Background: an optimization exercise with open tools, aiming at small area and a short achievable clock period. Do not read the settings as production practice. At most, simulation tests tie the RTL to the original design; equivalence was not proved. Not every run is shown, and edits may drop behaviour that the tests do not exercise. Function not checked in runs 5 to 7: the RTL went through the layout flow alone. Power and IR-drop figures of this design are not reliable: the tool's default activity estimate is inflated in some of its runs.

==> design/flow/design.v <==
module top_fft(
    input clk,
    input reset_p,
    input [23:0] fft_input,
    output [23:0] fft_output
);
    reg [3:0] cnt;
    wire in_m_s0, in_m_s1, in_m_s2;
    wire [2:0] index_0;
    reg [2:0] index_1, index_2; 
    assign index_0 = cnt[2:0];
    assign in_m_s0 = cnt[3];
    always @( posedge clk) begin
        if (reset_p) begin
            cnt <= 4'b1111;
        end
        else begin
            cnt <= cnt + 1;
        end
    end
    wire [23:0] w_first_reg_1, w_first_butterfly_0, w_first_butterfly_1, 
    w_first_reg_8, w_first_twiddle_value, w_first_2_second_output;
    reg1    first_stage_reg1(       .clk(clk),
                                    .reset_p(reset_p),
                                    .fft_input(fft_input),
                                    .fft_output_1clk(w_first_reg_1));       
    reg8    first_stage_reg8(       .clk(clk),
                                    .reset_p(reset_p),
                                    .fft_input(in_m_s0 ? w_first_butterfly_1 : w_first_reg_1 ),  
                                    .fft_output_8clk(w_first_reg_8));  
    Butterfly first_stage_butterfly(        .fft_input_A(w_first_reg_8 ),       
                                            .fft_input_B(w_first_reg_1),       
                                            .fft_output_0(w_first_butterfly_0),     
                                            .fft_output_1(w_first_butterfly_1));
    twiddle_factor first_stage_twiddle(     .fft_input(w_first_reg_8),
                                            .twiddle_factor_value(w_first_twiddle_value),                  
                                            .fft_output(w_first_2_second_output)  );         
    twiddle_w_value first_stage_w_value(    .index(index_0),     
                                            .W_value(w_first_twiddle_value));      
    wire [23:0] w_second_reg_1, w_second_butterfly_0, w_second_butterfly_1, w_second_reg_4, w_second_twiddle_value, w_second_2_third_output;
    assign in_m_s1 = (cnt == 4'd1) | (cnt == 4'd2) | (cnt == 4'd3) | (cnt == 4'd4) | (cnt == 4'd9) | (cnt == 4'd10) | (cnt == 4'd11) | (cnt == 4'd12); 
    reg1    second_stage_reg1(       .clk(clk),
                                    .reset_p(reset_p),
                                    .fft_input(in_m_s0 ? w_first_butterfly_0 : w_first_2_second_output ),
                                    .fft_output_1clk(w_second_reg_1));       
    reg4    second_stage_reg4(       .clk(clk),
                                    .reset_p(reset_p),
                                    .fft_input(in_m_s1 ? w_second_reg_1 : w_second_butterfly_1 ),  
                                    .fft_output_4clk(w_second_reg_4));  
    Butterfly second_stage_butterfly(        .fft_input_A(w_second_reg_4 ),       
                                            .fft_input_B(w_second_reg_1),       
                                            .fft_output_0(w_second_butterfly_0),     
                                            .fft_output_1(w_second_butterfly_1));
    twiddle_factor second_stage_twiddle(    .fft_input(w_second_reg_4),
                                            .twiddle_factor_value(w_second_twiddle_value),                  
                                            .fft_output(w_second_2_third_output)  );         
    twiddle_w_value second_stage_w_value(    .index(index_1),     
                                             .W_value(w_second_twiddle_value));      
    wire [23:0] w_third_reg_1, w_third_butterfly_0, w_third_butterfly_1, w_third_reg_2, w_third_twiddle_value, w_third_2_fourth_output;
    assign in_m_s2 = (cnt == 4'd2) | (cnt == 4'd3) | (cnt == 4'd6) | (cnt == 4'd7) | (cnt == 4'd10) | (cnt == 4'd11) | (cnt == 4'd14) | (cnt == 4'd15);
    reg1    third_stage_reg1(       .clk(clk),
                                    .reset_p(reset_p),
                                    .fft_input(in_m_s1 ? w_second_2_third_output : w_second_butterfly_0 ),
                                    .fft_output_1clk(w_third_reg_1));       
    reg2    third_stage_reg2(       .clk(clk),
                                    .reset_p(reset_p),
                                    .fft_input(in_m_s2 ? w_third_reg_1 : w_third_butterfly_1),  
                                    .fft_output_2clk(w_third_reg_2));  
    Butterfly third_stage_butterfly(        .fft_input_A(w_third_reg_2 ),       
                                            .fft_input_B(w_third_reg_1),       
                                            .fft_output_0(w_third_butterfly_0),     
                                            .fft_output_1(w_third_butterfly_1));
    twiddle_factor third_stage_twiddle(     .fft_input(w_third_reg_2),
                                            .twiddle_factor_value(w_third_twiddle_value),                  
                                            .fft_output(w_third_2_fourth_output)  );         
    twiddle_w_value third_stage_w_value(    .index(index_2),     
                                            .W_value(w_third_twiddle_value));      
    wire [23:0] w_fourth_reg_1_0, w_fourth_butterfly_0, w_fourth_butterfly_1, w_fourth_reg_1_1;
    assign in_m_s3 = (cnt == 4'd1) | (cnt == 4'd3) | (cnt == 4'd5) | (cnt == 4'd7) | (cnt == 4'd9) | (cnt == 4'd11) | (cnt == 4'd13) | (cnt == 4'd15);
    reg1    fourth_stage_reg1(      .clk(clk),
                                    .reset_p(reset_p),
                                    .fft_input(in_m_s2 ? w_third_2_fourth_output : w_third_butterfly_0  ),
                                    .fft_output_1clk(w_fourth_reg_1_0));       
    reg1    fourth_stage_reg1_1(    .clk(clk),
                                    .reset_p(reset_p),
                                    .fft_input(in_m_s3 ? w_fourth_reg_1_0: w_fourth_butterfly_1),  
                                    .fft_output_1clk(w_fourth_reg_1_1));  
    Butterfly fourth_stage_butterfly(        .fft_input_A(w_fourth_reg_1_1 ),       
                                            .fft_input_B(w_fourth_reg_1_0),       
                                            .fft_output_0(w_fourth_butterfly_0),     
                                            .fft_output_1(w_fourth_butterfly_1));
    wire [23:0] w_fft_output;
    assign w_fft_output = in_m_s3 ? w_fourth_reg_1_1 : w_fourth_butterfly_0;
    reg1   output_reg1(         .clk(clk),
                                .reset_p(reset_p),
                                .fft_input(w_fft_output),
                                .fft_output_1clk(fft_output));       
    always @ (posedge clk) begin
        if(reset_p) begin
            index_1 <= 3'b000;
        end
        else begin
            case (cnt)
                0: begin
                    index_1 <= 3'b000;
                end
                1: begin
                    index_1 <= 3'b010;
                end 
                2: begin
                    index_1 <= 3'b100;
                end
                3: begin
                    index_1 <= 3'b110;
                end
                8: begin
                    index_1 <= 3'b000;
                end
                9: begin
                    index_1 <= 3'b010;
                end
                10: begin
                    index_1 <= 3'b100;
                end
                11: begin
                    index_1 <= 3'b110;
                end
                default: ;
            endcase
        end
    end
    always @(posedge clk) begin
        if (reset_p) begin
            index_2 = 0;
        end
        else begin
            case (cnt)
                1: begin
                    index_2 <= 000;
                end
                2: begin
                    index_2 <= 100;
                end
                5: begin
                    index_2 <= 000;
                end 
                6: begin
                    index_2 <= 100;
                end
                9: begin
                    index_2 <= 000;
                end
                10: begin
                    index_2 <= 100;
                end
                13: begin
                    index_2 <= 000;
                end
                14: begin
                    index_2 <= 100;
                end
                default: ;
            endcase
        end
    end
endmodule
module reg8(
    input clk,
    input reset_p,
    input [23:0] fft_input,
    output reg [23:0] fft_output_8clk);
    reg [23:0] fft_reg [6:0];
    always @ (posedge clk) begin
        if (reset_p) begin
            fft_reg[0] <= 0;
            fft_reg[1] <= 0;
            fft_reg[2] <= 0;
            fft_reg[3] <= 0;
            fft_reg[4] <= 0;
            fft_reg[5] <= 0;
            fft_reg[6] <= 0;
            fft_output_8clk <= 0;
        end
        else begin
            fft_reg[0] <= fft_input;
            fft_reg[1] <= fft_reg[0];
            fft_reg[2] <= fft_reg[1];
            fft_reg[3] <= fft_reg[2];
            fft_reg[4] <= fft_reg[3];
            fft_reg[5] <= fft_reg[4];
            fft_reg[6] <= fft_reg[5];
            fft_output_8clk <= fft_reg[6];
        end
    end
endmodule
module reg4(
    input clk,
    input reset_p,
    input [23:0] fft_input,
    output reg [23:0] fft_output_4clk);
    reg [23:0] fft_reg [2:0];
    always @ (posedge clk) begin
        if (reset_p) begin
            fft_reg[0] <= 0;
            fft_reg[1] <= 0;
            fft_reg[2] <= 0;
            fft_output_4clk <= 0;
        end
        else begin
            fft_reg[0] <= fft_input;
            fft_reg[1] <= fft_reg[0];
            fft_reg[2] <= fft_reg[1];
            fft_output_4clk <= fft_reg[2];
        end
    end
endmodule
module reg2(
    input clk,
    input reset_p,
    input [23:0] fft_input,
    output reg [23:0] fft_output_2clk);
    reg [23:0] fft_reg;
    always @ (posedge clk) begin
        if (reset_p) begin
            fft_reg <= 0;
            fft_output_2clk <= 0;
        end
        else begin
            fft_reg <= fft_input;
            fft_output_2clk <= fft_reg;
        end
    end
endmodule
module reg1(
    input clk,
    input reset_p,
    input [23:0] fft_input,
    output reg [23:0] fft_output_1clk);
    always @ (posedge clk) begin
        if (reset_p) begin
            fft_output_1clk <= 0;
        end
        else begin
            fft_output_1clk <= fft_input;
        end
    end
endmodule
module Butterfly(
    input [23:0] fft_input_A,        
    input [23:0] fft_input_B,        
    output [23:0] fft_output_0,      
    output [23:0] fft_output_1
);
    wire signed [11:0] fft_input_A_r, fft_input_A_i, fft_input_B_r, fft_input_B_i;               
    wire signed [12:0] fft_input_x_0_r, fft_input_x_0_i, fft_input_x_1_r, fft_input_x_1_i;       
    assign fft_input_A_r = fft_input_A[23:12];       
    assign fft_input_A_i = fft_input_A[11:0];        
    assign fft_input_B_r = fft_input_B[23:12];       
    assign fft_input_B_i = fft_input_B[11:0];        
    assign fft_input_x_0_r = fft_input_A_r + fft_input_B_r;
    assign fft_input_x_0_i = fft_input_A_i + fft_input_B_i;
    assign fft_input_x_1_r = fft_input_A_r - fft_input_B_r;
    assign fft_input_x_1_i = fft_input_A_i - fft_input_B_i;
    assign fft_output_0 = {fft_input_x_0_r[12:1], fft_input_x_0_i[12:1]};    
    assign fft_output_1 = {fft_input_x_1_r[12:1], fft_input_x_1_i[12:1]};
endmodule
module twiddle_factor(
    input [23:0] fft_input,
    input [23:0] twiddle_factor_value,   
    output [23:0] fft_output   
);       
    wire signed [11:0] fft_input_r, fft_input_i, twiddle_factor_value_r, twiddle_factor_value_i;
    wire signed [21:0] fft_output_r, fft_output_i;           
    assign fft_input_r = fft_input[23:12];
    assign fft_input_i = fft_input[11:0];
    assign twiddle_factor_value_r = twiddle_factor_value[23:12];
    assign twiddle_factor_value_i = twiddle_factor_value[11:0];
    assign fft_output_r = fft_input_r * twiddle_factor_value_r - fft_input_i * twiddle_factor_value_i;
    assign fft_output_i = fft_input_r * twiddle_factor_value_i + fft_input_i * twiddle_factor_value_r;
    assign fft_output = {fft_output_r[21:10], fft_output_i[21:10]};
endmodule
module twiddle_w_value(
    input [2:0] index,
    output reg [23:0]  W_value
);  
always @ (*) begin
    case (index)
    3'b000 : begin
        W_value <= 24'h400000;           
    end
    3'b001 : begin
        W_value <= 24'h3B2E78;           
    end
    3'b010 : begin
        W_value <= 24'h2D4D2C;           
    end
    3'b011 : begin
        W_value <= 24'h188C4E;           
    end
    3'b100 : begin
        W_value <= 24'h000C00;           
    end
    3'b101 : begin
        W_value <= 24'hE78C4E;           
    end
    3'b110 : begin
        W_value <= 24'hD2CD2C;           
    end
    3'b111 : begin
        W_value <= 24'hC4EE78;           
    end
    endcase
end
endmodule
==> design/flow/run.sh <==
#!/bin/bash
# synth_recipe.tcl (not shown) runs the flow's synth.tcl, then flattens the netlist and writes it again
# the make line also repeats each setting of config.mk as NAME=value (left out here)
make -C /OpenROAD-flow-scripts/flow DESIGN_CONFIG=/design/flow/config.mk WORK_HOME=/design/flow/orfs CLKGATE_MAP_FILE= SYNTH_SCRIPT=/design/flow/synth_recipe.tcl finish
==> design/flow/config.mk <==
export PLATFORM = sky130hd
export DESIGN_NAME = top_fft
export DESIGN_NICKNAME = top_fft
export VERILOG_FILES = /design/flow/design.v
export SDC_FILE = /design/flow/constraint.sdc
export NUM_CORES = 4
export LEC_CHECK = 0
export CAP_MARGIN = 20
export CORE_MARGIN = 2
export CORE_UTILIZATION = 40
export SLEW_MARGIN = 20
==> design/flow/constraint.sdc <==
create_clock -name core_clock -period 7.0 [get_ports {clk}]
set_input_delay 1.4000 -clock core_clock [delete_from_list [all_inputs] [get_ports {clk}]]
set_output_delay 1.4000 -clock core_clock [all_outputs]
set_load 0.01 [all_outputs]
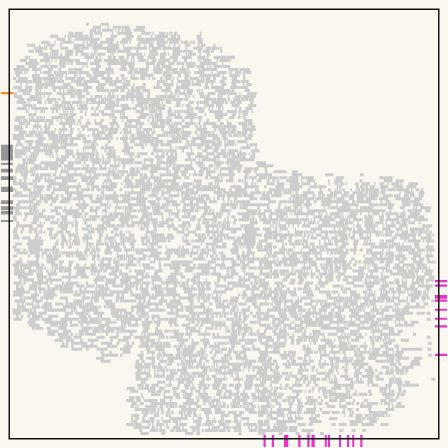
Figure 1: run 1, pin map.
Pins as bars across the die edge, other pins in gray.
Key: orange = clk [pins 1, direction input, edge left]; magenta = fft_output [pins 24, direction output, edge 15 bottom, 9 right]
All pins by edge: 26 left, 15 bottom, 9 right.

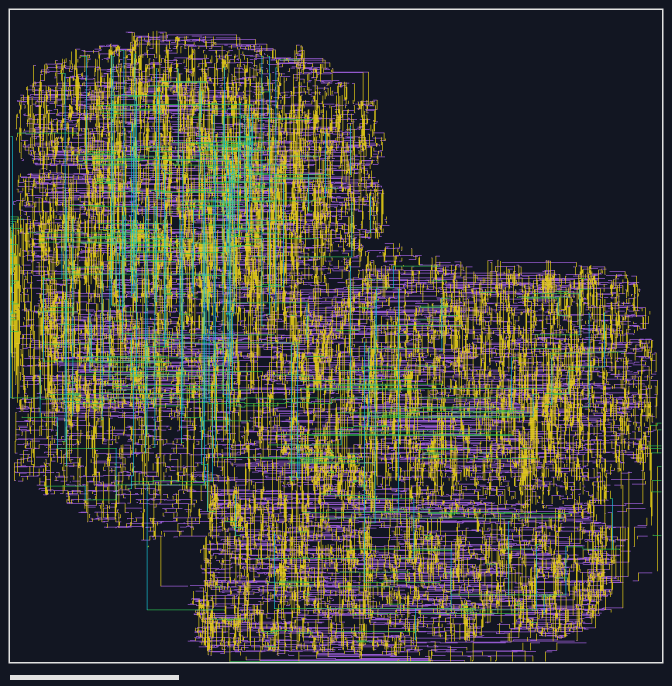
Figure 2: run 1, signal wires by layer.
The bar under the picture is 100 µm long.
Key: cyan = metal 4 [wire length 7,750 µm]; yellow = metal 2 [wire length 69.1 mm]; green = metal 3 [wire length 8,870 µm]; purple = metal 1 [wire length 71.0 mm]

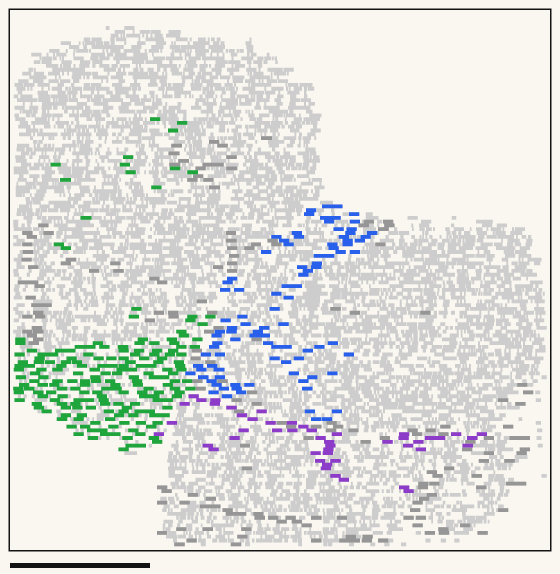
Figure 3: run 1, flops by top-level scope.
The bar under the picture is 100 µm long. Other sequential cells in the stronger gray, the rest of the logic in the fainter gray.
Key: green = first_stage_reg8 [flops 192]; blue = second_stage_reg4 [flops 96, where center]; purple = third_stage_reg2 [flops 48]

-- run 1: cell usage after synthesis, drive strengths merged, types with 20 or more instances --
library cell,number
clkbuf,196
nor2,243
nor3,80
o21bai,37
dfxtp,511
a21o,22
xor2,54
o21a,23
ha,758
nor2b,373
nand2b,54
and2,362
o21ai,144
buf,37
nand3,57
a21oi,203
xnor2,204
fa,851
and3,25
a211oi,60
inv,1405
nand2,351
a31oi,30
o31ai,20
-- run 1: layout by cell type (no fill, tap or decap), types with 19 or more instances in the layout --
cell type                            n
sky130_fd_sc_hd__a31oi_1            29
sky130_fd_sc_hd__nand3_1            56
sky130_fd_sc_hd__inv_1            1403
sky130_fd_sc_hd__clkbuf_16          56
sky130_fd_sc_hd__nor3_1             79
sky130_fd_sc_hd__a211oi_1           59
sky130_fd_sc_hd__buf_4             206
sky130_fd_sc_hd__xor2_1             54
sky130_fd_sc_hd__dfxtp_1           496
sky130_fd_sc_hd__xnor2_1           204
sky130_fd_sc_hd__o31ai_1            19
sky130_fd_sc_hd__a21oi_1           200
sky130_fd_sc_hd__o21ai_0           130
sky130_fd_sc_hd__o21a_1             23
sky130_fd_sc_hd__fa_1              850
sky130_fd_sc_hd__nand2_1           351
sky130_fd_sc_hd__nand2b_1           54
sky130_fd_sc_hd__nor2b_1           373
sky130_fd_sc_hd__a21o_1             22
sky130_fd_sc_hd__and2_1            361
sky130_fd_sc_hd__and3_1             25
sky130_fd_sc_hd__ha_1              758
sky130_fd_sc_hd__clkdlybuf4s50_1    48
sky130_fd_sc_hd__nor2_1            241
sky130_fd_sc_hd__or3_1              19
sky130_fd_sc_hd__o21bai_1           36
-- run 1: metrics by stage --
stage          cells  setup WS (ns)  cell area (µm²)   util
4_1_cts         8407          0.140            64300  0.442
2_1_floorplan   6363          0.413            58600      -
3_3_place_gp    8306          0.289            62300  0.428
5_1_grt         8407        0.00684            64300  0.442
6_report        8411          0.307            64300  0.442
3_5_place_dp    8306          0.185            62300  0.428
-- run 1: routing by layer --
metal	global-route usage	routed length [µm]	up-vias
met5	0	0	-
met4	0.0930	7750	0
met3	0.0324	8870	261
met2	0.332	69100	1008
met1	0.296	71000	20400
li1	-	-	19800
==> results.txt, run 1 <==
The flow ran to the end and the layout has no timing, DRC or antenna violations. The global router's overall resource usage is 0.214. sky130_fd_sc_hd__fa_1 takes more of the synthesized area than any other cell. The minimum clock period after layout came out at 6.69 ns.

The sequential cell area is 10,200 µm². Setup violations remaining at the end of the flow were counted as 0. CTS placed an instance of sky130_fd_sc_hd__clkbuf_16 at the clock tree root. The count of buffer and inverter cells on the critical path is 6. The floorplan step defined a die boundary enclosing 150,000 µm². The first-pass GRT wire length came out at 249,000 µm. STA puts the critical path data arrival time at 7.26 ns. The number of signal-net inverters in the final layout came out at 1,405.

The count of final hold-check violations came out at 0. The total clock sinks came out at 511. The design has 511 sequential cells. The simple-gate portion of the synthesized area came out at 0.149. In this run the number of cells on the critical path is 23.

The maximum number of pins on one net before global-route repair came out at 182. The initial antenna violation count came out at 1. The most critical setup path has its endpoint at second_stage_reg1.fft_output_1clk[8]. The number of multi-input combinational cells came out at 4,214. The class of the worst hold path is reg -> reg. Of all flip-flops after synthesis, the portion carrying an async set or reset was 0. The longest clock path from root to sink contains 3 buffers.

The XOR/XNOR share of the synthesized area is 0.0385. The row count is 140. The routability-driven placement congestion ratio is 0.945. On the critical path the largest part of the delay comes from adder cells. The number of buffers created by CTS is 56. The detailed-route DRC error count came out at 0. The startpoint identified for the worst register-to-register timing path is first_stage_twiddle.twiddle_factor_value[11]. The final net count is 8,082. The vertical die dimension came out at 387 µm. In this run the remaining antenna-violating nets after routing total 0.

The count of buffers inserted at the top-level ports is 49. The share of the Yosys chip area taken by registers is 0.174. The path with the worst hold slack has its endpoint at second_stage_reg4.fft_reg[2][18]. The worst hold margin is 0.414 ns. The final-layout non-clock buffer area share is 0.0330. For this block, the initial DRC count from the detailed router was 2,682.

In this run the critical register-to-register path is captured at second_stage_reg1.fft_output_1clk[8]. The footprint of the multi-input gates is 42,300 µm². The share of layout cells above drive strength 1 came out at 0.0567. In the final timing run, aggregate negative setup slack is 0 ns.

The layout has 67 clock buffers. The register with the most flip-flops in the layout has 168 of them. After global routing the overflow that remains totals 0. The width of the chip came out at 387 µm.

The category of the worst setup path capture point is a flop. The placed wire-length estimate came out at 131,000 µm. The worst reg-to-reg setup slack came out at 0.31 ns. The clock latency of the later-clocked register in the worst-skew pair came out at 0.70 ns.

The sequential fraction of total cell area is 0.159. 4 antenna diodes ended up in the layout. TritonCTS built the clock tree. The via count of the first global-routing pass is 43,100.

In this run the mean area of a mapped cell was 9.22 µm². The number of gates resized after CTS is 0. After clock tree synthesis, the setup repair step added 0 buffers. The mux contribution to synthesized area came out at 0.00294.

The number of H-tree branching levels came out at 2. The synthesized cell area is 58,600 µm². The number of synthesized register bits came out at 511. The worst-margin pin slew is 1.18 ns. After detailed routing, the number of vias per cell comes to 4.93.

The share of synthesized area in the top cell type comes to 0.290. The number of flops mapped to enable cells by yosys came out at 0. By startpoint and endpoint, the worst setup path is classified as reg -> reg. Setup repair after global routing left no endpoint under its margin. Counting instances, the worst hold path has a depth of 1. Of the total standard cell area in the layout, the multi-input combinational portion is 0.658. During tapcell insertion the tool placed 1,917 well taps.

The share of final layout cell area taken by clock buffers and inverters is 0.0306. In the final design, more cell area goes to multi-input combinational cells than to any other class. Of the available clock period, the critical path in the final layout requires 0.956.

Max-cap violations in this run came to 0. Tracing the worst setup path back leads to its startpoint at first_stage_twiddle.twiddle_factor_value[11]. The total number of yosys warnings is 9. The synthesized-area fraction occupied by ao, oa, aoi and oai cells came out at 0.0776. The normalized max-slew margin is 0.211. The achievable frequency is 0.149 GHz. The layout filler cell count is 14,200. The post-synthesis adder-cell area fraction is 0.452. The synthesized netlist contains 81 unique library cells.

The worst setup path is launched from a flop. The number of placed I/O pins came out at 50. In the final routed layout, each cell accounts on average for 18.6 µm. For this design, the slowest cell found on the critical path is sky130_fd_sc_hd__fa_1. The number of search-and-repair iterations in the first detailed-routing pass is 6.

The final wirelength came out at 157,000 µm. The initial core utilization came out at 0.403.
Figure 4. Sequential cells grouped by signal name (run 1).
The bar under the picture is 100 µm long. Other sequential cells in the stronger gray, the rest of the logic in the fainter gray.
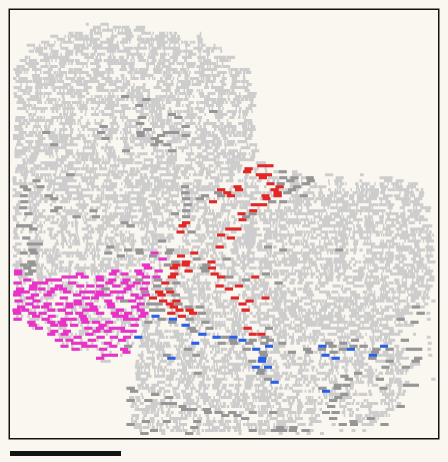

## Run 2: files that changed since run 1, shown whole
==> design/flow/design.v <==
module top_fft(
    input clk,
    input reset_p,
    input [23:0] fft_input,
    output reg [23:0] fft_output
);
    reg [3:0] cnt;
    reg       f1, f2;    
    always @(posedge clk) begin
        if (reset_p) begin
            cnt <= 4'b1111;
            f1  <= 1'b1;
            f2  <= 1'b1;
        end else begin
            cnt <= cnt + 4'd1;
            if (cnt == 4'd14) f1 <= 1'b0;
            if (cnt == 4'd1 && !f1) f2 <= 1'b0;
        end
    end
    wire [3:0] cm1 = cnt - 4'd1;
    wire sel1 = cnt[3];
    wire sel2 = ~cm1[2];
    wire sel3 = cnt[1];
    wire sel4 = cnt[0];
    reg  [23:0] s1_in;
    reg  [23:0] s1_dl [0:7];
    wire [23:0] s1_a = s1_dl[7];
    wire [23:0] s1_b0, s1_b1, s1_tw;
    Butterfly bf1(.fft_input_A(s1_a), .fft_input_B(s1_in), .fft_output_0(s1_b0), .fft_output_1(s1_b1));
    twiddle_factor #(.FULL(1)) tw1(.fft_input(s1_a), .k(cnt[2:0]), .fft_output(s1_tw));
    integer i;
    always @(posedge clk) begin
        s1_in <= fft_input;
        s1_dl[0] <= sel1 ? s1_b1 : s1_in;
        for (i = 1; i < 8; i = i + 1) s1_dl[i] <= s1_dl[i-1];
    end
    reg  [23:0] s2_in;
    reg  [23:0] s2_dl [0:3];
    wire [23:0] s2_a = s2_dl[3];
    wire [23:0] s2_b0, s2_b1, s2_tw;
    Butterfly bf2(.fft_input_A(s2_a), .fft_input_B(s2_in), .fft_output_0(s2_b0), .fft_output_1(s2_b1));
    twiddle_factor #(.FULL(0)) tw2(.fft_input(s2_a), .k({cm1[1:0], 1'b0}), .fft_output(s2_tw));
    always @(posedge clk) begin
        s2_in <= sel1 ? s1_b0 : s1_tw;
        s2_dl[0] <= sel2 ? s2_in : s2_b1;
        for (i = 1; i < 4; i = i + 1) s2_dl[i] <= s2_dl[i-1];
    end
    reg  [23:0] s3_in;
    reg  [23:0] s3_dl [0:1];
    wire [23:0] s3_a = s3_dl[1];
    wire [23:0] s3_b0, s3_b1, s3_tw;
    Butterfly bf3(.fft_input_A(s3_a), .fft_input_B(s3_in), .fft_output_0(s3_b0), .fft_output_1(s3_b1));
    wire [11:0] s3_neg_r = -s3_a[23:12];
    assign s3_tw = cnt[0] ? {s3_a[11:0], s3_neg_r} : s3_a;
    always @(posedge clk) begin
        s3_in <= sel2 ? s2_tw : s2_b0;
        s3_dl[0] <= sel3 ? s3_in : s3_b1;
        s3_dl[1] <= s3_dl[0];
    end
    reg  [23:0] s4_in;
    reg  [23:0] s4_dl;
    wire [23:0] s4_b0, s4_b1;
    Butterfly bf4(.fft_input_A(s4_dl), .fft_input_B(s4_in), .fft_output_0(s4_b0), .fft_output_1(s4_b1));
    always @(posedge clk) begin
        s4_in <= sel3 ? s3_tw : s3_b0;
        s4_dl <= sel4 ? s4_in : s4_b1;
        fft_output <= (reset_p | f2) ? 24'd0 : (sel4 ? s4_dl : s4_b0);
    end
endmodule
module Butterfly(
    input [23:0] fft_input_A,
    input [23:0] fft_input_B,
    output [23:0] fft_output_0,
    output [23:0] fft_output_1
);
    wire signed [11:0] ar = fft_input_A[23:12], ai = fft_input_A[11:0];
    wire signed [11:0] br = fft_input_B[23:12], bi = fft_input_B[11:0];
    wire signed [12:0] x0r = ar + br, x0i = ai + bi, x1r = ar - br, x1i = ai - bi;
    assign fft_output_0 = {x0r[12:1], x0i[12:1]};
    assign fft_output_1 = {x1r[12:1], x1i[12:1]};
endmodule
module twiddle_factor #(parameter FULL = 1) (
    input  [23:0] fft_input,
    input  [2:0]  k,
    output [23:0] fft_output
);
    wire signed [11:0] xr = fft_input[23:12];
    wire signed [11:0] xi = fft_input[11:0];
    wire signed [12:0] nxr = -{xr[11], xr};
    wire signed [12:0] nxi = -{xi[11], xi};
    wire signed [12:0] u  = k[2] ? {xi[11], xi} : {xr[11], xr};
    wire signed [12:0] v  = k[2] ? nxr : {xi[11], xi};
    wire signed [12:0] nu = k[2] ? nxi : nxr;
    wire [1:0] m = FULL ? k[1:0] : {k[1], 1'b0};
    twiddle_w_value re(.p(u), .q(v),  .m(m), .y(fft_output[23:12]));
    twiddle_w_value im(.p(v), .q(nu), .m(m), .y(fft_output[11:0]));
endmodule
module twiddle_w_value(
    input  signed [12:0] p,
    input  signed [12:0] q,
    input  [1:0] m,
    output [11:0] y
);
    wire m0 = (m == 2'd0);
    wire m2 = (m == 2'd2);
    wire sw = (m == 2'd3);
    wire signed [12:0] pp = sw ? q : p;
    wire signed [12:0] qq = sw ? p : q;
    wire signed [13:0] s  = pp + qq;
    wire signed [21:0] t  = m2 ? s : pp;
    wire signed [21:0] q2 = qq;
    wire signed [21:0] z  = 22'sd0;
    wire signed [21:0] rA = t <<< 10;
    wire signed [21:0] rB = m0 ? z : (t <<< 6);
    wire signed [21:0] rC = m0 ? z : (m2 ? (t <<< 8) : (t <<< 4));
    wire signed [21:0] rD = m0 ? z : (m2 ? (t <<< 4) : (t <<< 1));
    wire signed [21:0] rE = m0 ? z : (m2 ? (t <<< 2) : (q2 <<< 9));
    wire signed [21:0] rF = (m0 | m2) ? z : (q2 <<< 7);
    wire signed [21:0] rG = (m0 | m2) ? z : (q2 <<< 3);
    wire signed [21:0] sum = rA - rB - rC + rD + rE - rF + rG;
    assign y = sum[21:10];
endmodule
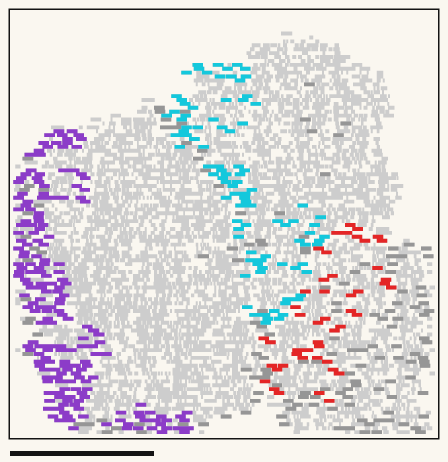
Figure 5: run 2, sequential cells grouped by signal name.
The bar under the picture is 100 µm long. Other sequential cells in the stronger gray, the rest of the logic in the fainter gray.
Key: red = s3_dl [flops 48]; purple = s1_dl [flops 192]; cyan = s2_dl [flops 96]

==> run 2 against run 1 <==
Compared with the run above:
- now fails the layout checks on negative setup slack
- global-route usage shrank 1.5 points
- count of clock-buffer cells in the layout grew 1
- core utilization grew 5.8 points
==> results.txt, run 2 <==
The flow ran to the end, but the layout failed its checks. The post-route worst setup slack is -0.0954 ns (-0.403 ns). The number of flops mapped to enable cells by yosys came out at 0 (unchanged). The area share of the largest cell type after synthesis came to 0.282 (-0.00896).

The count of buffers inserted at the top-level ports is 49 (unchanged). The vertical die dimension is 298 µm (-23%). The finished layout cell area came out at 42,700 µm² (-34%). The number of endpoints failing setup at the final stage came out at 1 (+1). The minimum setup slack after placement came out at -0.404 ns (-0.589 ns). The row count is 107 (-24%).

The number of placed I/O pins came out at 50 (unchanged). The synthesized cell area is 34,600 µm² (-41%). The placed cell count is 5,398 (-35%). The cell taking the most area after synthesis is sky130_fd_sc_hd__dfxtp_1. Sorting the synthesized cells by how often they occur yields sky130_fd_sc_hd__inv_1 (534), sky130_fd_sc_hd__dfxtp_1 (486), sky130_fd_sc_hd__ha_1 (379). Leaving out fill and tap cells, the most frequent cells in the layout are sky130_fd_sc_hd__inv_1 (522), sky130_fd_sc_hd__dfxtp_1 (476), sky130_fd_sc_hd__buf_4 (441). The most common cell after layout, fill and taps aside is sky130_fd_sc_hd__inv_1. The total number of yosys warnings is 4 (-5). The initial core utilization came to 0.405 (+0.00171).

The number of flip-flops in the largest register came out at 192 (+14%). The routability-driven placement congestion ratio is 0.915 (-3.2%).

TritonCTS built the clock tree. The data arrival at the endpoint of the critical path is 7.57 ns (+0.31 ns). The number of max-capacitance violations reported is 0 (unchanged).

The proportion of register bits with asynchronous set or reset after synthesis came out at 0 (unchanged). The number of unique standard cell types used by synthesis is 80 (-1.2%). The buffer type at the clock tree root is sky130_fd_sc_hd__clkbuf_16. The path with the worst hold slack has its endpoint at s1_dl[4][6]. The clock latency of the later-clocked register in the worst-skew pair is 0.62 ns (-0.08 ns). The detailed-route vias per instance is 4.99 (+1.3%).

The maximum number of pins on one net before global-route repair came to 91 (-50%). The checks that failed: negative setup slack. The per-cell routed wire length came out at 16.2 µm (-13%). The fraction of the cycle the final worst path needs is 1.01 (+0.0575).

The number of search-and-repair iterations in the first detailed-routing pass came out at 5 (-1). The share of layout cells above drive strength 1 is 0.193 (+0.136). The worst hold margin is 0.316 ns (-0.0980 ns). The total clock sinks came out at 486 (-4.9%). The summed negative setup slack over all endpoints is -0.0954 ns (-0.0954 ns). The layout filler cell count is 8,065 (-43%). The count of final hold-check violations is 0 (unchanged).

The worst reg-to-reg setup slack is -0.1 ns (-0.40 ns). The remaining global-route overflow is 0 (unchanged). The DRC violation total after the first TritonRoute iteration came out at 1,299 (-52%).

Setup repair after global routing could not meet its margin everywhere. The count of non-filler cells in the finished layout came to 5,538 (-34%). The final wirelength is 89,600 µm (-43%).

The sequential cell area is 9740 µm² (-4.9%). The number of buffers between clock root and the deepest sink came out at 3 (unchanged).
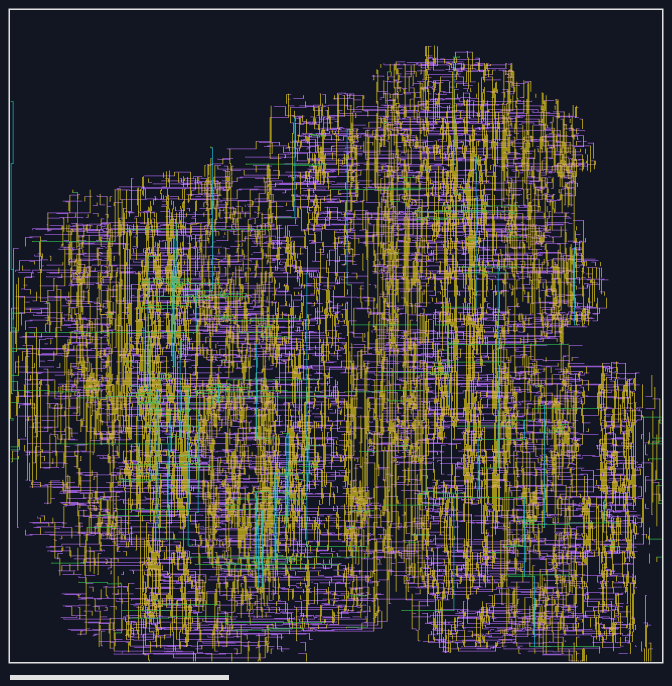
Figure 6: run 2, signal wires by layer.
The bar under the picture is 100 µm long.
Key: green = metal 3 [wire length 3,010 µm]; cyan = metal 4 [wire length 3,030 µm]; yellow = metal 2 [wire length 42.9 mm]; purple = metal 1 [wire length 40.7 mm]

run 2: cell types whose count changed in the layout (fill, tap and decap cells not counted), sizes merged, moves of 123 or more:
cell   previous run  this run
and2            362        29
inv            1411       543
fa              851       230
ha              758       379
nor2b           373        43
o21ai           144       267
buf             211       449
run 2: worst max path at each step:
stage                 startpoint        end  depth (start not counted)
global placement     s1_dl[7][1]  s2_in[11]                         33
finish               s1_dl[7][1]  s2_in[11]                         33
global route         s1_dl[7][1]  s2_in[11]                         35
floorplan            s1_dl[7][1]  s2_in[11]                         32
CTS                 s1_dl[7][13]  s2_in[11]                         32
detailed placement   s1_dl[7][1]  s2_in[11]                         34
run 2: critical path: cells and delay by family (launching register included):
family | cells | cell delay [ns]
mux | 1 | 0.27
compound gates | 7 | 1.30
simple gates | 8 | 1.36
fa+ha+maj | 7 | 2.58
flops | 1 | 0.32
xor+xnor | 4 | 0.71
buf+inv | 6 | 0.43
run 2: layout make-up:
class	instances	area share
multi-input combinational	2778	0.558
sequential	486	0.228
timing repair buffer	498	0.0916
inverter	536	0.0472
clock buffer	68	0.0340
tap	1144	0.0336
clock inverter	27	0.00698
antenna	1	0.0000587
run 2: logic make-up after synthesis:
kind of cell / after synthesis / share of synthesized area
compound gates: 929 / 0.167
mux: 73 / 0.0219
flops: 486 / 0.282
buf+inv: 658 / 0.0720
fa+ha+maj: 609 / 0.270
xor+xnor: 260 / 0.0661
simple gates: 907 / 0.121
run 2: routing by layer:
layer  vias up  global-route usage  wire length (µm)  part of all wire
met5         -                   0                 0                 0
met1     13100               0.258             40700              0.45
met4         0              0.0647              3030             0.034
met3       136              0.0228              3010             0.034
li1      13900                   -                 -                 -
met2       474               0.343             42900              0.48
run 2: what timing repair did:
| action | 4_1_cts | 5_1_grt |
|---|---|---|
| hold buffers | 0 | 0 |
| buffers inserted | 25 | 21 |
| setup endpoints to repair | 13 | 28 |
| gates cloned | 0 | 0 |
| pin swaps | 74 | 133 |
| resized for setup | 101 | 198 |
Figure 7. Pin map (run 2).
Pins as bars across the die edge, other pins in gray.
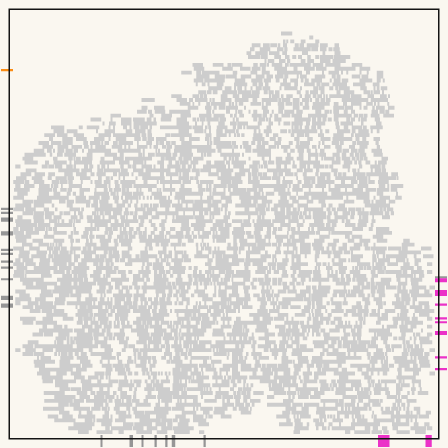

==> run 3: a larger rewrite; changed files in full <==
==> design/flow/design.v <==
module top_fft(
    input clk,
    input reset_p,
    input [23:0] fft_input,
    output reg [23:0] fft_output
);
    reg [3:0] cnt;
    reg       f1, f2;    
    wire [3:0] nc = reset_p ? 4'b1111 : cnt + 4'd1;    
    always @(posedge clk) begin
        cnt <= nc;
        if (reset_p) begin
            f1  <= 1'b1;
            f2  <= 1'b1;
        end else begin
            if (cnt == 4'd14) f1 <= 1'b0;
            if (cnt == 4'd1 && !f1) f2 <= 1'b0;
        end
    end
    wire [3:0] nc1 = nc + 4'd1;
    wire [3:0] nc2 = nc + 4'd2;
    wire [3:0] ncm1 = nc - 4'd1;
    reg sel1, sel2, sel3, sel4, rot3;
    reg [2:0] k1p, k1m, k2p, k2m;
    always @(posedge clk) begin
        sel1 <= nc[3];
        sel2 <= ~ncm1[2];
        sel3 <= nc[1];
        sel4 <= nc[0];
        rot3 <= nc1[1] & nc1[0];
        k1p  <= nc2[3] ? 3'd0 : nc2[2:0];
        k1m  <= nc1[3] ? 3'd0 : nc1[2:0];
        k2p  <= nc1[2] ? 3'd0 : {nc1[1:0], 1'b0};
        k2m  <= nc[2]  ? 3'd0 : {nc[1:0], 1'b0};
    end
    reg  [23:0] s1_in;
    reg  [23:0] s1_dl [0:5];
    reg  [27:0] s1_d6;
    reg  [23:0] s1_d7;
    wire [23:0] s1_b0, s1_b1;
    wire [27:0] s1_p;
    wire [23:0] s1_m;
    Butterfly bf1(.fft_input_A(s1_d7), .fft_input_B(s1_in), .fft_output_0(s1_b0), .fft_output_1(s1_b1));
    twiddle_prep #(.FULL(1)) tp1(.x(s1_dl[5]), .k(k1p), .t(s1_p));
    twiddle_factor #(.FULL(1)) tw1(.t(s1_d6), .k(k1m), .y(s1_m));
    integer i;
    always @(posedge clk) begin
        s1_in <= fft_input;
        s1_dl[0] <= sel1 ? s1_b1 : s1_in;
        for (i = 1; i < 6; i = i + 1) s1_dl[i] <= s1_dl[i-1];
        s1_d6 <= s1_p;
        s1_d7 <= s1_m;
    end
    reg  [23:0] s2_in;
    reg  [23:0] s2_d0, s2_d1;
    reg  [27:0] s2_d2;
    reg  [23:0] s2_d3;
    wire [23:0] s2_b0, s2_b1;
    wire [27:0] s2_p;
    wire [23:0] s2_m;
    Butterfly bf2(.fft_input_A(s2_d3), .fft_input_B(s2_in), .fft_output_0(s2_b0), .fft_output_1(s2_b1));
    twiddle_prep #(.FULL(0)) tp2(.x(s2_d1), .k(k2p), .t(s2_p));
    twiddle_factor #(.FULL(0)) tw2(.t(s2_d2), .k(k2m), .y(s2_m));
    always @(posedge clk) begin
        s2_in <= sel1 ? s1_b0 : s1_d7;
        s2_d0 <= sel2 ? s2_in : s2_b1;
        s2_d1 <= s2_d0;
        s2_d2 <= s2_p;
        s2_d3 <= s2_m;
    end
    reg  [23:0] s3_in;
    reg  [23:0] s3_d0, s3_d1;
    wire [23:0] s3_b0, s3_b1;
    Butterfly bf3(.fft_input_A(s3_d1), .fft_input_B(s3_in), .fft_output_0(s3_b0), .fft_output_1(s3_b1));
    wire [11:0] s3_neg_r = -s3_d0[23:12];
    always @(posedge clk) begin
        s3_in <= sel2 ? s2_d3 : s2_b0;
        s3_d0 <= sel3 ? s3_in : s3_b1;
        s3_d1 <= rot3 ? {s3_d0[11:0], s3_neg_r} : s3_d0;
    end
    reg  [23:0] s4_in;
    reg  [23:0] s4_dl;
    wire [23:0] s4_b0, s4_b1;
    Butterfly bf4(.fft_input_A(s4_dl), .fft_input_B(s4_in), .fft_output_0(s4_b0), .fft_output_1(s4_b1));
    always @(posedge clk) begin
        s4_in <= sel3 ? s3_d1 : s3_b0;
        s4_dl <= sel4 ? s4_in : s4_b1;
        fft_output <= (reset_p | f2) ? 24'd0 : (sel4 ? s4_dl : s4_b0);
    end
endmodule
module Butterfly(
    input [23:0] fft_input_A,
    input [23:0] fft_input_B,
    output [23:0] fft_output_0,
    output [23:0] fft_output_1
);
    wire signed [11:0] ar = fft_input_A[23:12], ai = fft_input_A[11:0];
    wire signed [11:0] br = fft_input_B[23:12], bi = fft_input_B[11:0];
    wire signed [12:0] x0r = ar + br, x0i = ai + bi, x1r = ar - br, x1i = ai - bi;
    assign fft_output_0 = {x0r[12:1], x0i[12:1]};
    assign fft_output_1 = {x1r[12:1], x1i[12:1]};
endmodule
module twiddle_factor #(parameter FULL = 1) (
    input  [27:0] t,
    input  [2:0]  k,
    output [23:0] y
);
    wire signed [13:0] tr = {t[27:26], t[23:12]};
    wire signed [13:0] ti = {t[25:24], t[11:0]};
    wire [1:0] m = FULL ? k[1:0] : {k[1], 1'b0};
    twiddle_cmul re(.t(tr), .q(ti), .neg(m == 2'd3), .m(m), .y(y[23:12]));
    twiddle_cmul im(.t(ti), .q(tr), .neg(m == 2'd1), .m(m), .y(y[11:0]));
endmodule
module twiddle_cmul(
    input  signed [13:0] t,
    input  signed [13:0] q,
    input  neg,
    input  [1:0] m,
    output [11:0] y
);
    wire m0  = (m == 2'd0);
    wire m2  = (m == 2'd2);
    wire m13 = m[0];
    wire signed [21:0] tt = t;
    wire signed [13:0] qn = q ^ {14{neg}};
    wire signed [21:0] qx = qn;
    wire signed [21:0] z  = 22'sd0;
    wire signed [21:0] rA = {tt[11:0], 10'd0} | (neg ? 22'sd392 : z);
    wire signed [21:0] rB = m0 ? z : (tt <<< 6);
    wire signed [21:0] rC = m0 ? z : (m2 ? (tt <<< 8) : (tt <<< 4));
    wire signed [21:0] rD = m0 ? z : (m2 ? (tt <<< 4) : (tt <<< 1));
    wire signed [21:0] rE = m0 ? z : (m2 ? (tt <<< 2) : (qx <<< 9));
    wire signed [21:0] rF = m13 ? (qx <<< 7) : z;
    wire signed [21:0] rG = m13 ? (qx <<< 3) : z;
    wire signed [21:0] sum = rA - rB - rC + rD + rE - rF + rG;
    assign y = sum[21:10];
endmodule
module twiddle_prep #(parameter FULL = 1) (
    input  [23:0] x,
    input  [2:0]  k,
    output [27:0] t
);
    wire signed [11:0] xr12 = x[23:12];
    wire signed [11:0] xi12 = x[11:0];
    wire signed [13:0] xr = xr12;
    wire signed [13:0] xi = xi12;
    reg  signed [13:0] tr, ti;
    always @(*) begin
        case (k)
            3'd0: begin tr = xr;      ti = xi;       end
            3'd1: begin tr = xr;      ti = xi;       end
            3'd2: begin tr = xr + xi; ti = xi - xr;  end
            3'd3: begin tr = xi;      ti = -xr;      end
            3'd4: begin tr = xi;      ti = -xr;      end
            3'd5: begin tr = xi;      ti = -xr;      end
            3'd6: begin tr = xi - xr; ti = -xr - xi; end
            default: begin tr = -xr;  ti = -xi;      end
        endcase
        if (!FULL && k[0]) begin tr = xr; ti = xi; end
    end
    assign t = {tr[13:12], ti[13:12], tr[11:0], ti[11:0]};
endmodule
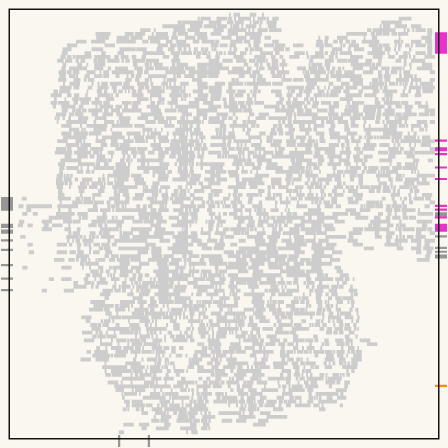
Figure 8: run 3, pin map.
Pins as bars across the die edge, other pins in gray.
Key: orange = clk [pins 1, direction input, edge right]; magenta = fft_output [pins 24, direction output, edge right]

==> run 3 against run 2 <==
Compared with the run above:
- now clean on timing, DRC and antenna
- area after synthesis grew 4.1%
- clock skew up 0.0098 ns
- critical endpoint is now s1_d7[23]
==> results.txt, run 3 <==
The sequential cell area is 10,100 µm² (+3.7%).

The proportion of register bits with asynchronous set or reset after synthesis is 0 (unchanged). The layout filler cell count was 8,676 (+7.6%). Measured against its own limit, the worst slew margin works out to 0.292. The number of endpoints failing setup at the final stage came out at 0 (-1).

The wire length on met2 is 37,300 µm (-13%). The routability-driven placement congestion ratio is 0.885 (-3.2%). The most critical setup path has its startpoint at k1m[1].

In the layout the commonest cells are sky130_fd_sc_hd__inv_1 (514), sky130_fd_sc_hd__dfxtp_1 (494), sky130_fd_sc_hd__ha_1 (387). Once detail routing completed, the nets flagged for antenna violations numbered 0. CTS placed an instance of sky130_fd_sc_hd__clkbuf_16 at the clock tree root. Setup repair after global routing left no endpoint under its margin. The number of max-capacitance violations reported came out at 0 (unchanged). The count of buffers inserted at the top-level ports came to 49 (unchanged). The number of placed I/O pins is 50 (unchanged). The remaining global-route overflow is 0 (unchanged). The DRC violation total after the first TritonRoute iteration is 1,923 (+48%). The count of final hold-check violations is 0 (unchanged). The count of buffer and inverter cells on the critical path came out at 4 (-2). The number of gates resized after CTS is 0 (-100%). The final wirelength is 85,800 µm (-4.2%). The vertical die dimension came out at 304 µm (+2.0%). The number of flip-flops in the largest register came out at 144 (-25%). The number of unique standard cell types used by synthesis came out at 89 (+11%). The length of routed wiring on met1 came to 43,000 µm (+5.6%). The data arrival at the endpoint of the critical path is 6.16 ns (-1.41 ns). The post-CTS setup buffer count was 0 (-100%). After synthesis, the most frequently instantiated cells are sky130_fd_sc_hd__inv_1 (514), sky130_fd_sc_hd__dfxtp_1 (504), sky130_fd_sc_hd__ha_1 (387). The met3 routed wirelength came to 3920 µm (+30%). The clock latency of the later-clocked register in the worst-skew pair came out at 0.64 ns (+0.02 ns).

The initial core utilization came to 0.402 (-0.00290). The number of logic stages on the critical path including buffering came out at 19 (-42%). The maximum number of pins on one net before global-route repair came to 83 (-8.8%).

The fraction of the cycle the final worst path needs came out at 0.803 (-0.211). TritonCTS built the clock tree. The number of search-and-repair iterations in the first detailed-routing pass came out at 5 (unchanged). In the post-synthesis netlist, the biggest area contributors are sky130_fd_sc_hd__dfxtp_1 (28%), sky130_fd_sc_hd__ha_1 (13%), sky130_fd_sc_hd__fa_1 (13%). The flow ran to the end and the layout has no timing, DRC or antenna violations.

On the critical path the largest part of the delay comes from adder cells. The area share of the largest cell type after synthesis is 0.280 (-0.00119). The total clock sinks is 504 (+3.7%). The library cell used most frequently in the layout, excluding fill and tap cells, is sky130_fd_sc_hd__inv_1. In this run the horizontal extent of the chip is 304 µm. The detailed-route vias per instance is 5.14 (+3.0%). The row count came out at 110 (+2.8%). The highest routed metal layer is met4. The number of buffers between clock root and the deepest sink is 3 (unchanged). The total of hold buffers inserted after clock tree synthesis was 0 (unchanged). The synthesized cell area came out at 36,000 µm² (+4.1%).

The share of layout cells above drive strength 1 is 0.0511 (-0.142). The summed negative setup slack over all endpoints came to 0 ns (+0.0954 ns). The cell taking the most area after synthesis is sky130_fd_sc_hd__dfxtp_1. The per-cell routed wire length came out at 16.3 µm (+0.75%).
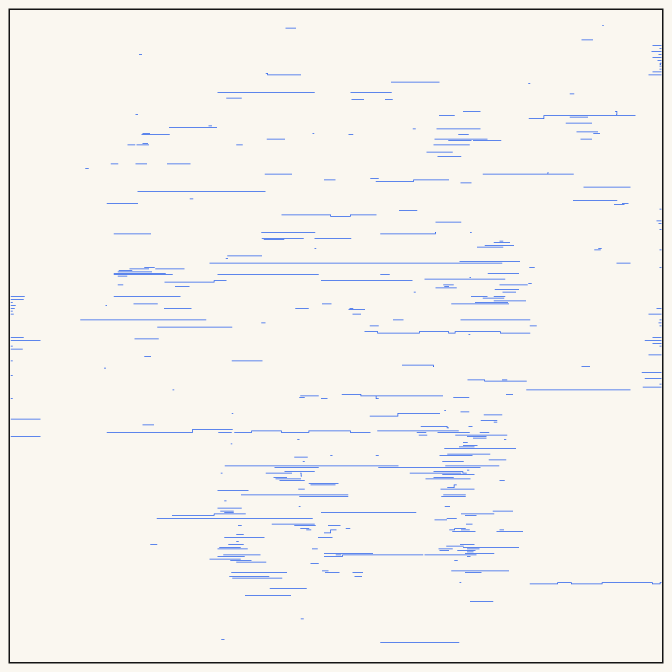
Figure 9: run 3, met3 routing.
The longest straight run is 136 µm. The layer carries 3,920 µm of wire. 236 nets have wire on it. The wires run mostly horizontal. The layer holds 4.6% of the routed length.

## run 3: changes by cell type in the layout (fill, tap and decap cells not counted), moves of 23 or more
cell and delta:
sky130_fd_sc_hd__buf_4 -425, sky130_fd_sc_hd__nand2_1 +53, sky130_fd_sc_hd__nor2_1 +47, sky130_fd_sc_hd__a21oi_2 -45
sky130_fd_sc_hd__ha_1 +40, sky130_fd_sc_hd__a21o_1 -38, sky130_fd_sc_hd__mux2i_1 -38, sky130_fd_sc_hd__xnor2_1 +33
sky130_fd_sc_hd__nor3_1 +30, sky130_fd_sc_hd__ha_4 -29, sky130_fd_sc_hd__o21ai_2 -29, sky130_fd_sc_hd__a31oi_1 +27
sky130_fd_sc_hd__and2_1 +24, sky130_fd_sc_hd__nand3_1 +23
## run 3: layout make-up
| cell class | instances | area share |
|---|---|---|
| multi-input combinational | 2898 | 0.593 |
| sequential | 504 | 0.255 |
| inverter | 516 | 0.0490 |
| clock buffer | 72 | 0.0396 |
| tap | 1176 | 0.0372 |
| timing repair buffer | 65 | 0.0154 |
| clock inverter | 35 | 0.0104 |
| antenna | 1 | 0.0000633 |
## run 3: stage by stage
stage | util | worst slack (ns) | hold slack, ns | area, µm² | cells
floorplan | - | 1.67 | 0.310 | 36000 | 4047
global placement | 0.419 | 1.40 | 0.310 | 37600 | 5159
detailed placement | 0.419 | 1.40 | 0.312 | 37600 | 5159
CTS | 0.441 | 1.37 | 0.305 | 39500 | 5266
global route | 0.441 | 0.916 | 0.322 | 39500 | 5266
finish | 0.441 | 1.38 | 0.308 | 39500 | 5267
## run 3: path summary, 6_finish.rpt
check / slack [ns] / endpoint
max reg2reg: 1.38 / s1_d7[23]
min reg2reg: 0.31 / s1_dl[2][0]
max: 1.38 / s1_d7[23]
min: 0.31 / s1_dl[2][0]
## run 3: cell families (layout without fill, tap and decap cells)
family | after synthesis | count (layout) | synth area share
xor gates and xnor gates | 265 | 265 | 0.0645
DFF | 504 | 504 | 0.280
adders and majority gates | 627 | 627 | 0.268
buffers and inverters | 645 | 688 | 0.0683
and+or+nand+nor | 1042 | 1042 | 0.134
AOI/OAI and AO/OA | 904 | 904 | 0.162
muxes | 60 | 60 | 0.0233
other | 0 | 1 | 0
## run 3: metal layers
metal  up-vias  track usage
li1      13600            -
met1     12700        0.272
met2       591        0.293
met3        98       0.0258
met4         0       0.0401
met5         -            0
Figure 10. Signal wires by layer (run 3).
The bar under the picture is 100 µm long.
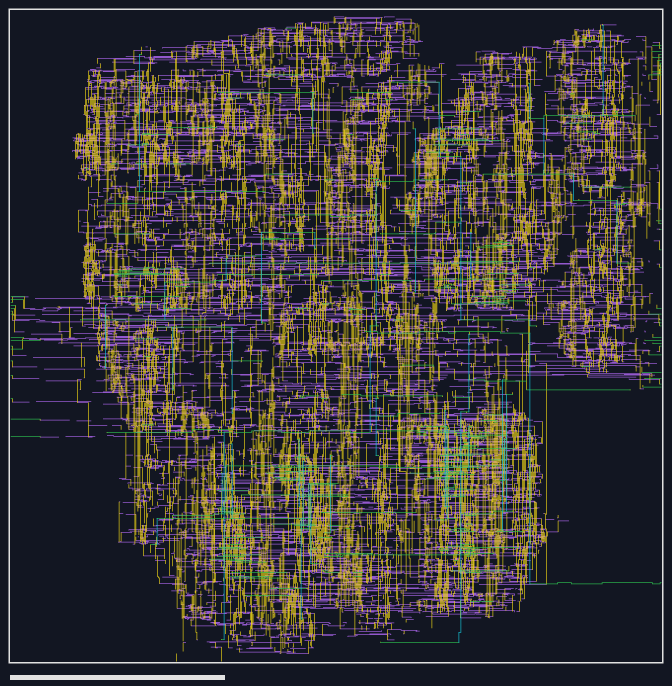

==> inputs of run 4 (changes only) <==
--- a/design/flow/config.mk
+++ b/design/flow/config.mk
@@ -10,2 +10,3 @@
 export CORE_UTILIZATION = 40
+export SETUP_SLACK_MARGIN = 3.5
 export SLEW_MARGIN = 20
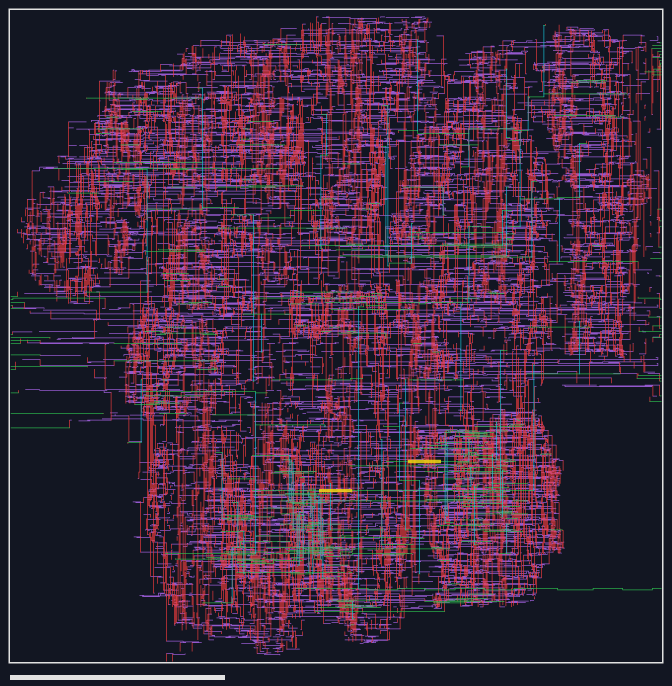
Figure 11: run 4, signal wires by layer.
The bar under the picture is 100 µm long.
Key: cyan = metal 4 [wire length 2,040 µm]; red = metal 2 [wire length 39.8 mm]; yellow = metal 5 [wire length 27.6 µm]; purple = metal 1 [wire length 43.6 mm]; green = metal 3 [wire length 5,000 µm]

==> run 4 against run 3 <==
Compared with the run above:
- fmax increased by 17%
- critical path depth increased by 1
- die area unchanged
- sequential share of layout area decreased by 1.4 points
- synthesized cell count unchanged
- clock skew decreased by 0.0081 ns
- via count increased by 2.2%
==> results.txt, run 4 <==
The flow ran to the end and the layout has no timing, DRC or antenna violations. The most instantiated library cell after synthesis is sky130_fd_sc_hd__inv_1. The normalized max-slew margin is 0.352 (+0.0609). The finished layout cell area is 41,900 µm² (+5.9%).

STA classifies the critical path endpoint as a flop. The number of routed nets with antenna violations came to 0 (unchanged). The detailed-route vias per instance came out at 5.16 (+0.50%). The end point of the most critical hold path is s1_dl[3][19]. The floorplan die area came out at 92,400 µm². The most instantiated flip-flop cell in the synthesis netlist is sky130_fd_sc_hd__dfxtp_1.

The final wirelength is 90,400 µm (+5.3%). The count of final hold-check violations came out at 0 (unchanged). The DRC violation total after the first TritonRoute iteration is 1,758 (-8.6%).

The origin of the worst setup path is k1m[0]. The met2 track demand over resource is 0.304 (+0.0109). The total number of yosys warnings is 5. The number of instances in the synthesized netlist is 4,047. In this design, the largest share of critical-path delay is due to adder cells.

The library cells used most frequently in the layout, excluding fill and tap cells, are sky130_fd_sc_hd__inv_1 (499), sky130_fd_sc_hd__dfxtp_1 (484), sky130_fd_sc_hd__ha_1 (360). The area of placed instances came to 37,900 µm² (+0.95%). The met1 usage is 0.277 (+0.00564). The fraction of the cycle the final worst path needs came to 0.689 (-0.114).

The first global-routing pass estimated 146,000 µm of wire. The maximum cell stage delay along the critical path came out at 0.49 ns. By area the synthesized netlist is led by sky130_fd_sc_hd__dfxtp_1 (28%), sky130_fd_sc_hd__ha_1 (13%), sky130_fd_sc_hd__fa_1 (13%). Setup repair after global routing could not meet its margin everywhere. The synthesized-area fraction occupied by ao, oa, aoi and oai cells was 0.162 (unchanged). The final net count is 4,783. The startpoint of the worst register-to-register path is k1m[0]. The met3 usage in global routing came out at 0.0302 (+0.00446). STA classifies the critical path startpoint as a flop.

The XOR/XNOR share of the synthesized area came out at 0.0645 (unchanged). In this run the worst path has a maximum fanout of 7. The area growth from synthesis to layout is 16.3%.

The maximum number of pins on one net before global-route repair came out at 83 (unchanged). For the final database, setup skew stands at 0.0328 ns. The global router's overall resource usage is 0.194. By area, the combinational part of the netlist is dominated by adder cells.

The most congested layer reported by global routing is met2. The width of the chip is 304 µm (unchanged). Walking the worst path, the cells encountered are buf_12 -> or2_4 -> buf_6 -> and2_1 -> fa_1 -> inv_1 -> fa_1 -> fa_1 -> inv_1 -> fa_1 -> inv_2 -> ha_4 -> a21o_1 -> a21oi_2 -> nand2_2 -> a21oi_4 -> nor3_4 -> o32a_1 -> a21oi_2 -> xnor2_1. The worst hold path passes through 0 cells.

The summed negative setup slack over all endpoints is 0 ns (unchanged). The total clock sinks is 504 (unchanged). The remaining global-route overflow is 0 (unchanged). The initial antenna violation count is 5. sky130_fd_sc_hd__dfxtp_1 takes more of the synthesized area than any other cell. The number of cells traversed by the worst register-to-register path came out at 20. The count of buffers inserted at the top-level ports was 49 (unchanged). The number of slew-limit violations in the final report is 0.

The number of search-and-repair iterations in the first detailed-routing pass came out at 5 (unchanged). Clock tree synthesis inserted a total of 57 buffers. The footprint of the multi-input gates came out at 24,700 µm². The post-synthesis adder-cell area fraction came out at 0.268 (unchanged).

The core region is 89,600 µm². The slowest cell on the critical path is sky130_fd_sc_hd__fa_1. The number of endpoints failing setup at the final stage came out at 0 (unchanged). The critical path in this run is classified as reg -> reg. The count of buffer and inverter cells on the critical path is 5 (+1).

The achievable frequency is 0.207 GHz. The clock-pin slew on the worst setup and hold paths came out at 0.07 ns. The initial core utilization is 0.402 (unchanged).

The share of layout cells above drive strength 1 came out at 0.126 (+0.0750). The number of synthesized register bits is 504. The commonest cells after synthesis are sky130_fd_sc_hd__inv_1 (514), sky130_fd_sc_hd__dfxtp_1 (504), sky130_fd_sc_hd__ha_1 (387). The row count came out at 110 (unchanged). The proportion of register bits with asynchronous set or reset after synthesis came out at 0 (unchanged).

The via count of the first global-routing pass came out at 27,300. The count of vias placed by the detailed router came out at 27,700. The simple-gate portion of the synthesized area was 0.134 (unchanged). The vertical die dimension came to 304 µm (unchanged). The area share of the largest cell type after synthesis came out at 0.280 (unchanged). The number of buffers between clock root and the deepest sink was 3 (unchanged). The buffer type at the clock tree root is sky130_fd_sc_hd__clkbuf_16.

The number of placed I/O pins is 50 (unchanged). The most common cell after layout, fill and taps aside is sky130_fd_sc_hd__inv_1. The number of flip-flops in the largest register came out at 144 (unchanged). The minimum clock period after layout is 4.82 ns. The class of the worst hold path is reg -> reg.

The mux contribution to synthesized area came out at 0.0233 (unchanged). The routability-driven placement congestion ratio came to 0.885 (unchanged). At the pin with the least slew margin, the transition time is 0.965 ns. The clock tree from TritonCTS is built. The register area share after synthesis came out at 0.280. The detailed-route DRC error count came out at 0. The layout filler cell count is 8,496 (-2.1%). The placed wire-length estimate is 69,000 µm. The mean instance size in the synthesized netlist came out at 8.89 µm².

The critical path ends at s1_d7[23]. The synthesized cell area is 36,000 µm² (unchanged). The worst reg-to-reg setup slack was 2.18 ns (+0.80 ns).

The number of H-tree branching levels came out at 2. The number of max-capacitance violations reported was 0 (unchanged). The required time at the endpoint of the critical path is 7.54 ns.

The number of flops mapped to enable cells by yosys is 0. The worst hold path begins at s1_dl[2][19]. The sequential cell area is 10,100 µm² (+0.25%). The data arrival at the endpoint of the critical path was 5.36 ns (-0.80 ns).

The per-cell routed wire length is 16.9 µm (+3.6%). The number of unique standard cell types used by synthesis came to 89 (unchanged). The clock latency of the later-clocked register in the worst-skew pair came out at 0.63 ns (about the same). The number of logic stages on the critical path including buffering came to 20 (+1).

The capture instance of the worst register-to-register path is s1_d7[23].
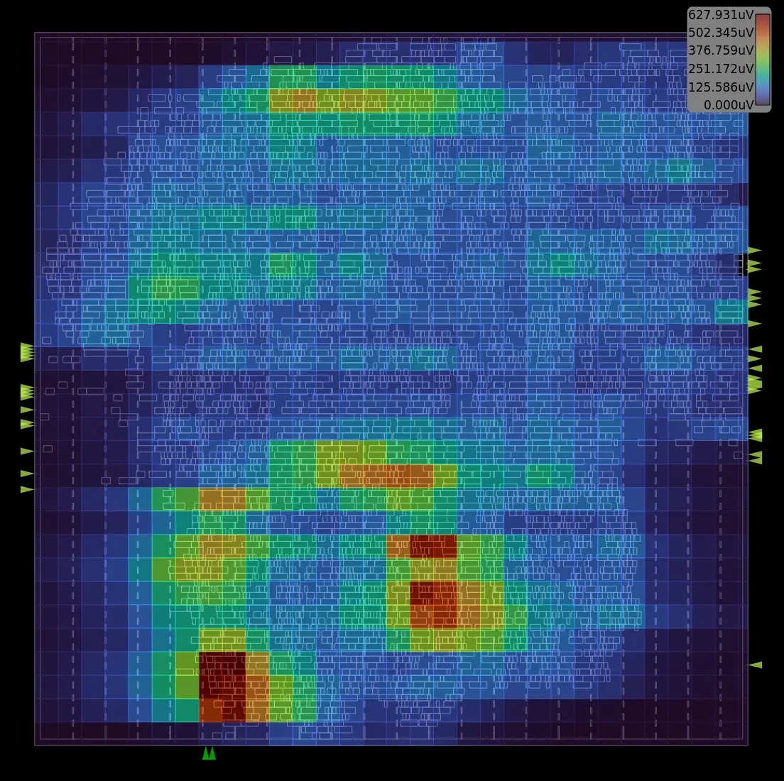
Figure 12: run 4, IR drop map.

==> run 4: cell counts after synthesis <==
No cell type changed its count.
==> run 4: final cells by class <==
type	count	share of cell area
multi-input cells	2899	0.591
flip-flops and latches	504	0.242
repair buffers	152	0.0367
clock buffers	64	0.0357
clock inverters	43	0.0132
inverters	516	0.0463
diodes	1	0.0000598
well taps	1176	0.0352
==> run 4: layer usage <==
layer,wire length [µm],vias up
li1,-,13800
met4,2040,4
met3,5000,151
met5,27,-
met2,39800,641
met1,43600,13100
==> run 4: metrics by stage <==
stage	setup slack [ns]	instances	util	hold slack, ns
6_report	2.18	5355	0.467	0.320
3_5_place_dp	1.53	5158	0.423	0.312
5_1_grt	2.01	5354	0.467	0.322
2_1_floorplan	2.43	4047	-	0.310
3_3_place_gp	1.57	5158	0.423	0.310
4_1_cts	2.18	5321	0.458	0.314
==> run 4: worst register-to-register path: stages, from the launching register on <==
cell and delay (ns):
sky130_fd_sc_hd__dfxtp_4 0.37, sky130_fd_sc_hd__buf_12 0.13, sky130_fd_sc_hd__or2_4 0.31, sky130_fd_sc_hd__buf_6 0.16, sky130_fd_sc_hd__and2_1 0.16, sky130_fd_sc_hd__fa_1 0.47
sky130_fd_sc_hd__inv_1 0.05, sky130_fd_sc_hd__fa_1 0.47, sky130_fd_sc_hd__fa_1 0.49, sky130_fd_sc_hd__inv_1 0.04, sky130_fd_sc_hd__fa_1 0.49, sky130_fd_sc_hd__inv_2 0.05
sky130_fd_sc_hd__ha_4 0.23, sky130_fd_sc_hd__a21o_1 0.17, sky130_fd_sc_hd__a21oi_2 0.16, sky130_fd_sc_hd__nand2_2 0.09, sky130_fd_sc_hd__a21oi_4 0.19, sky130_fd_sc_hd__nor3_4 0.07
sky130_fd_sc_hd__o32a_1 0.39, sky130_fd_sc_hd__a21oi_2 0.16, sky130_fd_sc_hd__xnor2_1 0.12
==> run 4: timing repair <==
item,CTS,global route
gates cloned,4,1
pin swaps,78,80
hold buffers,0,0
resized for setup,110,121
buffers inserted,52,32
endpoints found under the setup margin,55,53
Figure 13. Pin map (run 4).
Pins as bars across the die edge, other pins in gray.
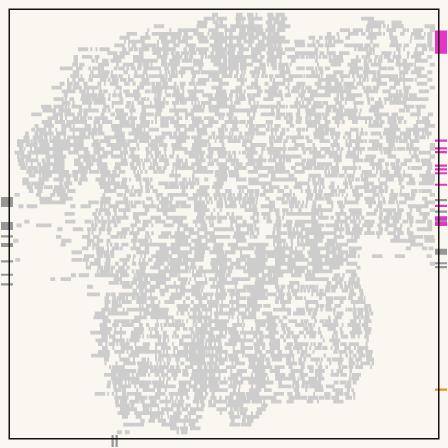

## Run 5: files that changed since run 4, shown whole
==> design/flow/design.v <==
module top_fft(
    input clk,
    input reset_p,
    input [23:0] fft_input,
    output reg [23:0] fft_output
);
    reg [3:0] cnt;
    reg       f1, f2;    
    wire [3:0] nc = reset_p ? 4'b1111 : cnt + 4'd1;    
    always @(posedge clk) begin
        cnt <= nc;
        if (reset_p) begin
            f1  <= 1'b1;
            f2  <= 1'b1;
        end else begin
            if (cnt == 4'd14) f1 <= 1'b0;
            if (cnt == 4'd1 && !f1) f2 <= 1'b0;
        end
    end
    wire [3:0] nc1 = nc + 4'd1;
    wire [3:0] nc2 = nc + 4'd2;
    wire [3:0] ncm1 = nc - 4'd1;
    wire [3:0] nc0m1 = nc;
    wire [3:0] nc1m1 = nc1 - 4'd1;
    wire [2:0] k1_p = nc2[3] ? 3'd0 : nc2[2:0];
    wire [2:0] k1_m = nc1[3] ? 3'd0 : nc1[2:0];
    wire [2:0] k1_a = nc[3]  ? 3'd0 : nc[2:0];
    wire [2:0] k2_p = nc1[2] ? 3'd0 : {nc1[1:0], 1'b0};
    wire [2:0] k2_m = nc[2]  ? 3'd0 : {nc[1:0], 1'b0};
    wire [2:0] k2_a = ncm1[2] ? 3'd0 : {ncm1[1:0], 1'b0};
    wire [1:0]  ps1_n, ps2_n, ps1_x, ps2_x, ps1_y, ps2_y;
    wire [28:0] ct1_n, ct2_n, ct1_x, ct2_x, ct1_y, ct2_y;
    twiddle_w_value w1p(.k(k1_p), .psel(ps1_n), .ctl(ct1_x));
    twiddle_w_value w1m(.k(k1_m), .psel(ps1_x), .ctl(ct1_n));
    twiddle_w_value w1a(.k(k1_a), .psel(ps1_y), .ctl(ct1_y));
    twiddle_w_value w2p(.k(k2_p), .psel(ps2_n), .ctl(ct2_x));
    twiddle_w_value w2m(.k(k2_m), .psel(ps2_x), .ctl(ct2_n));
    twiddle_w_value w2a(.k(k2_a), .psel(ps2_y), .ctl(ct2_y));
    reg sel1, sel2, sel3, sel4, rot3;
    reg [1:0]  ps1, ps2;
    reg [28:0] ct1, ct2;
    reg h1r, h1i, h2r, h2i;
    always @(posedge clk) begin
        sel1 <= nc[3];
        sel2 <= ~ncm1[2];
        sel3 <= nc[1];
        sel4 <= nc[0];
        rot3 <= nc1[1] & nc1[0];
        ps1 <= ps1_n;
        ps2 <= ps2_n;
        ct1 <= ct1_n;
        ct2 <= ct2_n;
        h1r <= ct1_y[13]; h1i <= ct1_y[0];
        h2r <= ct2_y[13]; h2i <= ct2_y[0];
    end
    reg  [23:0] s1_in;
    reg  [23:0] s1_dl [0:5];
    reg  [25:0] s1_d6;
    reg  [49:0] s1_d7;
    wire [23:0] s1_a = s1_d7[49:26];
    wire [23:0] s1_b0, s1_b1, s1_y;
    wire [25:0] s1_p;
    wire [49:0] s1_m;
    Butterfly bf1(.fft_input_A(s1_a), .fft_input_B(s1_in), .fft_output_0(s1_b0), .fft_output_1(s1_b1));
    twiddle_prep tp1(.x(s1_dl[5]), .psel(ps1), .t(s1_p));
    twiddle_factor #(.FULL(1)) tw1(.t(s1_d6), .ctl(ct1), .y(s1_m));
    twiddle_add ta1(.y(s1_d7), .hr(h1r), .hi(h1i), .o(s1_y));
    integer i;
    always @(posedge clk) begin
        s1_in <= fft_input;
        s1_dl[0] <= sel1 ? s1_b1 : s1_in;
        for (i = 1; i < 6; i = i + 1) s1_dl[i] <= s1_dl[i-1];
        s1_d6 <= s1_p;
        s1_d7 <= s1_m;
    end
    reg  [23:0] s2_in;
    reg  [23:0] s2_d0, s2_d1;
    reg  [25:0] s2_d2;
    reg  [49:0] s2_d3;
    wire [23:0] s2_a = s2_d3[49:26];
    wire [23:0] s2_b0, s2_b1, s2_y;
    wire [25:0] s2_p;
    wire [49:0] s2_m;
    Butterfly bf2(.fft_input_A(s2_a), .fft_input_B(s2_in), .fft_output_0(s2_b0), .fft_output_1(s2_b1));
    twiddle_prep tp2(.x(s2_d1), .psel(ps2), .t(s2_p));
    twiddle_factor #(.FULL(0)) tw2(.t(s2_d2), .ctl(ct2), .y(s2_m));
    twiddle_add ta2(.y(s2_d3), .hr(h2r), .hi(h2i), .o(s2_y));
    always @(posedge clk) begin
        s2_in <= sel1 ? s1_b0 : s1_y;
        s2_d0 <= sel2 ? s2_in : s2_b1;
        s2_d1 <= s2_d0;
        s2_d2 <= s2_p;
        s2_d3 <= s2_m;
    end
    reg  [23:0] s3_in;
    reg  [23:0] s3_d0, s3_d1;
    wire [23:0] s3_b0, s3_b1;
    Butterfly bf3(.fft_input_A(s3_d1), .fft_input_B(s3_in), .fft_output_0(s3_b0), .fft_output_1(s3_b1));
    wire [11:0] s3_neg_r = -s3_d0[23:12];
    always @(posedge clk) begin
        s3_in <= sel2 ? s2_y : s2_b0;
        s3_d0 <= sel3 ? s3_in : s3_b1;
        s3_d1 <= rot3 ? {s3_d0[11:0], s3_neg_r} : s3_d0;
    end
    reg  [23:0] s4_in;
    reg  [23:0] s4_dl;
    wire [23:0] s4_b0, s4_b1;
    Butterfly bf4(.fft_input_A(s4_dl), .fft_input_B(s4_in), .fft_output_0(s4_b0), .fft_output_1(s4_b1));
    always @(posedge clk) begin
        s4_in <= sel3 ? s3_d1 : s3_b0;
        s4_dl <= sel4 ? s4_in : s4_b1;
        fft_output <= (reset_p | f2) ? 24'd0 : (sel4 ? s4_dl : s4_b0);
    end
endmodule
module Butterfly(
    input [23:0] fft_input_A,
    input [23:0] fft_input_B,
    output [23:0] fft_output_0,
    output [23:0] fft_output_1
);
    wire signed [11:0] ar = fft_input_A[23:12], ai = fft_input_A[11:0];
    wire signed [11:0] br = fft_input_B[23:12], bi = fft_input_B[11:0];
    wire signed [12:0] x0r = ar + br, x0i = ai + bi, x1r = ar - br, x1i = ai - bi;
    assign fft_output_0 = {x0r[12:1], x0i[12:1]};
    assign fft_output_1 = {x1r[12:1], x1i[12:1]};
endmodule
module twiddle_factor #(parameter FULL = 1) (
    input  [25:0] t,
    input  [28:0] ctl,
    output [49:0] y
);
    wire [12:0] tr = {t[25], t[23:12]};
    wire [12:0] ti = {t[24], t[11:0]};
    wire en = ctl[28], en2 = ctl[27], en13 = FULL ? ctl[26] : 1'b0;
    wire [11:0] sr, si, cr, ci;
    wire        kr, ki;
    twiddle_csa re(.t(tr), .q(ti), .en(en), .en2(en2), .en13(en13), .invT(ctl[25]), .invQ(ctl[24]), .kl(ctl[23:14]),
                   .sh(sr), .ch(cr), .cin(kr));
    twiddle_csa im(.t(ti), .q(tr), .en(en), .en2(en2), .en13(en13), .invT(ctl[12]), .invQ(ctl[11]), .kl(ctl[10:1]),
                   .sh(si), .ch(ci), .cin(ki));
    assign y = {sr, si, cr, ci, kr, ki};
endmodule
module twiddle_csa(
    input  [12:0] t,
    input  [12:0] q,
    input  en, en2, en13, invT, invQ,
    input  [9:0] kl,
    output [11:0] sh,
    output [11:0] ch,
    output cin
);
    wire [21:0] te = {{9{t[12]}}, t};
    wire [21:0] qe = {{9{q[12]}}, q};
    wire [21:0] tp = te ^ {22{invT}};
    wire [21:0] tn = ~tp;
    wire [21:0] qp = qe ^ {22{invQ}};
    wire [21:0] qn = ~qp;
    wire [21:0] z = 22'd0;
    wire [21:0] rA = {tp[11:0], kl};
    wire [21:0] rB = en ? (tn << 6) : z;
    wire [21:0] rC = en ? (en2 ? (tn << 8) : (tn << 4)) : z;
    wire [21:0] rD = en ? (en2 ? (tp << 4) : (tp << 1)) : z;
    wire [21:0] rE = en2 ? (tp << 2) : (en13 ? (qp << 9) : z);
    wire [21:0] rF = en13 ? (qn << 7) : z;
    wire [21:0] rG = en13 ? (qp << 3) : z;
    wire [21:0] s1 = rA ^ rB ^ rC, c1 = ((rA & rB) | (rA & rC) | (rB & rC)) << 1;
    wire [21:0] s2 = rD ^ rE ^ rF, c2 = ((rD & rE) | (rD & rF) | (rE & rF)) << 1;
    wire [21:0] s3 = s1 ^ c1 ^ s2, c3 = ((s1 & c1) | (s1 & s2) | (c1 & s2)) << 1;
    wire [21:0] s4 = c2 ^ rG ^ s3, c4 = ((c2 & rG) | (c2 & s3) | (rG & s3)) << 1;
    wire [21:0] s5 = s4 ^ c4 ^ c3, c5 = ((s4 & c4) | (s4 & c3) | (c4 & c3)) << 1;
    wire [10:0] lo = {1'b0, s5[9:0]} + {1'b0, c5[9:0]};
    assign sh = s5[21:10];
    assign ch = c5[21:10];
    assign cin = lo[10];
endmodule
module twiddle_add(
    input  [49:0] y,
    input  hr, hi,
    output [23:0] o
);
    wire [11:0] re = y[49:38] + y[25:14] + y[1] + hr;
    wire [11:0] im = y[37:26] + y[13:2]  + y[0] + hi;
    assign o = {re, im};
endmodule
module twiddle_w_value(
    input  [2:0] k,
    output reg [1:0] psel,
    output reg [28:0] ctl
);
    always @(*) begin
        case (k)
            3'd0: begin psel = 2'd0; ctl = {3'b000, 2'b00, 10'd0,   1'b0, 2'b00, 10'd0,   1'b0}; end
            3'd1: begin psel = 2'd0; ctl = {3'b101, 2'b00, 10'd208, 1'b0, 2'b01, 10'd600, 1'b0}; end
            3'd2: begin psel = 2'd1; ctl = {3'b110, 2'b00, 10'd320, 1'b0, 2'b00, 10'd320, 1'b0}; end
            3'd3: begin psel = 2'd2; ctl = {3'b101, 2'b00, 10'd208, 1'b0, 2'b10, 10'd130, 1'b1}; end
            3'd4: begin psel = 2'd2; ctl = {3'b000, 2'b00, 10'd0,   1'b0, 2'b10, 10'd0,   1'b1}; end
            3'd5: begin psel = 2'd2; ctl = {3'b101, 2'b01, 10'd600, 1'b0, 2'b11, 10'd522, 1'b1}; end
            3'd6: begin psel = 2'd3; ctl = {3'b110, 2'b00, 10'd320, 1'b0, 2'b10, 10'd20,  1'b1}; end
            default: begin psel = 2'd0; ctl = {3'b101, 2'b10, 10'd130, 1'b1, 2'b11, 10'd522, 1'b1}; end
        endcase
    end
endmodule
module twiddle_prep(
    input  [23:0] x,
    input  [1:0]  psel,
    output [25:0] t
);
    wire signed [11:0] xr12 = x[23:12];
    wire signed [11:0] xi12 = x[11:0];
    wire signed [12:0] xr = xr12;
    wire signed [12:0] xi = xi12;
    wire signed [12:0] sum  = xr + xi;
    wire signed [12:0] diff = xi - xr;
    reg  signed [12:0] tr, ti;
    always @(*) begin
        case (psel)
            2'd0: begin tr = xr;   ti = xi;   end
            2'd1: begin tr = sum;  ti = diff; end
            2'd2: begin tr = xi;   ti = xr;   end
            default: begin tr = diff; ti = sum; end
        endcase
    end
    assign t = {tr[12], ti[12], tr[11:0], ti[11:0]};
endmodule
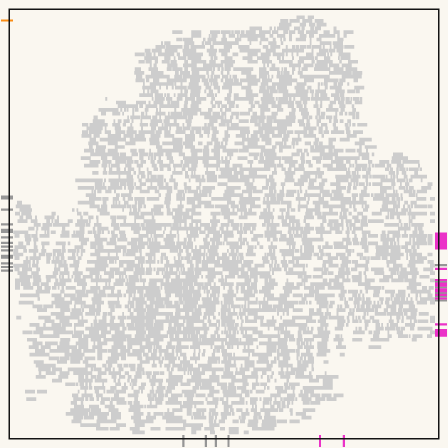
Figure 14: run 5, pin map.
Pins as bars across the die edge, other pins in gray.
Key: orange = clk [pins 1, direction input, edge left]; magenta = fft_output [pins 24, direction output, edge 22 right, 2 bottom]

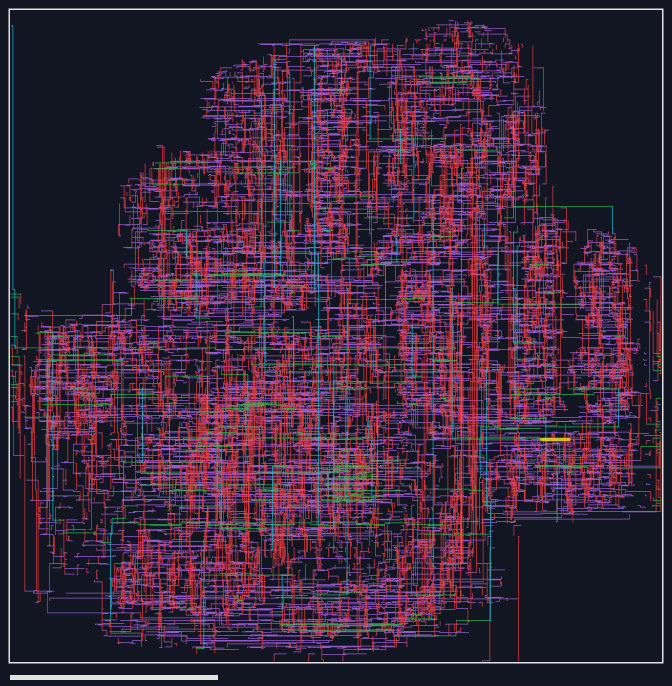
Figure 15: run 5, signal wires by layer.
The bar under the picture is 100 µm long.
Key: cyan = metal 4 [wire length 2,910 µm]; red = metal 2 [wire length 41.4 mm]; yellow = metal 5 [wire length 12.9 µm]; purple = metal 1 [wire length 43.0 mm]; green = metal 3 [wire length 4,350 µm]

==> run 5 against run 4 <==
Compared with the run above:
- largest cell class unchanged
- final cell count rose by 3.2%
- count of clock-buffer cells in the layout increased by 22
==> results.txt, run 5 <==
The maximum number of pins on one net before global-route repair is 87 (+4.8%). The count of final hold-check violations came out at 0 (unchanged). The number of endpoints failing setup at the final stage came out at 0 (unchanged). The number of placed I/O pins is 50 (unchanged).

The count of vias placed by the detailed router is 27,800 (+0.46%). The number of unique standard cell types used by synthesis is 82 (-7.9%). Leaving out fill and tap cells, the most frequent cells in the layout are sky130_fd_sc_hd__dfxtp_1 (556), sky130_fd_sc_hd__inv_1 (504), sky130_fd_sc_hd__ha_1 (444). The worst-margin pin slew came out at 1.05 ns (+0.0825 ns).

The run finished with no timing, DRC or antenna violations. The remaining global-route overflow is 0 (unchanged). The synthesized-area fraction occupied by ao, oa, aoi and oai cells is 0.132 (-0.0299). The number of buffers between clock root and the deepest sink is 3 (unchanged). The proportion of register bits with asynchronous set or reset after synthesis was 0 (unchanged). The detailed-route vias per instance came out at 5.03 (-2.7%).

The length of routed wiring on met1 is 43,000 µm (-1.4%). The sort of element at the start of the critical path is a flop. The minimum clock period after layout is 4.06 ns (-0.762 ns). The floorplan die area came to 98,600 µm² (+6.7%). The share of layout cells above drive strength 1 came out at 0.0925 (-0.0337).

The normalized max-slew margin is 0.293 (-0.0599). The register area share after synthesis was 0.298 (+0.0180). The met2 track demand over resource came out at 0.294 (-0.0102). The number of search-and-repair iterations in the first detailed-routing pass came out at 5 (unchanged).

The family with the most delay on the worst path is adder cells. The setup skew after layout is 0.0353 ns (+0.00250 ns). The worst hold margin is 0.313 ns (-0.00673 ns). Setup repair after global routing could not meet its margin everywhere.

The routability-driven placement congestion ratio is 0.860 (-2.9%). The number of buffers created by CTS is 66 (+16%). The summed negative setup slack over all endpoints came out at 0 ns (unchanged).

The met3 routed wirelength is 4350 µm (-13%). The number of max-capacitance violations reported came out at 0 (unchanged). The required time at the endpoint of the critical path is 7.52 ns (-0.02 ns). The highest routed metal layer is met5. The number of H-tree branching levels came out at 3 (+1).

The number of synthesized register bits was 573 (+14%). The vertical die dimension came to 314 µm (+3.3%). The clock latency of the later-clocked register in the worst-skew pair is 0.64 ns (about the same). After synthesis, the largest family of logic cells by area is adder cells.

Yosys attributes the largest share of cell area to sky130_fd_sc_hd__dfxtp_1 (30%), sky130_fd_sc_hd__ha_1 (15%), sky130_fd_sc_hd__fa_1 (14%). The critical path goes through buf_12 -> xnor2_4 -> inv_2 -> o21ai_1 -> nor2_1 -> ha_1 -> inv_1 -> fa_1 -> fa_1 -> inv_1 -> fa_1 -> ha_1 -> and4b_1 -> a41o_1 -> a21o_1 -> a21o_1 -> a21o_1 -> a21o_1. The clock-pin slew on the worst setup and hold paths came out at 0.06 ns (about the same). The final net count is 4,944 (+3.4%). The maximum cell stage delay along the critical path came out at 0.50 ns (about the same). The width of the chip is 314 µm (+3.3%). The per-cell routed wire length is 16.6 µm (-1.8%). The XOR/XNOR share of the synthesized area is 0.0692 (+0.00476). The area of the placeable core came out at 95,200 µm² (+6.2%). The first-pass GRT wire length is 147,000 µm (+1.0%). The DRC violation total after the first TritonRoute iteration came out at 1,776 (+1.0%).
run 5: cell types whose count changed after synthesis, moves of 21 or more:
cell	change
sky130_fd_sc_hd__and2_1	+22
sky130_fd_sc_hd__nor3_1	-33
sky130_fd_sc_hd__mux2i_1	+35
sky130_fd_sc_hd__dfxtp_1	+69
sky130_fd_sc_hd__ha_1	+59
sky130_fd_sc_hd__fa_1	+21
sky130_fd_sc_hd__nor2_1	+33
sky130_fd_sc_hd__nand2_1	-97
sky130_fd_sc_hd__xor2_1	+24
sky130_fd_sc_hd__clkbuf_1	+31
sky130_fd_sc_hd__o21ai_1	-32
sky130_fd_sc_hd__a22oi_1	-22
sky130_fd_sc_hd__o21ai_0	+40
run 5: worst paths after layout:
| check | from | end | slack, ns | cells past startpoint |
|---|---|---|---|---|
| max | ct1[25] | s1_d7[1] | 2.94 | 18 |
| min | s2_d0[0] | s2_d1[0] | 0.31 | 0 |
| max reg2reg | ct1[25] | s1_d7[1] | 2.94 | 18 |
| min reg2reg | s2_d0[0] | s2_d1[0] | 0.31 | 0 |
run 5: repair_timing:
item / 4_1_cts / 5_1_grt
cloned: 3 / 1
gates resized for setup: 83 / 98
hold buffers: 0 / 0
setup endpoints to repair: 70 / 54
pin swaps: 16 / 50
buffers inserted: 30 / 24
run 5: metrics by stage:
| step | cells | cell area (µm²) | worst slack [ns] |
|---|---|---|---|
| 4_1_cts | 5501 | 43300 | 2.92 |
| 3_3_place_gp | 5349 | 40300 | 2.37 |
| 2_1_floorplan | 4186 | 38900 | 3.12 |
| 3_5_place_dp | 5350 | 40300 | 2.29 |
| 6_report | 5527 | 43900 | 2.94 |
| 5_1_grt | 5526 | 43900 | 2.84 |
run 5: cell families after synthesis:
group | after synthesis
and+or+nand+nor | 981
AOI/OAI and AO/OA | 812
adders and majority gates | 707
buffers and inverters | 696
DFF | 573
xor gates and xnor gates | 304
muxes | 100
other | 2
run 5: layout make-up:
cell class | count | area (µm²) | share of cell area
well taps | 1265 | 1580 | 0.0360
repair buffers | 127 | 1340 | 0.0304
flip-flops and latches | 573 | 11500 | 0.262
clock buffers | 86 | 1840 | 0.0418
multi-input cells | 2917 | 25200 | 0.574
diodes | 1 | 2.50 | 0.0000570
clock inverters | 32 | 428 | 0.00974
inverters | 526 | 1990 | 0.0454
Figure 16. Sequential cells grouped by signal name (run 5).
The bar under the picture is 100 µm long. Other sequential cells in the stronger gray, the rest of the logic in the fainter gray.
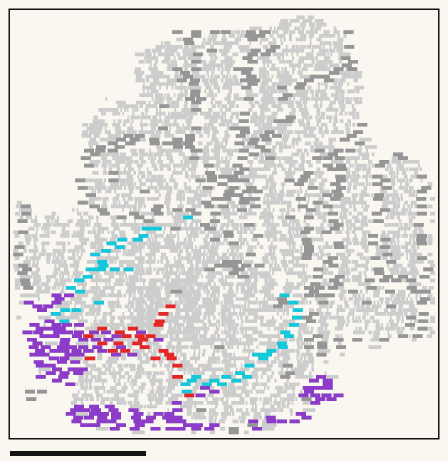

==> inputs of run 6 (changes only) <==
--- a/design/flow/config.mk
+++ b/design/flow/config.mk
@@ -10,3 +10,3 @@
 export CORE_UTILIZATION = 40
-export SETUP_SLACK_MARGIN = 3.5
+export SETUP_SLACK_MARGIN = 4.5
 export SLEW_MARGIN = 20
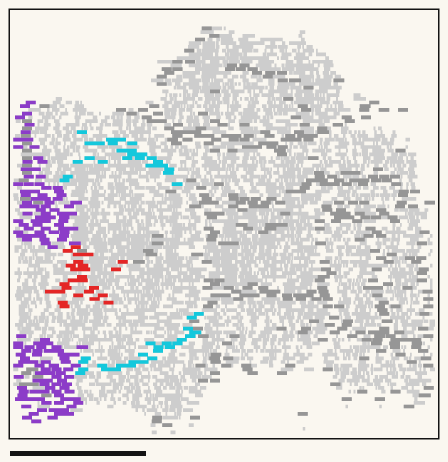
Figure 17: run 6, sequential cells grouped by signal name.
The bar under the picture is 100 µm long. Other sequential cells in the stronger gray, the rest of the logic in the fainter gray.
Key: purple = s1_dl [flops 144]; cyan = s1_d7 [flops 50]; red = s1_d6 [flops 26]

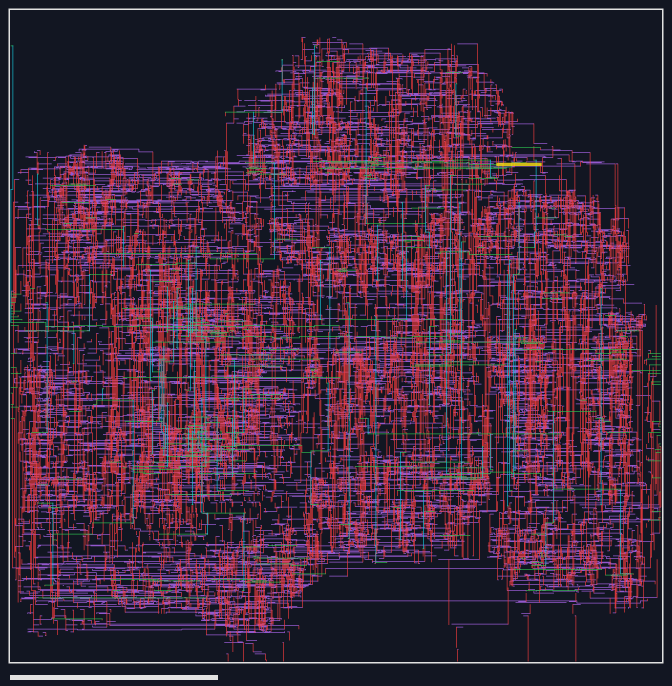
Figure 18: run 6, signal wires by layer.
The bar under the picture is 100 µm long.
Key: green = metal 3 [wire length 3,780 µm]; red = metal 2 [wire length 49.9 mm]; purple = metal 1 [wire length 44.1 mm]; cyan = metal 4 [wire length 3,220 µm]; yellow = metal 5 [wire length 20.2 µm]

==> run 6 against run 5 <==
Compared with the run above:
- still clean
- sequential share of layout area decreased by 2.0 points
- die area unchanged
- final cell count increased by 2.3%
- flip-flop and latch count unchanged
- global-route usage increased by 1.4 points
- non-clock buffer count increased by 120
- count of clock-buffer cells in the layout increased by 4
- area after synthesis unchanged
- register-to-register slack improved by 0.04 ns
==> results.txt, run 6 <==
The total clock sinks is 573. The worst hold margin came to 0.319 ns (+0.00563 ns). The maximum number of pins on one net before global-route repair came out at 74 (-15%).

The first-pass GRT wire length came out at 156,000 µm (+6.2%). The setup skew after layout is 0.0288 ns (-0.00657 ns). The detailed-route vias per instance came out at 5.11 (+1.7%).

The achievable frequency came out at 0.249 GHz. The number of buffers between clock root and the deepest sink is 3 (unchanged). The number of H-tree branching levels is 3 (unchanged). The number of synthesized register bits is 573 (unchanged). The fraction of the cycle the final worst path needs came out at 0.573. The maximum cell stage delay along the critical path came to 0.51 ns (about the same). The number of routed nets with antenna violations is 0. The area share of the largest cell type after synthesis came out at 0.298. The most instantiated library cell after synthesis is sky130_fd_sc_hd__dfxtp_1.

The number of flops mapped to enable cells by yosys is 0. The number of search-and-repair iterations in the first detailed-routing pass was 5 (unchanged). The required time at the endpoint of the critical path came out at 7.51 ns (about the same).

The vertical die dimension is 314 µm (unchanged). The initial antenna violation count is 11. For this run, the total global-route usage over all layers was measured as 0.201. The category of the worst setup path capture point is a flop. The number of cells traversed by the worst register-to-register path is 17 (-1). The number of buffers created by CTS came out at 67 (+1.5%). The total of hold buffers inserted after clock tree synthesis came out at 0 (unchanged).

The routability-driven placement congestion ratio is 0.865 (+0.66%). The share of layout cells above drive strength 1 is 0.228 (+0.136). Summed over all instances, the cell type with the most area after synthesis is sky130_fd_sc_hd__dfxtp_1. The proportion of register bits with asynchronous set or reset after synthesis is 0 (unchanged).

The worst setup path is of the reg -> reg kind. The detailed-route DRC error count came out at 0. The synthesized cell area is 38,500 µm².

The tree is rooted in a sky130_fd_sc_hd__clkbuf_16. The path class of the tightest hold or removal check is reg -> reg. The normalized max-slew margin came out at 0.295 (+0.00254). The worst-margin pin slew is 1.06 ns (+0.00804 ns). The per-cell routed wire length came out at 17.9 µm (+7.8%). The register area share after synthesis was 0.298 (unchanged). The DRC violation total after the first TritonRoute iteration is 1,733 (-2.4%). The count of non-filler cells in the finished layout came to 5,652 (+2.3%). STA classifies the critical path startpoint as a flop. The placed wire-length estimate came out at 72,400 µm. The family with the most delay on the worst path is adder cells.

The clock tree from TritonCTS is built. Ranked by instance count, the synthesized netlist is headed by sky130_fd_sc_hd__dfxtp_1 (573), sky130_fd_sc_hd__inv_1 (521), sky130_fd_sc_hd__ha_1 (446). The number of instances in the synthesized netlist is 4,175.

The number of unique standard cell types used by synthesis came out at 82 (unchanged). Setup repair after global routing could not meet its margin everywhere. The area of the placeable core came out at 95,200 µm² (unchanged). The largest fanout of any net on the critical path is 7. The slowest cell on the critical path is sky130_fd_sc_hd__dfxtp_4. The clock latency of the later-clocked register in the worst-skew pair is 0.63 ns (about the same). The cell count of the worst hold path came out at 0 (unchanged). The count of buffer and inverter cells on the critical path came out at 2. The row count is 113.

The area growth from synthesis to layout is 24.9%. Among all flip-flop cells after synthesis, the most frequent one is sky130_fd_sc_hd__dfxtp_1. The floorplan die area came out at 98,600 µm² (unchanged). The clock-pin slew on the worst setup and hold paths came out at 0.07 ns (about the same). The flow ran to the end and the layout has no timing, DRC or antenna violations. Input and output buffers added on the ports amount to 49. The layout filler cell count is 8,608. The summed negative setup slack over all endpoints is 0 ns (unchanged). The number of placed I/O pins is 50 (unchanged).

The number of slew-limit violations in the final report was 0. The placed cell count was 5,346 (-0.075%). For this configuration, the core starts out at a cell density of 0.404.

The number of endpoints failing setup at the final stage came out at 0 (unchanged). The remaining global-route overflow was 0 (unchanged). The finished layout cell area came out at 48,000 µm² (+9.3%). The most common cell after layout, fill and taps aside is sky130_fd_sc_hd__dfxtp_1. The data arrival at the endpoint of the critical path came out at 4.52 ns. The final wirelength is 101,000 µm. The width of the chip is 314 µm (unchanged). The count of vias placed by the detailed router came to 28,900 (+4.0%). The area of placed instances is 41,200 µm² (+2.2%).

In the layout the commonest cells are sky130_fd_sc_hd__dfxtp_1 (512), sky130_fd_sc_hd__inv_1 (468), sky130_fd_sc_hd__ha_1 (365). The signal on the critical path passes through xnor2_4 -> nand2_2 -> o21ai_2 -> nor2_1 -> ha_1 -> inv_1 -> fa_1 -> fa_1 -> inv_1 -> fa_1 -> ha_1 -> and4b_1 -> a41o_1 -> a21o_1 -> a21o_1 -> a21o_1 -> a21o_1. The via count of the first global-routing pass is 28,700. The count of final hold-check violations is 0 (unchanged). The number of max-capacitance violations reported came out at 0 (unchanged). The total number of yosys warnings is 5. The final net count came out at 5,066 (+2.5%).

A synthesized cell averages 9.21 µm². Counting stages on the worst path, the most repeated cell is sky130_fd_sc_hd__a21o_1. The number of flip-flops in the largest register came out at 144.

The minimum clock period after layout is 4.01 ns (-0.0445 ns). By area the synthesized netlist is led by sky130_fd_sc_hd__dfxtp_1 (30%), sky130_fd_sc_hd__ha_1 (15%), sky130_fd_sc_hd__fa_1 (14%). The number of logic stages on the critical path including buffering came to 17 (-1).
[run 6: cell families (layout without fill, tap and decap cells)]
logic type / Yosys count / in the layout / synth area share
AND/OR/NAND/NOR: 981 / 981 / 0.120
adder cells (fa/ha/maj): 707 / 707 / 0.281
buffers and inverters: 696 / 895 / 0.0684
XOR/XNOR: 304 / 304 / 0.0692
other: 2 / 15 / 0.000195
AO/OA/AOI/OAI: 812 / 812 / 0.132
multiplexers: 100 / 100 / 0.0306
flip-flops: 573 / 573 / 0.298
[run 6: path summary, 6_finish.rpt]
path / endpoint / slack, ns / start
setup reg to reg: s1_d7[1] / 2.99 / ct1[25]
setup / recovery: s1_d7[1] / 2.99 / ct1[25]
hold reg to reg: s1_dl[3][0] / 0.32 / s1_dl[2][0]
hold / removal: s1_dl[3][0] / 0.32 / s1_dl[2][0]
[run 6: area by class of cell]
cell class	count	area (µm²)	area share
Timing Repair Buffer	247	2570	0.0535
Timing Repair inverter	1	8.76	0.000182
Antenna cell	2	5.00	0.000104
Tap cell	1265	1580	0.0330
Clock inverter	31	409	0.00852
Sequential cell	573	11600	0.242
Clock buffer	90	1930	0.0401
Multi-Input combinational cell	2917	27900	0.581
Inverter	526	2020	0.0421
[run 6: per-layer routing]
metal | GRT usage | routed length [µm]
met1 | 0.258 | 44100
met2 | 0.347 | 49900
met3 | 0.0262 | 3780
met4 | 0.0668 | 3220
met5 | 0 | 20
[run 6: repair_timing]
action / in CTS / in global routing
setup endpoints to repair: 230 / 190
resized for setup: 500 / 262
buffers inserted: 125 / 46
cloned: 9 / 3
pin swaps: 148 / 149
[run 6: through the flow]
step,utilization,setup slack [ns]
5_1_grt,0.505,2.85
3_5_place_dp,0.433,2.18
6_report,0.505,2.99
3_3_place_gp,0.433,2.21
4_1_cts,0.489,3.00
2_1_floorplan,-,3.12
Figure 19. IR drop map (run 6).
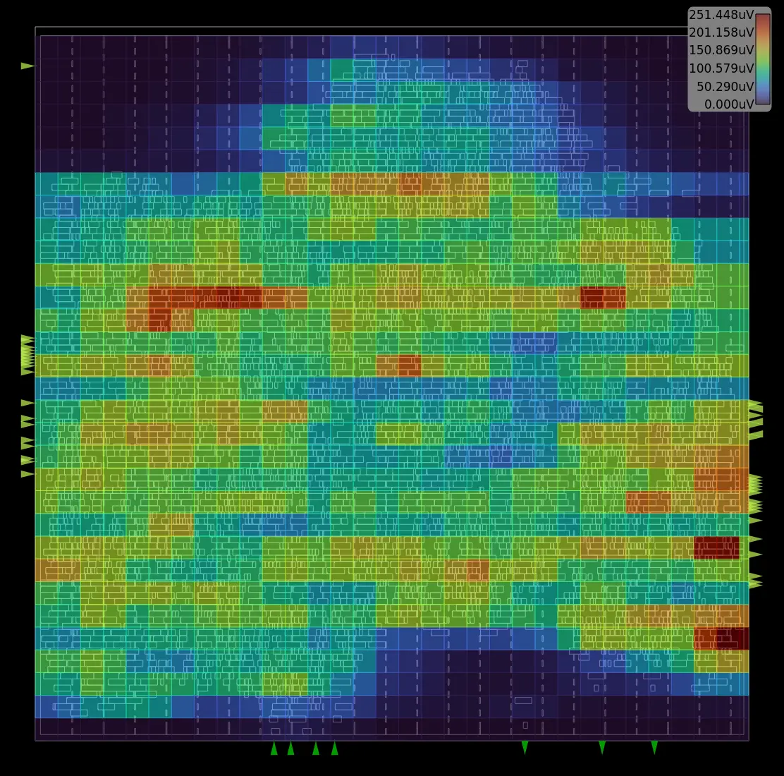

==> run 7: a larger rewrite; changed files in full <==
==> design/flow/design.v <==
module top_fft(
    input clk,
    input reset_p,
    input [23:0] fft_input,
    output reg [23:0] fft_output
);
    reg [3:0] cnt;
    reg       f1, f2;    
    wire [3:0] nc = reset_p ? 4'b1111 : cnt + 4'd1;    
    always @(posedge clk) begin
        cnt <= nc;
        if (reset_p) begin
            f1  <= 1'b1;
            f2  <= 1'b1;
        end else begin
            if (cnt == 4'd14) f1 <= 1'b0;
            if (cnt == 4'd1 && !f1) f2 <= 1'b0;
        end
    end
    wire [3:0] nc1 = nc + 4'd1;
    wire [3:0] nc2 = nc + 4'd2;
    wire [3:0] ncm1 = nc - 4'd1;
    wire [2:0] k1_p = nc2[3] ? 3'd0 : nc2[2:0];
    wire [2:0] k1_m = nc1[3] ? 3'd0 : nc1[2:0];
    wire [2:0] k2_p = nc1[2] ? 3'd0 : {nc1[1:0], 1'b0};
    wire [2:0] k2_m = nc[2]  ? 3'd0 : {nc[1:0], 1'b0};
    wire [3:0]  c1p_n, c2p_n, c1x, c2x;
    wire [44:0] c1m_n, c1y;
    wire [32:0] c2m_n, c2y;
    twiddle_w_value  w1p(.k(k1_p), .p1(c1p_n), .p2(c1y));
    twiddle_w_value  w1m(.k(k1_m), .p1(c1x),   .p2(c1m_n));
    twiddle_w_value2 w2p(.k(k2_p), .p1(c2p_n), .p2(c2y));
    twiddle_w_value2 w2m(.k(k2_m), .p1(c2x),   .p2(c2m_n));
    reg sel1, sel2, sel3, sel4, rot3;
    reg [3:0]  c1p, c2p;
    reg [44:0] c1m;
    reg [32:0] c2m;
    always @(posedge clk) begin
        sel1 <= nc[3];
        sel2 <= ~ncm1[2];
        sel3 <= nc[1];
        sel4 <= nc[0];
        rot3 <= nc1[1] & nc1[0];
        c1p <= c1p_n;
        c2p <= c2p_n;
        c1m <= c1m_n;
        c2m <= c2m_n;
    end
    reg  [23:0] s1_in;
    reg  [23:0] s1_dl [0:5];
    reg  [25:0] s1_d6;
    reg  [77:0] s1_d7;
    wire [23:0] s1_a = s1_d7[77:54];
    wire [23:0] s1_b0, s1_b1;
    wire [25:0] s1_p;
    wire [77:0] s1_m;
    wire [11:0] s1_yr, s1_yi;
    Butterfly bf1(.fft_input_A(s1_a), .fft_input_B(s1_in), .fft_output_0(s1_b0), .fft_output_1(s1_b1));
    twiddle_prep tp1(.x(s1_dl[5]), .p1(c1p), .t(s1_p));
    twiddle_factor tw1(.t(s1_d6), .p2(c1m), .y(s1_m));
    twiddle_add ta1r(.a(s1_d7[77:66]), .s(s1_d7[53:42]), .c(s1_d7[29:18]), .gpc(s1_d7[5:3]), .y(s1_yr));
    twiddle_add ta1i(.a(s1_d7[65:54]), .s(s1_d7[41:30]), .c(s1_d7[17:6]),  .gpc(s1_d7[2:0]), .y(s1_yi));
    integer i;
    always @(posedge clk) begin
        s1_in <= fft_input;
        s1_dl[0] <= sel1 ? s1_b1 : s1_in;
        for (i = 1; i < 6; i = i + 1) s1_dl[i] <= s1_dl[i-1];
        s1_d6 <= s1_p;
        s1_d7 <= s1_m;
    end
    reg  [23:0] s2_in;
    reg  [23:0] s2_d0, s2_d1;
    reg  [25:0] s2_d2;
    reg  [53:0] s2_d3;
    wire [23:0] s2_a = s2_d3[53:30];
    wire [23:0] s2_b0, s2_b1;
    wire [25:0] s2_p;
    wire [53:0] s2_m;
    wire [11:0] s2_yr, s2_yi;
    Butterfly bf2(.fft_input_A(s2_a), .fft_input_B(s2_in), .fft_output_0(s2_b0), .fft_output_1(s2_b1));
    twiddle_prep tp2(.x(s2_d1), .p1(c2p), .t(s2_p));
    twiddle_factor2 tw2(.t(s2_d2), .p2(c2m), .y(s2_m));
    twiddle_add ta2r(.a(12'd0), .s(s2_d3[53:42]), .c(s2_d3[29:18]), .gpc(s2_d3[5:3]), .y(s2_yr));
    twiddle_add ta2i(.a(12'd0), .s(s2_d3[41:30]), .c(s2_d3[17:6]),  .gpc(s2_d3[2:0]), .y(s2_yi));
    always @(posedge clk) begin
        s2_in <= sel1 ? s1_b0 : {s1_yr, s1_yi};
        s2_d0 <= sel2 ? s2_in : s2_b1;
        s2_d1 <= s2_d0;
        s2_d2 <= s2_p;
        s2_d3 <= s2_m;
    end
    reg  [23:0] s3_in;
    reg  [23:0] s3_d0, s3_d1;
    wire [23:0] s3_b0, s3_b1;
    Butterfly bf3(.fft_input_A(s3_d1), .fft_input_B(s3_in), .fft_output_0(s3_b0), .fft_output_1(s3_b1));
    wire [11:0] s3_neg_r = -s3_d0[23:12];
    always @(posedge clk) begin
        s3_in <= sel2 ? {s2_yr, s2_yi} : s2_b0;
        s3_d0 <= sel3 ? s3_in : s3_b1;
        s3_d1 <= rot3 ? {s3_d0[11:0], s3_neg_r} : s3_d0;
    end
    reg  [23:0] s4_in;
    reg  [23:0] s4_dl;
    wire [23:0] s4_b0, s4_b1;
    Butterfly bf4(.fft_input_A(s4_dl), .fft_input_B(s4_in), .fft_output_0(s4_b0), .fft_output_1(s4_b1));
    always @(posedge clk) begin
        s4_in <= sel3 ? s3_d1 : s3_b0;
        s4_dl <= sel4 ? s4_in : s4_b1;
        fft_output <= (reset_p | f2) ? 24'd0 : (sel4 ? s4_dl : s4_b0);
    end
endmodule
module Butterfly(
    input [23:0] fft_input_A,
    input [23:0] fft_input_B,
    output [23:0] fft_output_0,
    output [23:0] fft_output_1
);
    wire signed [11:0] ar = fft_input_A[23:12], ai = fft_input_A[11:0];
    wire signed [11:0] br = fft_input_B[23:12], bi = fft_input_B[11:0];
    wire signed [12:0] x0r = ar + br, x0i = ai + bi, x1r = ar - br, x1i = ai - bi;
    assign fft_output_0 = {x0r[12:1], x0i[12:1]};
    assign fft_output_1 = {x1r[12:1], x1i[12:1]};
endmodule
module twiddle_factor(
    input  [25:0] t,
    input  [44:0] p2,
    output [77:0] y
);
    wire [12:0] tr = {t[25], t[23:12]};
    wire [12:0] ti = {t[24], t[11:0]};
    wire en = p2[44], en2 = p2[43], en13 = p2[42], m1 = p2[41], m3 = p2[40];
    wire [11:0] ar, ai, sr, si, cr, ci;
    wire [2:0]  kr, ki;
    twiddle_csa re(.t(tr), .q(ti), .en(en), .en2(en2), .en13(en13), .qneg(m3), .inv(p2[39]),
                   .ke(p2[38:30]), .kf(p2[29:20]), .a(ar), .sh(sr), .ch(cr), .gpc(kr));
    twiddle_csa im(.t(ti), .q(tr), .en(en), .en2(en2), .en13(en13), .qneg(m1), .inv(p2[19]),
                   .ke(p2[18:10]), .kf(p2[9:0]), .a(ai), .sh(si), .ch(ci), .gpc(ki));
    assign y = {ar, ai, sr, si, cr, ci, kr, ki};
endmodule
module twiddle_csa(
    input  [12:0] t,
    input  [12:0] q,
    input  en, en2, en13, qneg, inv,
    input  [8:0] ke,
    input  [9:0] kf,
    output [11:0] a,
    output [11:0] sh,
    output [11:0] ch,
    output [2:0] gpc
);
    wire [21:0] tp = {{9{t[12]}}, t};
    wire [21:0] tn = ~tp;
    wire [21:0] qp = {{9{q[12]}}, q} ^ {22{qneg}};
    wire [21:0] qn = ~qp;
    wire [21:0] z = 22'd0;
    assign a = t[11:0] + {11'd0, inv};
    wire [21:0] rB = en ? (tn << 6) : z;
    wire [21:0] rC = en ? (en2 ? (tn << 8) : (tn << 4)) : z;
    wire [21:0] rD = en ? (en2 ? (tp << 4) : (tp << 1)) : z;
    wire [21:0] rE = (en2 ? (tp << 2) : z) | (en13 ? (qp << 9) : z) | {13'd0, ke};
    wire [21:0] rF = (en13 ? (qn << 7) : z) | {12'd0, kf};
    wire [21:0] rG = en13 ? (qp << 3) : z;
    wire [21:0] s1 = rB ^ rC ^ rD, c1 = ((rB & rC) | (rB & rD) | (rC & rD)) << 1;
    wire [21:0] s2 = rE ^ rF ^ rG, c2 = ((rE & rF) | (rE & rG) | (rF & rG)) << 1;
    wire [21:0] s3 = s1 ^ c1 ^ s2, c3 = ((s1 & c1) | (s1 & s2) | (c1 & s2)) << 1;
    wire [21:0] s4 = s3 ^ c3 ^ c2, c4 = ((s3 & c3) | (s3 & c2) | (c3 & c2)) << 1;
    twiddle_lowcarry lc(.s(s4[9:0]), .c(c4[9:0]), .gpc(gpc));
    assign sh = s4[21:10];
    assign ch = c4[21:10];
endmodule
module twiddle_lowcarry(
    input  [9:0] s,
    input  [9:0] c,
    output [2:0] gpc
);
    wire [6:0] lo = {1'b0, s[5:0]} + {1'b0, c[5:0]};
    wire [3:0] g = s[9:6] & c[9:6];
    wire [3:0] p = s[9:6] | c[9:6];
    wire gg = g[3] | (p[3] & g[2]) | (p[3] & p[2] & g[1]) | (p[3] & p[2] & p[1] & g[0]);
    wire pp = &p;
    assign gpc = {gg, pp, lo[6]};
endmodule
module twiddle_factor2(
    input  [25:0] t,
    input  [32:0] p2,
    output [53:0] y
);
    wire [12:0] tr = {t[25], t[23:12]};
    wire [12:0] ti = {t[24], t[11:0]};
    wire [11:0] sr, si, cr, ci;
    wire [2:0]  kr, ki;
    twiddle_csa2 re(.t(tr), .en(p2[32]), .ka(p2[31:22]), .kb(p2[21:16]), .sh(sr), .ch(cr), .gpc(kr));
    twiddle_csa2 im(.t(ti), .en(p2[32]), .ka(p2[15:6]),  .kb(p2[5:0]),   .sh(si), .ch(ci), .gpc(ki));
    assign y = {sr, si, cr, ci, kr, ki};
endmodule
module twiddle_csa2(
    input  [12:0] t,
    input  en,
    input  [9:0] ka,
    input  [5:0] kb,
    output [11:0] sh,
    output [11:0] ch,
    output [2:0] gpc
);
    wire [21:0] tp = {{9{t[12]}}, t};
    wire [21:0] tn = ~tp;
    wire [21:0] z = 22'd0;
    wire [21:0] rA = {t[11:0], ka};
    wire [21:0] rB = (en ? (tn << 6) : z) | {16'd0, kb};
    wire [21:0] rC = en ? (tn << 8) : z;
    wire [21:0] rD = en ? (tp << 4) : z;
    wire [21:0] rE = en ? (tp << 2) : z;
    wire [21:0] s1 = rA ^ rB ^ rC, c1 = ((rA & rB) | (rA & rC) | (rB & rC)) << 1;
    wire [21:0] s2 = s1 ^ c1 ^ rD, c2 = ((s1 & c1) | (s1 & rD) | (c1 & rD)) << 1;
    wire [21:0] s3 = s2 ^ c2 ^ rE, c3 = ((s2 & c2) | (s2 & rE) | (c2 & rE)) << 1;
    twiddle_lowcarry lc(.s(s3[9:0]), .c(c3[9:0]), .gpc(gpc));
    assign sh = s3[21:10];
    assign ch = c3[21:10];
endmodule
module twiddle_add(
    input  [11:0] a,
    input  [11:0] s,
    input  [11:0] c,
    input  [2:0]  gpc,
    output [11:0] y
);
    wire cin = gpc[2] | (gpc[1] & gpc[0]);
    wire [11:0] s2 = a ^ s ^ c;
    wire [11:0] c2 = (a & s) | (a & c) | (s & c);
    assign y = s2 + {c2[10:0], cin};
endmodule
module twiddle_w_value(
    input  [2:0] k,
    output reg [3:0]  p1,     
    output reg [44:0] p2      
);
    always @(*) begin
        case (k)
            3'd0: begin p1 = {2'd0, 2'b00}; p2 = {5'b00000, 1'b0, 9'd0,   10'd0,   1'b0, 9'd0,   10'd0};   end
            3'd1: begin p1 = {2'd0, 2'b00}; p2 = {5'b10110, 1'b0, 9'd208, 10'd0,   1'b0, 9'd511, 10'd89};  end
            3'd2: begin p1 = {2'd1, 2'b00}; p2 = {5'b11000, 1'b0, 9'd0,   10'd320, 1'b0, 9'd0,   10'd320}; end
            3'd3: begin p1 = {2'd2, 2'b01}; p2 = {5'b10101, 1'b0, 9'd208, 10'd0,   1'b1, 9'd130, 10'd0};   end
            3'd4: begin p1 = {2'd2, 2'b01}; p2 = {5'b00000, 1'b0, 9'd0,   10'd0,   1'b1, 9'd0,   10'd0};   end
            3'd5: begin p1 = {2'd2, 2'b01}; p2 = {5'b10110, 1'b0, 9'd511, 10'd89,  1'b1, 9'd511, 10'd11};  end
            3'd6: begin p1 = {2'd3, 2'b01}; p2 = {5'b11000, 1'b0, 9'd0,   10'd320, 1'b1, 9'd0,   10'd20};  end
            default: begin p1 = {2'd0, 2'b11}; p2 = {5'b10101, 1'b1, 9'd130, 10'd0, 1'b1, 9'd511, 10'd11};  end
        endcase
    end
endmodule
module twiddle_w_value2(
    input  [2:0] k,
    output reg [3:0]  p1,     
    output reg [32:0] p2      
);
    always @(*) begin
        case (k[2:1])
            2'd0: begin p1 = {2'd0, 2'b00}; p2 = {1'b0, 10'd0,   6'd0, 10'd0,    6'd0};  end
            2'd1: begin p1 = {2'd1, 2'b00}; p2 = {1'b1, 10'd320, 6'd0, 10'd320,  6'd0};  end
            2'd2: begin p1 = {2'd2, 2'b01}; p2 = {1'b0, 10'd0,   6'd0, 10'd1023, 6'd1};  end
            default: begin p1 = {2'd3, 2'b01}; p2 = {1'b1, 10'd320, 6'd0, 10'd1023, 6'd21}; end
        endcase
    end
endmodule
module twiddle_prep(
    input  [23:0] x,
    input  [3:0]  p1,
    output [25:0] t
);
    wire signed [11:0] xr12 = x[23:12];
    wire signed [11:0] xi12 = x[11:0];
    wire signed [12:0] xr = xr12;
    wire signed [12:0] xi = xi12;
    wire signed [12:0] sum  = xr + xi;
    wire signed [12:0] diff = xi - xr;
    reg  [12:0] tr, ti;
    always @(*) begin
        case (p1[3:2])
            2'd0: begin tr = xr;   ti = xi;   end
            2'd1: begin tr = sum;  ti = diff; end
            2'd2: begin tr = xi;   ti = xr;   end
            default: begin tr = diff; ti = sum; end
        endcase
    end
    wire [12:0] ur = tr ^ {13{p1[1]}};
    wire [12:0] ui = ti ^ {13{p1[0]}};
    assign t = {ur[12], ui[12], ur[11:0], ui[11:0]};
endmodule
==> design/flow/config.mk <==
export PLATFORM = sky130hd
export DESIGN_NAME = top_fft
export DESIGN_NICKNAME = top_fft
export VERILOG_FILES = /design/flow/design.v
export SDC_FILE = /design/flow/constraint.sdc
export NUM_CORES = 4
export LEC_CHECK = 0
export CAP_MARGIN = 20
export CORE_MARGIN = 2
export CORE_UTILIZATION = 40
export SETUP_SLACK_MARGIN = 4.3
export SLEW_MARGIN = 20
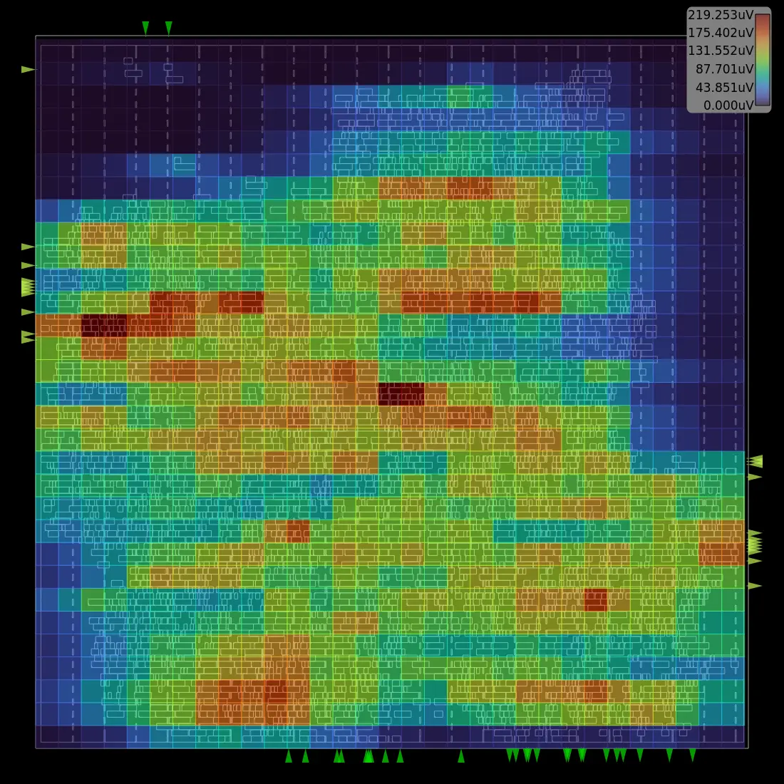
Figure 20: run 7, IR drop map.

==> run 7 against run 6 <==
Compared with the run above:
- area after synthesis down 1.5%
- largest cell class unchanged
- core utilization decreased by 3.3 points
- final cell count fell by 3.6%
- sequential share of layout area rose by 3.4 points
- via count is 4.0% lower
- routed wire length shrank 6.5%
- setup slack better by 0.83 ns
- count of clock-buffer cells in the layout rose by 2
==> results.txt, run 7 <==
The clock latency of the later-clocked register in the worst-skew pair came to 0.62 ns (about the same). The via count of the first global-routing pass is 26,700 (-6.7%). The number of slew-limit violations in the final report came out at 0 (unchanged).

The post-route worst setup slack was 3.82 ns (+0.829 ns). The antenna diode count came out at 0 (-2). The critical path class is reg -> reg. The proportion of register bits with asynchronous set or reset after synthesis was 0 (unchanged). The total clock sinks came out at 602 (+5.1%). The count of buffer and inverter cells on the critical path is 0 (-2). The floorplan die area is 97,100 µm² (-1.5%). The final wirelength is 94,400 µm (-6.5%). The final net count is 4,766 (-5.9%). The first-pass GRT wire length is 147,000 µm (-6.2%). The maximum number of pins on one net before global-route repair came out at 90 (+22%).

The count of non-filler cells in the finished layout came to 5,449 (-3.6%). The detailed-route DRC error count is 0 (unchanged). The wire length on met2 is 43,600 µm (-13%). The routability-driven placement congestion ratio is 0.869 (+0.45%).

The number of instances in the synthesized netlist came to 4,091 (-2.0%). The initial core utilization came to 0.404 (about the same). The vertical die dimension was 312 µm (-0.77%).

The placed cell count came out at 5,237 (-2.0%). The achievable frequency is 0.314 GHz (+26%). The detailed-route vias per instance is 5.09 (-0.39%). The worst register-to-register path ends at s1_d7[2]. The DRC violation total after the first TritonRoute iteration is 1,809 (+4.4%). The worst reg-to-reg setup slack came to 3.82 ns (+0.83 ns). The area of placed instances is 39,500 µm² (-4.2%). The minimum clock period after layout came out at 3.18 ns (-0.829 ns). The area of the placeable core is 93,600 µm² (-1.6%). Clock tree synthesis selected as its root buffer the cell sky130_fd_sc_hd__clkbuf_16. The met1 usage came out at 0.254 (-0.00430). The worst-margin pin slew is 1.10 ns (+0.0427 ns). The mean instance size in the synthesized netlist is 9.25 µm² (+0.48%). The per-cell routed wire length is 17.3 µm (-3.0%). The number of cells traversed by the worst register-to-register path came out at 9 (-8). The met3 usage in global routing is 0.0321 (+0.00592). The count of buffers inserted at the top-level ports is 49 (unchanged).

STA classifies the critical path endpoint as a flop. Sorting the synthesized cells by area gives the leading types as sky130_fd_sc_hd__dfxtp_1 (32%), sky130_fd_sc_hd__fa_1 (13%), sky130_fd_sc_hd__ha_1 (12%). The clock-pin slew on the worst setup and hold paths is 0.06 ns (about the same).

The fraction of the cycle the final worst path needs was 0.455 (-0.118). The number of max-capacitance violations reported was 0 (unchanged). The number of flip-flops in the largest register is 144 (unchanged). The width of the chip is 312 µm (-0.77%).

The finished layout cell area came out at 44,200 µm² (-8.0%). Signal routing reaches up to met4. The placed wire-length estimate was 69,300 µm (-4.4%).

The run finished with no timing, DRC or antenna violations. The setup skew after layout was 0.0365 ns (+0.00771 ns). The met2 track demand over resource came out at 0.309 (-0.0387).

The synthesized-area fraction occupied by ao, oa, aoi and oai cells came out at 0.142 (+0.0104). The mux contribution to synthesized area was 0.0310 (+0.000415). TritonCTS built the clock tree.

The number of H-tree branching levels is 3 (unchanged). The number of buffers created by CTS came to 71 (+6.0%). Setup repair after global routing could not meet its margin everywhere.

The count of final hold-check violations came out at 0 (unchanged). The data arrival at the endpoint of the critical path came out at 3.73 ns (-0.79 ns). The largest individual stage delay along the critical path comes from the cell sky130_fd_sc_hd__fa_1.

Relative to the synthesized area, the layout overhead comes to 16.6%. Of all cell types, the one taking the most synthesized area is sky130_fd_sc_hd__dfxtp_1. The share of layout cells above drive strength 1 is 0.145 (-0.0833). The global router's overall resource usage is 0.190 (-0.0107). The cell count of the worst hold path was 0 (unchanged). The area share of the largest cell type after synthesis was 0.318 (+0.0200). The total number of yosys warnings is 6 (+1). The required time at the endpoint of the critical path came out at 7.55 ns (+0.04 ns). The normalized max-slew margin is 0.265 (-0.0302). The number of routed nets with antenna violations is 0 (unchanged). The number of flops mapped to enable cells by yosys is 0 (unchanged). The initial antenna violation count is 2 (-9). In this run the worst hold path is classified as reg -> reg.

The number of endpoints failing setup at the final stage is 0 (unchanged). Counting instances in the post-synthesis netlist gives the leading cell types as sky130_fd_sc_hd__dfxtp_1 (602), sky130_fd_sc_hd__inv_1 (434), sky130_fd_sc_hd__ha_1 (359). The end point of the most critical hold path is s1_dl[3][21]. In the layout the commonest cells are sky130_fd_sc_hd__dfxtp_1 (539), sky130_fd_sc_hd__inv_1 (422), sky130_fd_sc_hd__ha_1 (334). The synthesized cell area came out at 37,900 µm² (-1.5%). The met3 routed wirelength is 4260 µm (+13%). The minimum setup slack after placement is 3.28 ns (+1.10 ns). The largest fanout of any net on the critical path is 11 (+4). The register area share after synthesis is 0.318 (+0.0200). The worst hold margin is 0.316 ns (-0.00257 ns). The length of routed wiring on met1 is 43,100 µm (-2.3%). The library cell used most frequently in the layout, excluding fill and tap cells, is sky130_fd_sc_hd__dfxtp_1. The number of placed I/O pins came to 50 (unchanged). The most instantiated flip-flop cell in the synthesis netlist is sky130_fd_sc_hd__dfxtp_1. The post-synthesis adder-cell area fraction came to 0.247 (-0.0344). The remaining global-route overflow came out at 0 (unchanged). The startpoint of the worst hold path is s1_dl[2][21]. The global routing stage identified its most utilized layer as met2.
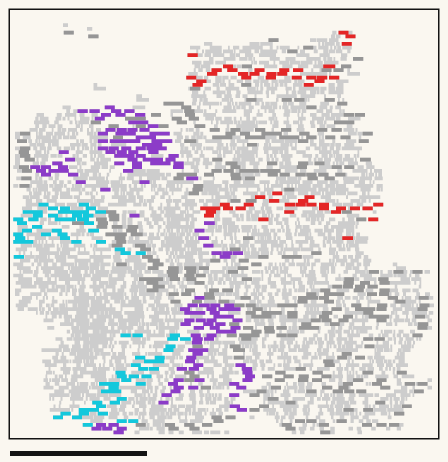
Figure 21: run 7, sequential cells grouped by signal name.
The bar under the picture is 100 µm long. Other sequential cells in the stronger gray, the rest of the logic in the fainter gray.
Key: red = s2_d3 [flops 54]; purple = s1_dl [flops 144]; cyan = s1_d7 [flops 78]
Another 326 sequential cells are not colored.

==> run 7: cell count changes in the layout (fill, tap and decap cells not counted), sizes merged, moves of 22 or more <==
cell,before,now
dfxtp,573,602
buf,212,94
dlygate4sd2,0,23
nand2b,50,86
and2,70,38
inv,532,438
nor2,321,274
a21oi,234,263
fa,261,239
xor2,93,117
ha,446,359
==> run 7: timing repair <==
| item | in CTS | in global routing |
|---|---|---|
| setup buffers | 42 | 36 |
| hold buffers | 0 | 0 |
| endpoints found under the setup margin | 155 | 143 |
| pin swaps | 74 | 84 |
| cloned | 7 | 1 |
| resized for setup | 247 | 193 |
==> run 7: cells by family (layout without fill, tap and decap cells) <==
family / Yosys count / count (layout)
buffers and inverters: 609 / 713
AO/OA/AOI/OAI: 871 / 871
flip-flops: 602 / 602
adder cells (fa/ha/maj): 604 / 604
multiplexers: 95 / 95
XOR/XNOR: 312 / 312
AND/OR/NAND/NOR: 998 / 998
==> run 7: worst max-delay path by stage <==
stage	start	cells past startpoint	to
after global placement	c1m[43]	12	s1_d7[2]
final	s1_d6[14]	9	s1_d7[2]
after global routing	s1_d6[14]	9	s1_d7[2]
after floorplan	c1m[43]	14	s1_d7[2]
after CTS	c1m[43]	13	s1_d7[5]
after detailed placement	c1m[44]	9	s1_d7[5]
==> run 7: metrics by stage <==
stage / util
global placement: 0.422
global route: 0.472
finish: 0.472
floorplan: -
CTS: 0.460
detailed placement: 0.422
==> run 7: final cells by class <==
| class | count | area (µm²) | share of cell area |
|---|---|---|---|
| timing repair inverter | 2 | 15.0 | 0.000340 |
| clock inverter | 34 | 389 | 0.00881 |
| multi-input combinational | 2880 | 24800 | 0.561 |
| timing repair buffer | 147 | 1550 | 0.0350 |
| inverter | 438 | 1660 | 0.0375 |
| sequential | 602 | 12200 | 0.276 |
| tap | 1254 | 1570 | 0.0355 |
| clock buffer | 92 | 2050 | 0.0464 |

==> layout pictures side by side <==
Met3 routing.
panel A
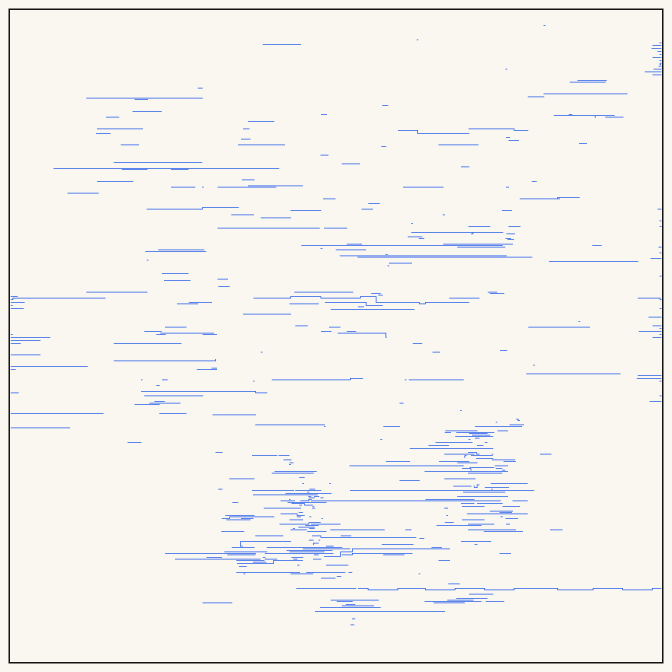
panel B
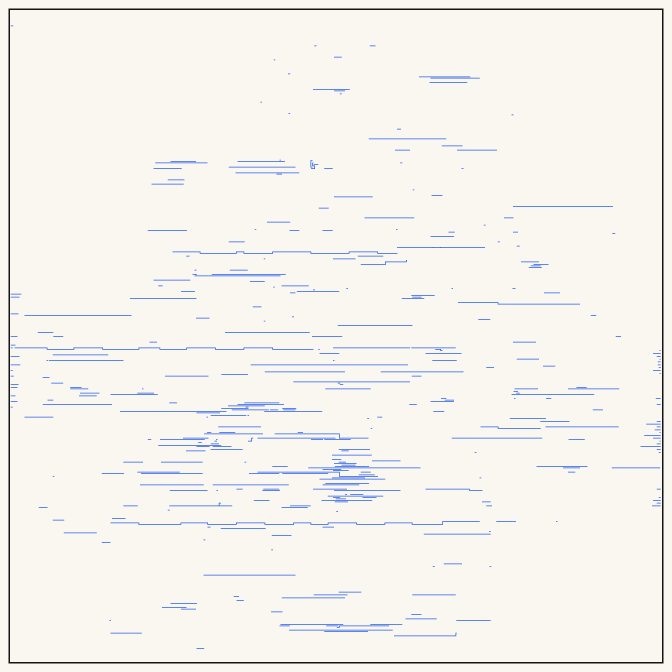
panel C
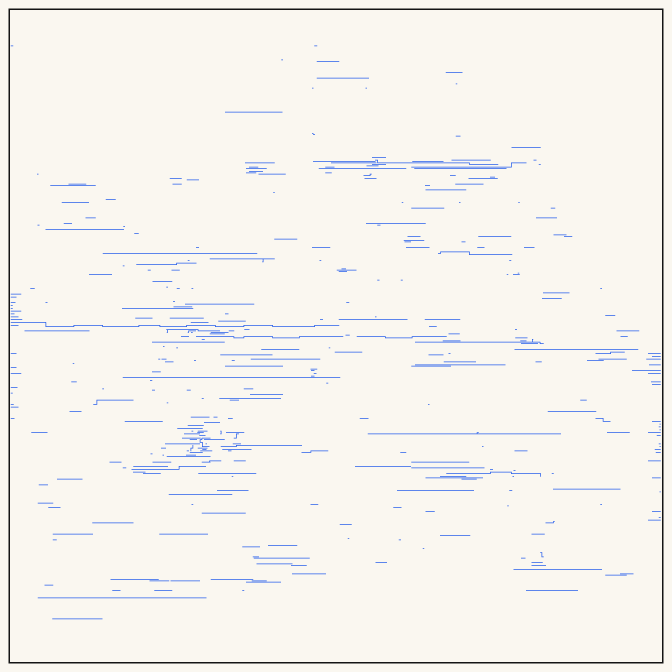
panel D
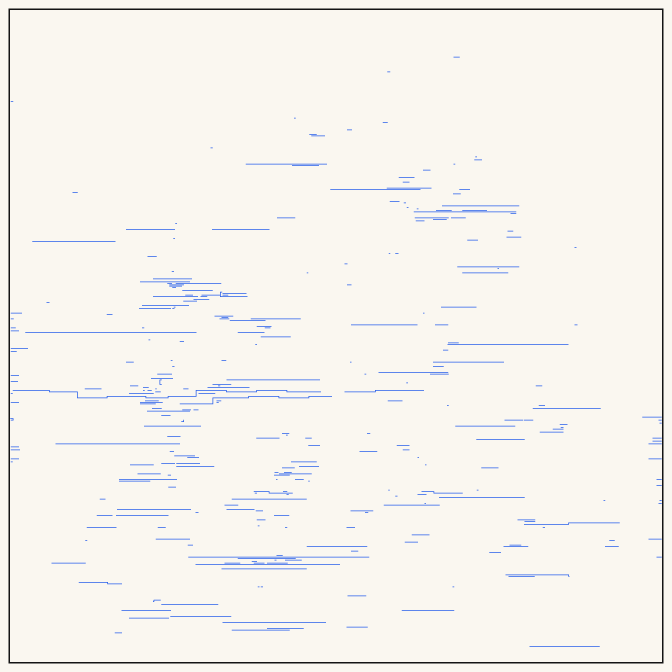
panel E
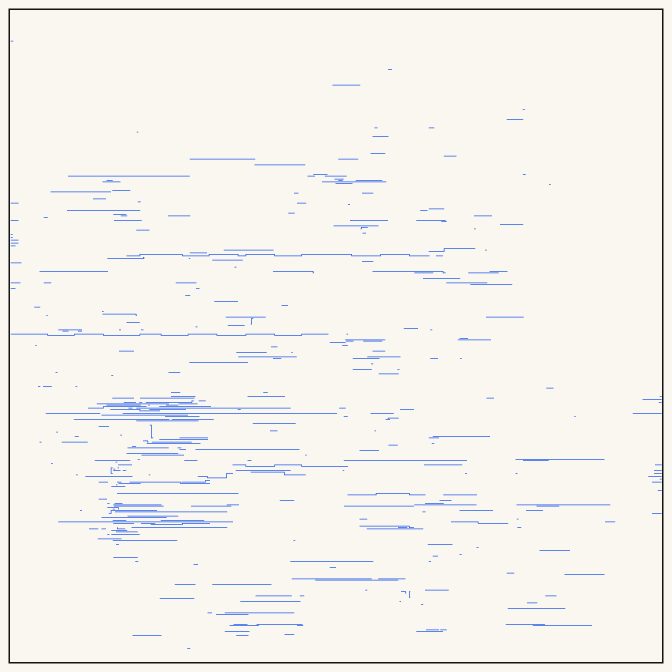
Run 2 is panel D.
Run 6 is panel C.
Run 7 is panel E.
Run 4 is panel A.
Run 5 is panel B.

Key to panel C:
The layer carries 3,780 µm of wire. The layer holds 3.8% of the routed length. The wires run mostly horizontal. The longest straight run is 104 µm.


==> gallery <==
IR drop map.
shot_01.png
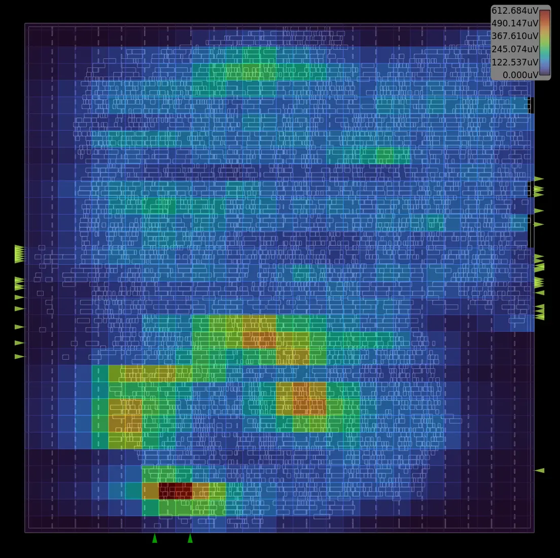
shot_02.png
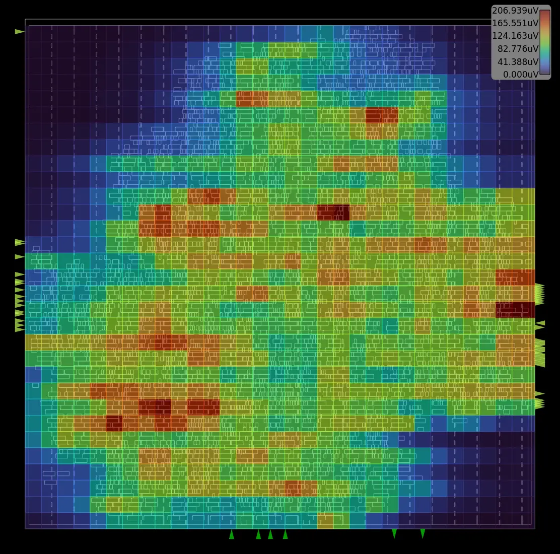
shot_03.png
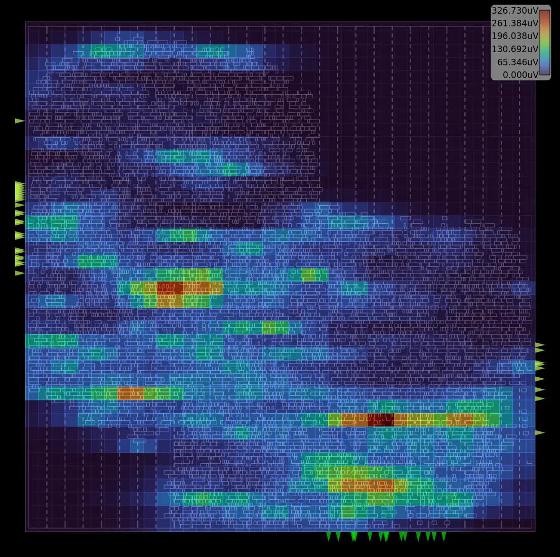
shot_04.png
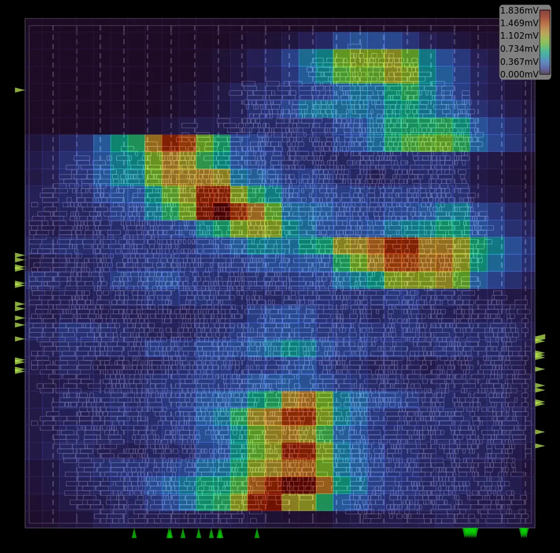
shot_01.png comes from run 3.
shot_04.png comes from run 2.
shot_03.png comes from run 1.
shot_02.png comes from run 5.

what the ideal ports hide:
In the flow no input, the clock included, has a driving cell. The finished layouts below were timed again as built, in two steps. Step 1, drivers: a clkbuf_16 drives clk and a buf_2 each remaining input, both assumed. Step 2 moves the port delays by t, midway between the first and last clock arrival at a register: inputs arrive t later, outputs are due t later. That takes back most of the time a late clock gives input paths. a / b / c = no drivers / after step 1 / after step 2; a / b = the first two.
run | t, ns | slack for setup (ns) | worst setup path at the end | slew at the worst register clock pin (ns) | worst data-port slew with drivers (ns)
run 1 | 0.734 | 0.307 / 0.307 / 0.307 | register to register | 0.07 / 0.07 | 0.09
run 2 | 0.672 | -0.095 / -0.095 / -0.095 | register to register | 0.08 / 0.08 | 0.06
run 3 | 0.689 | 1.379 / 1.379 / 1.379 | register to register | 0.07 / 0.07 | 0.08
run 4 | 0.674 | 2.180 / 2.180 / 2.180 | register to register | 0.07 / 0.07 | 0.05
run 5 | 0.684 | 2.942 / 2.942 / 2.942 | register to register | 0.06 / 0.06 | 0.12
run 6 | 0.677 | 2.986 / 2.986 / 2.986 | register to register | 0.07 / 0.07 | 0.08
run 7 | 0.670 | 3.816 / 3.816 / 3.816 | register to register | 0.06 / 0.06 | 0.06
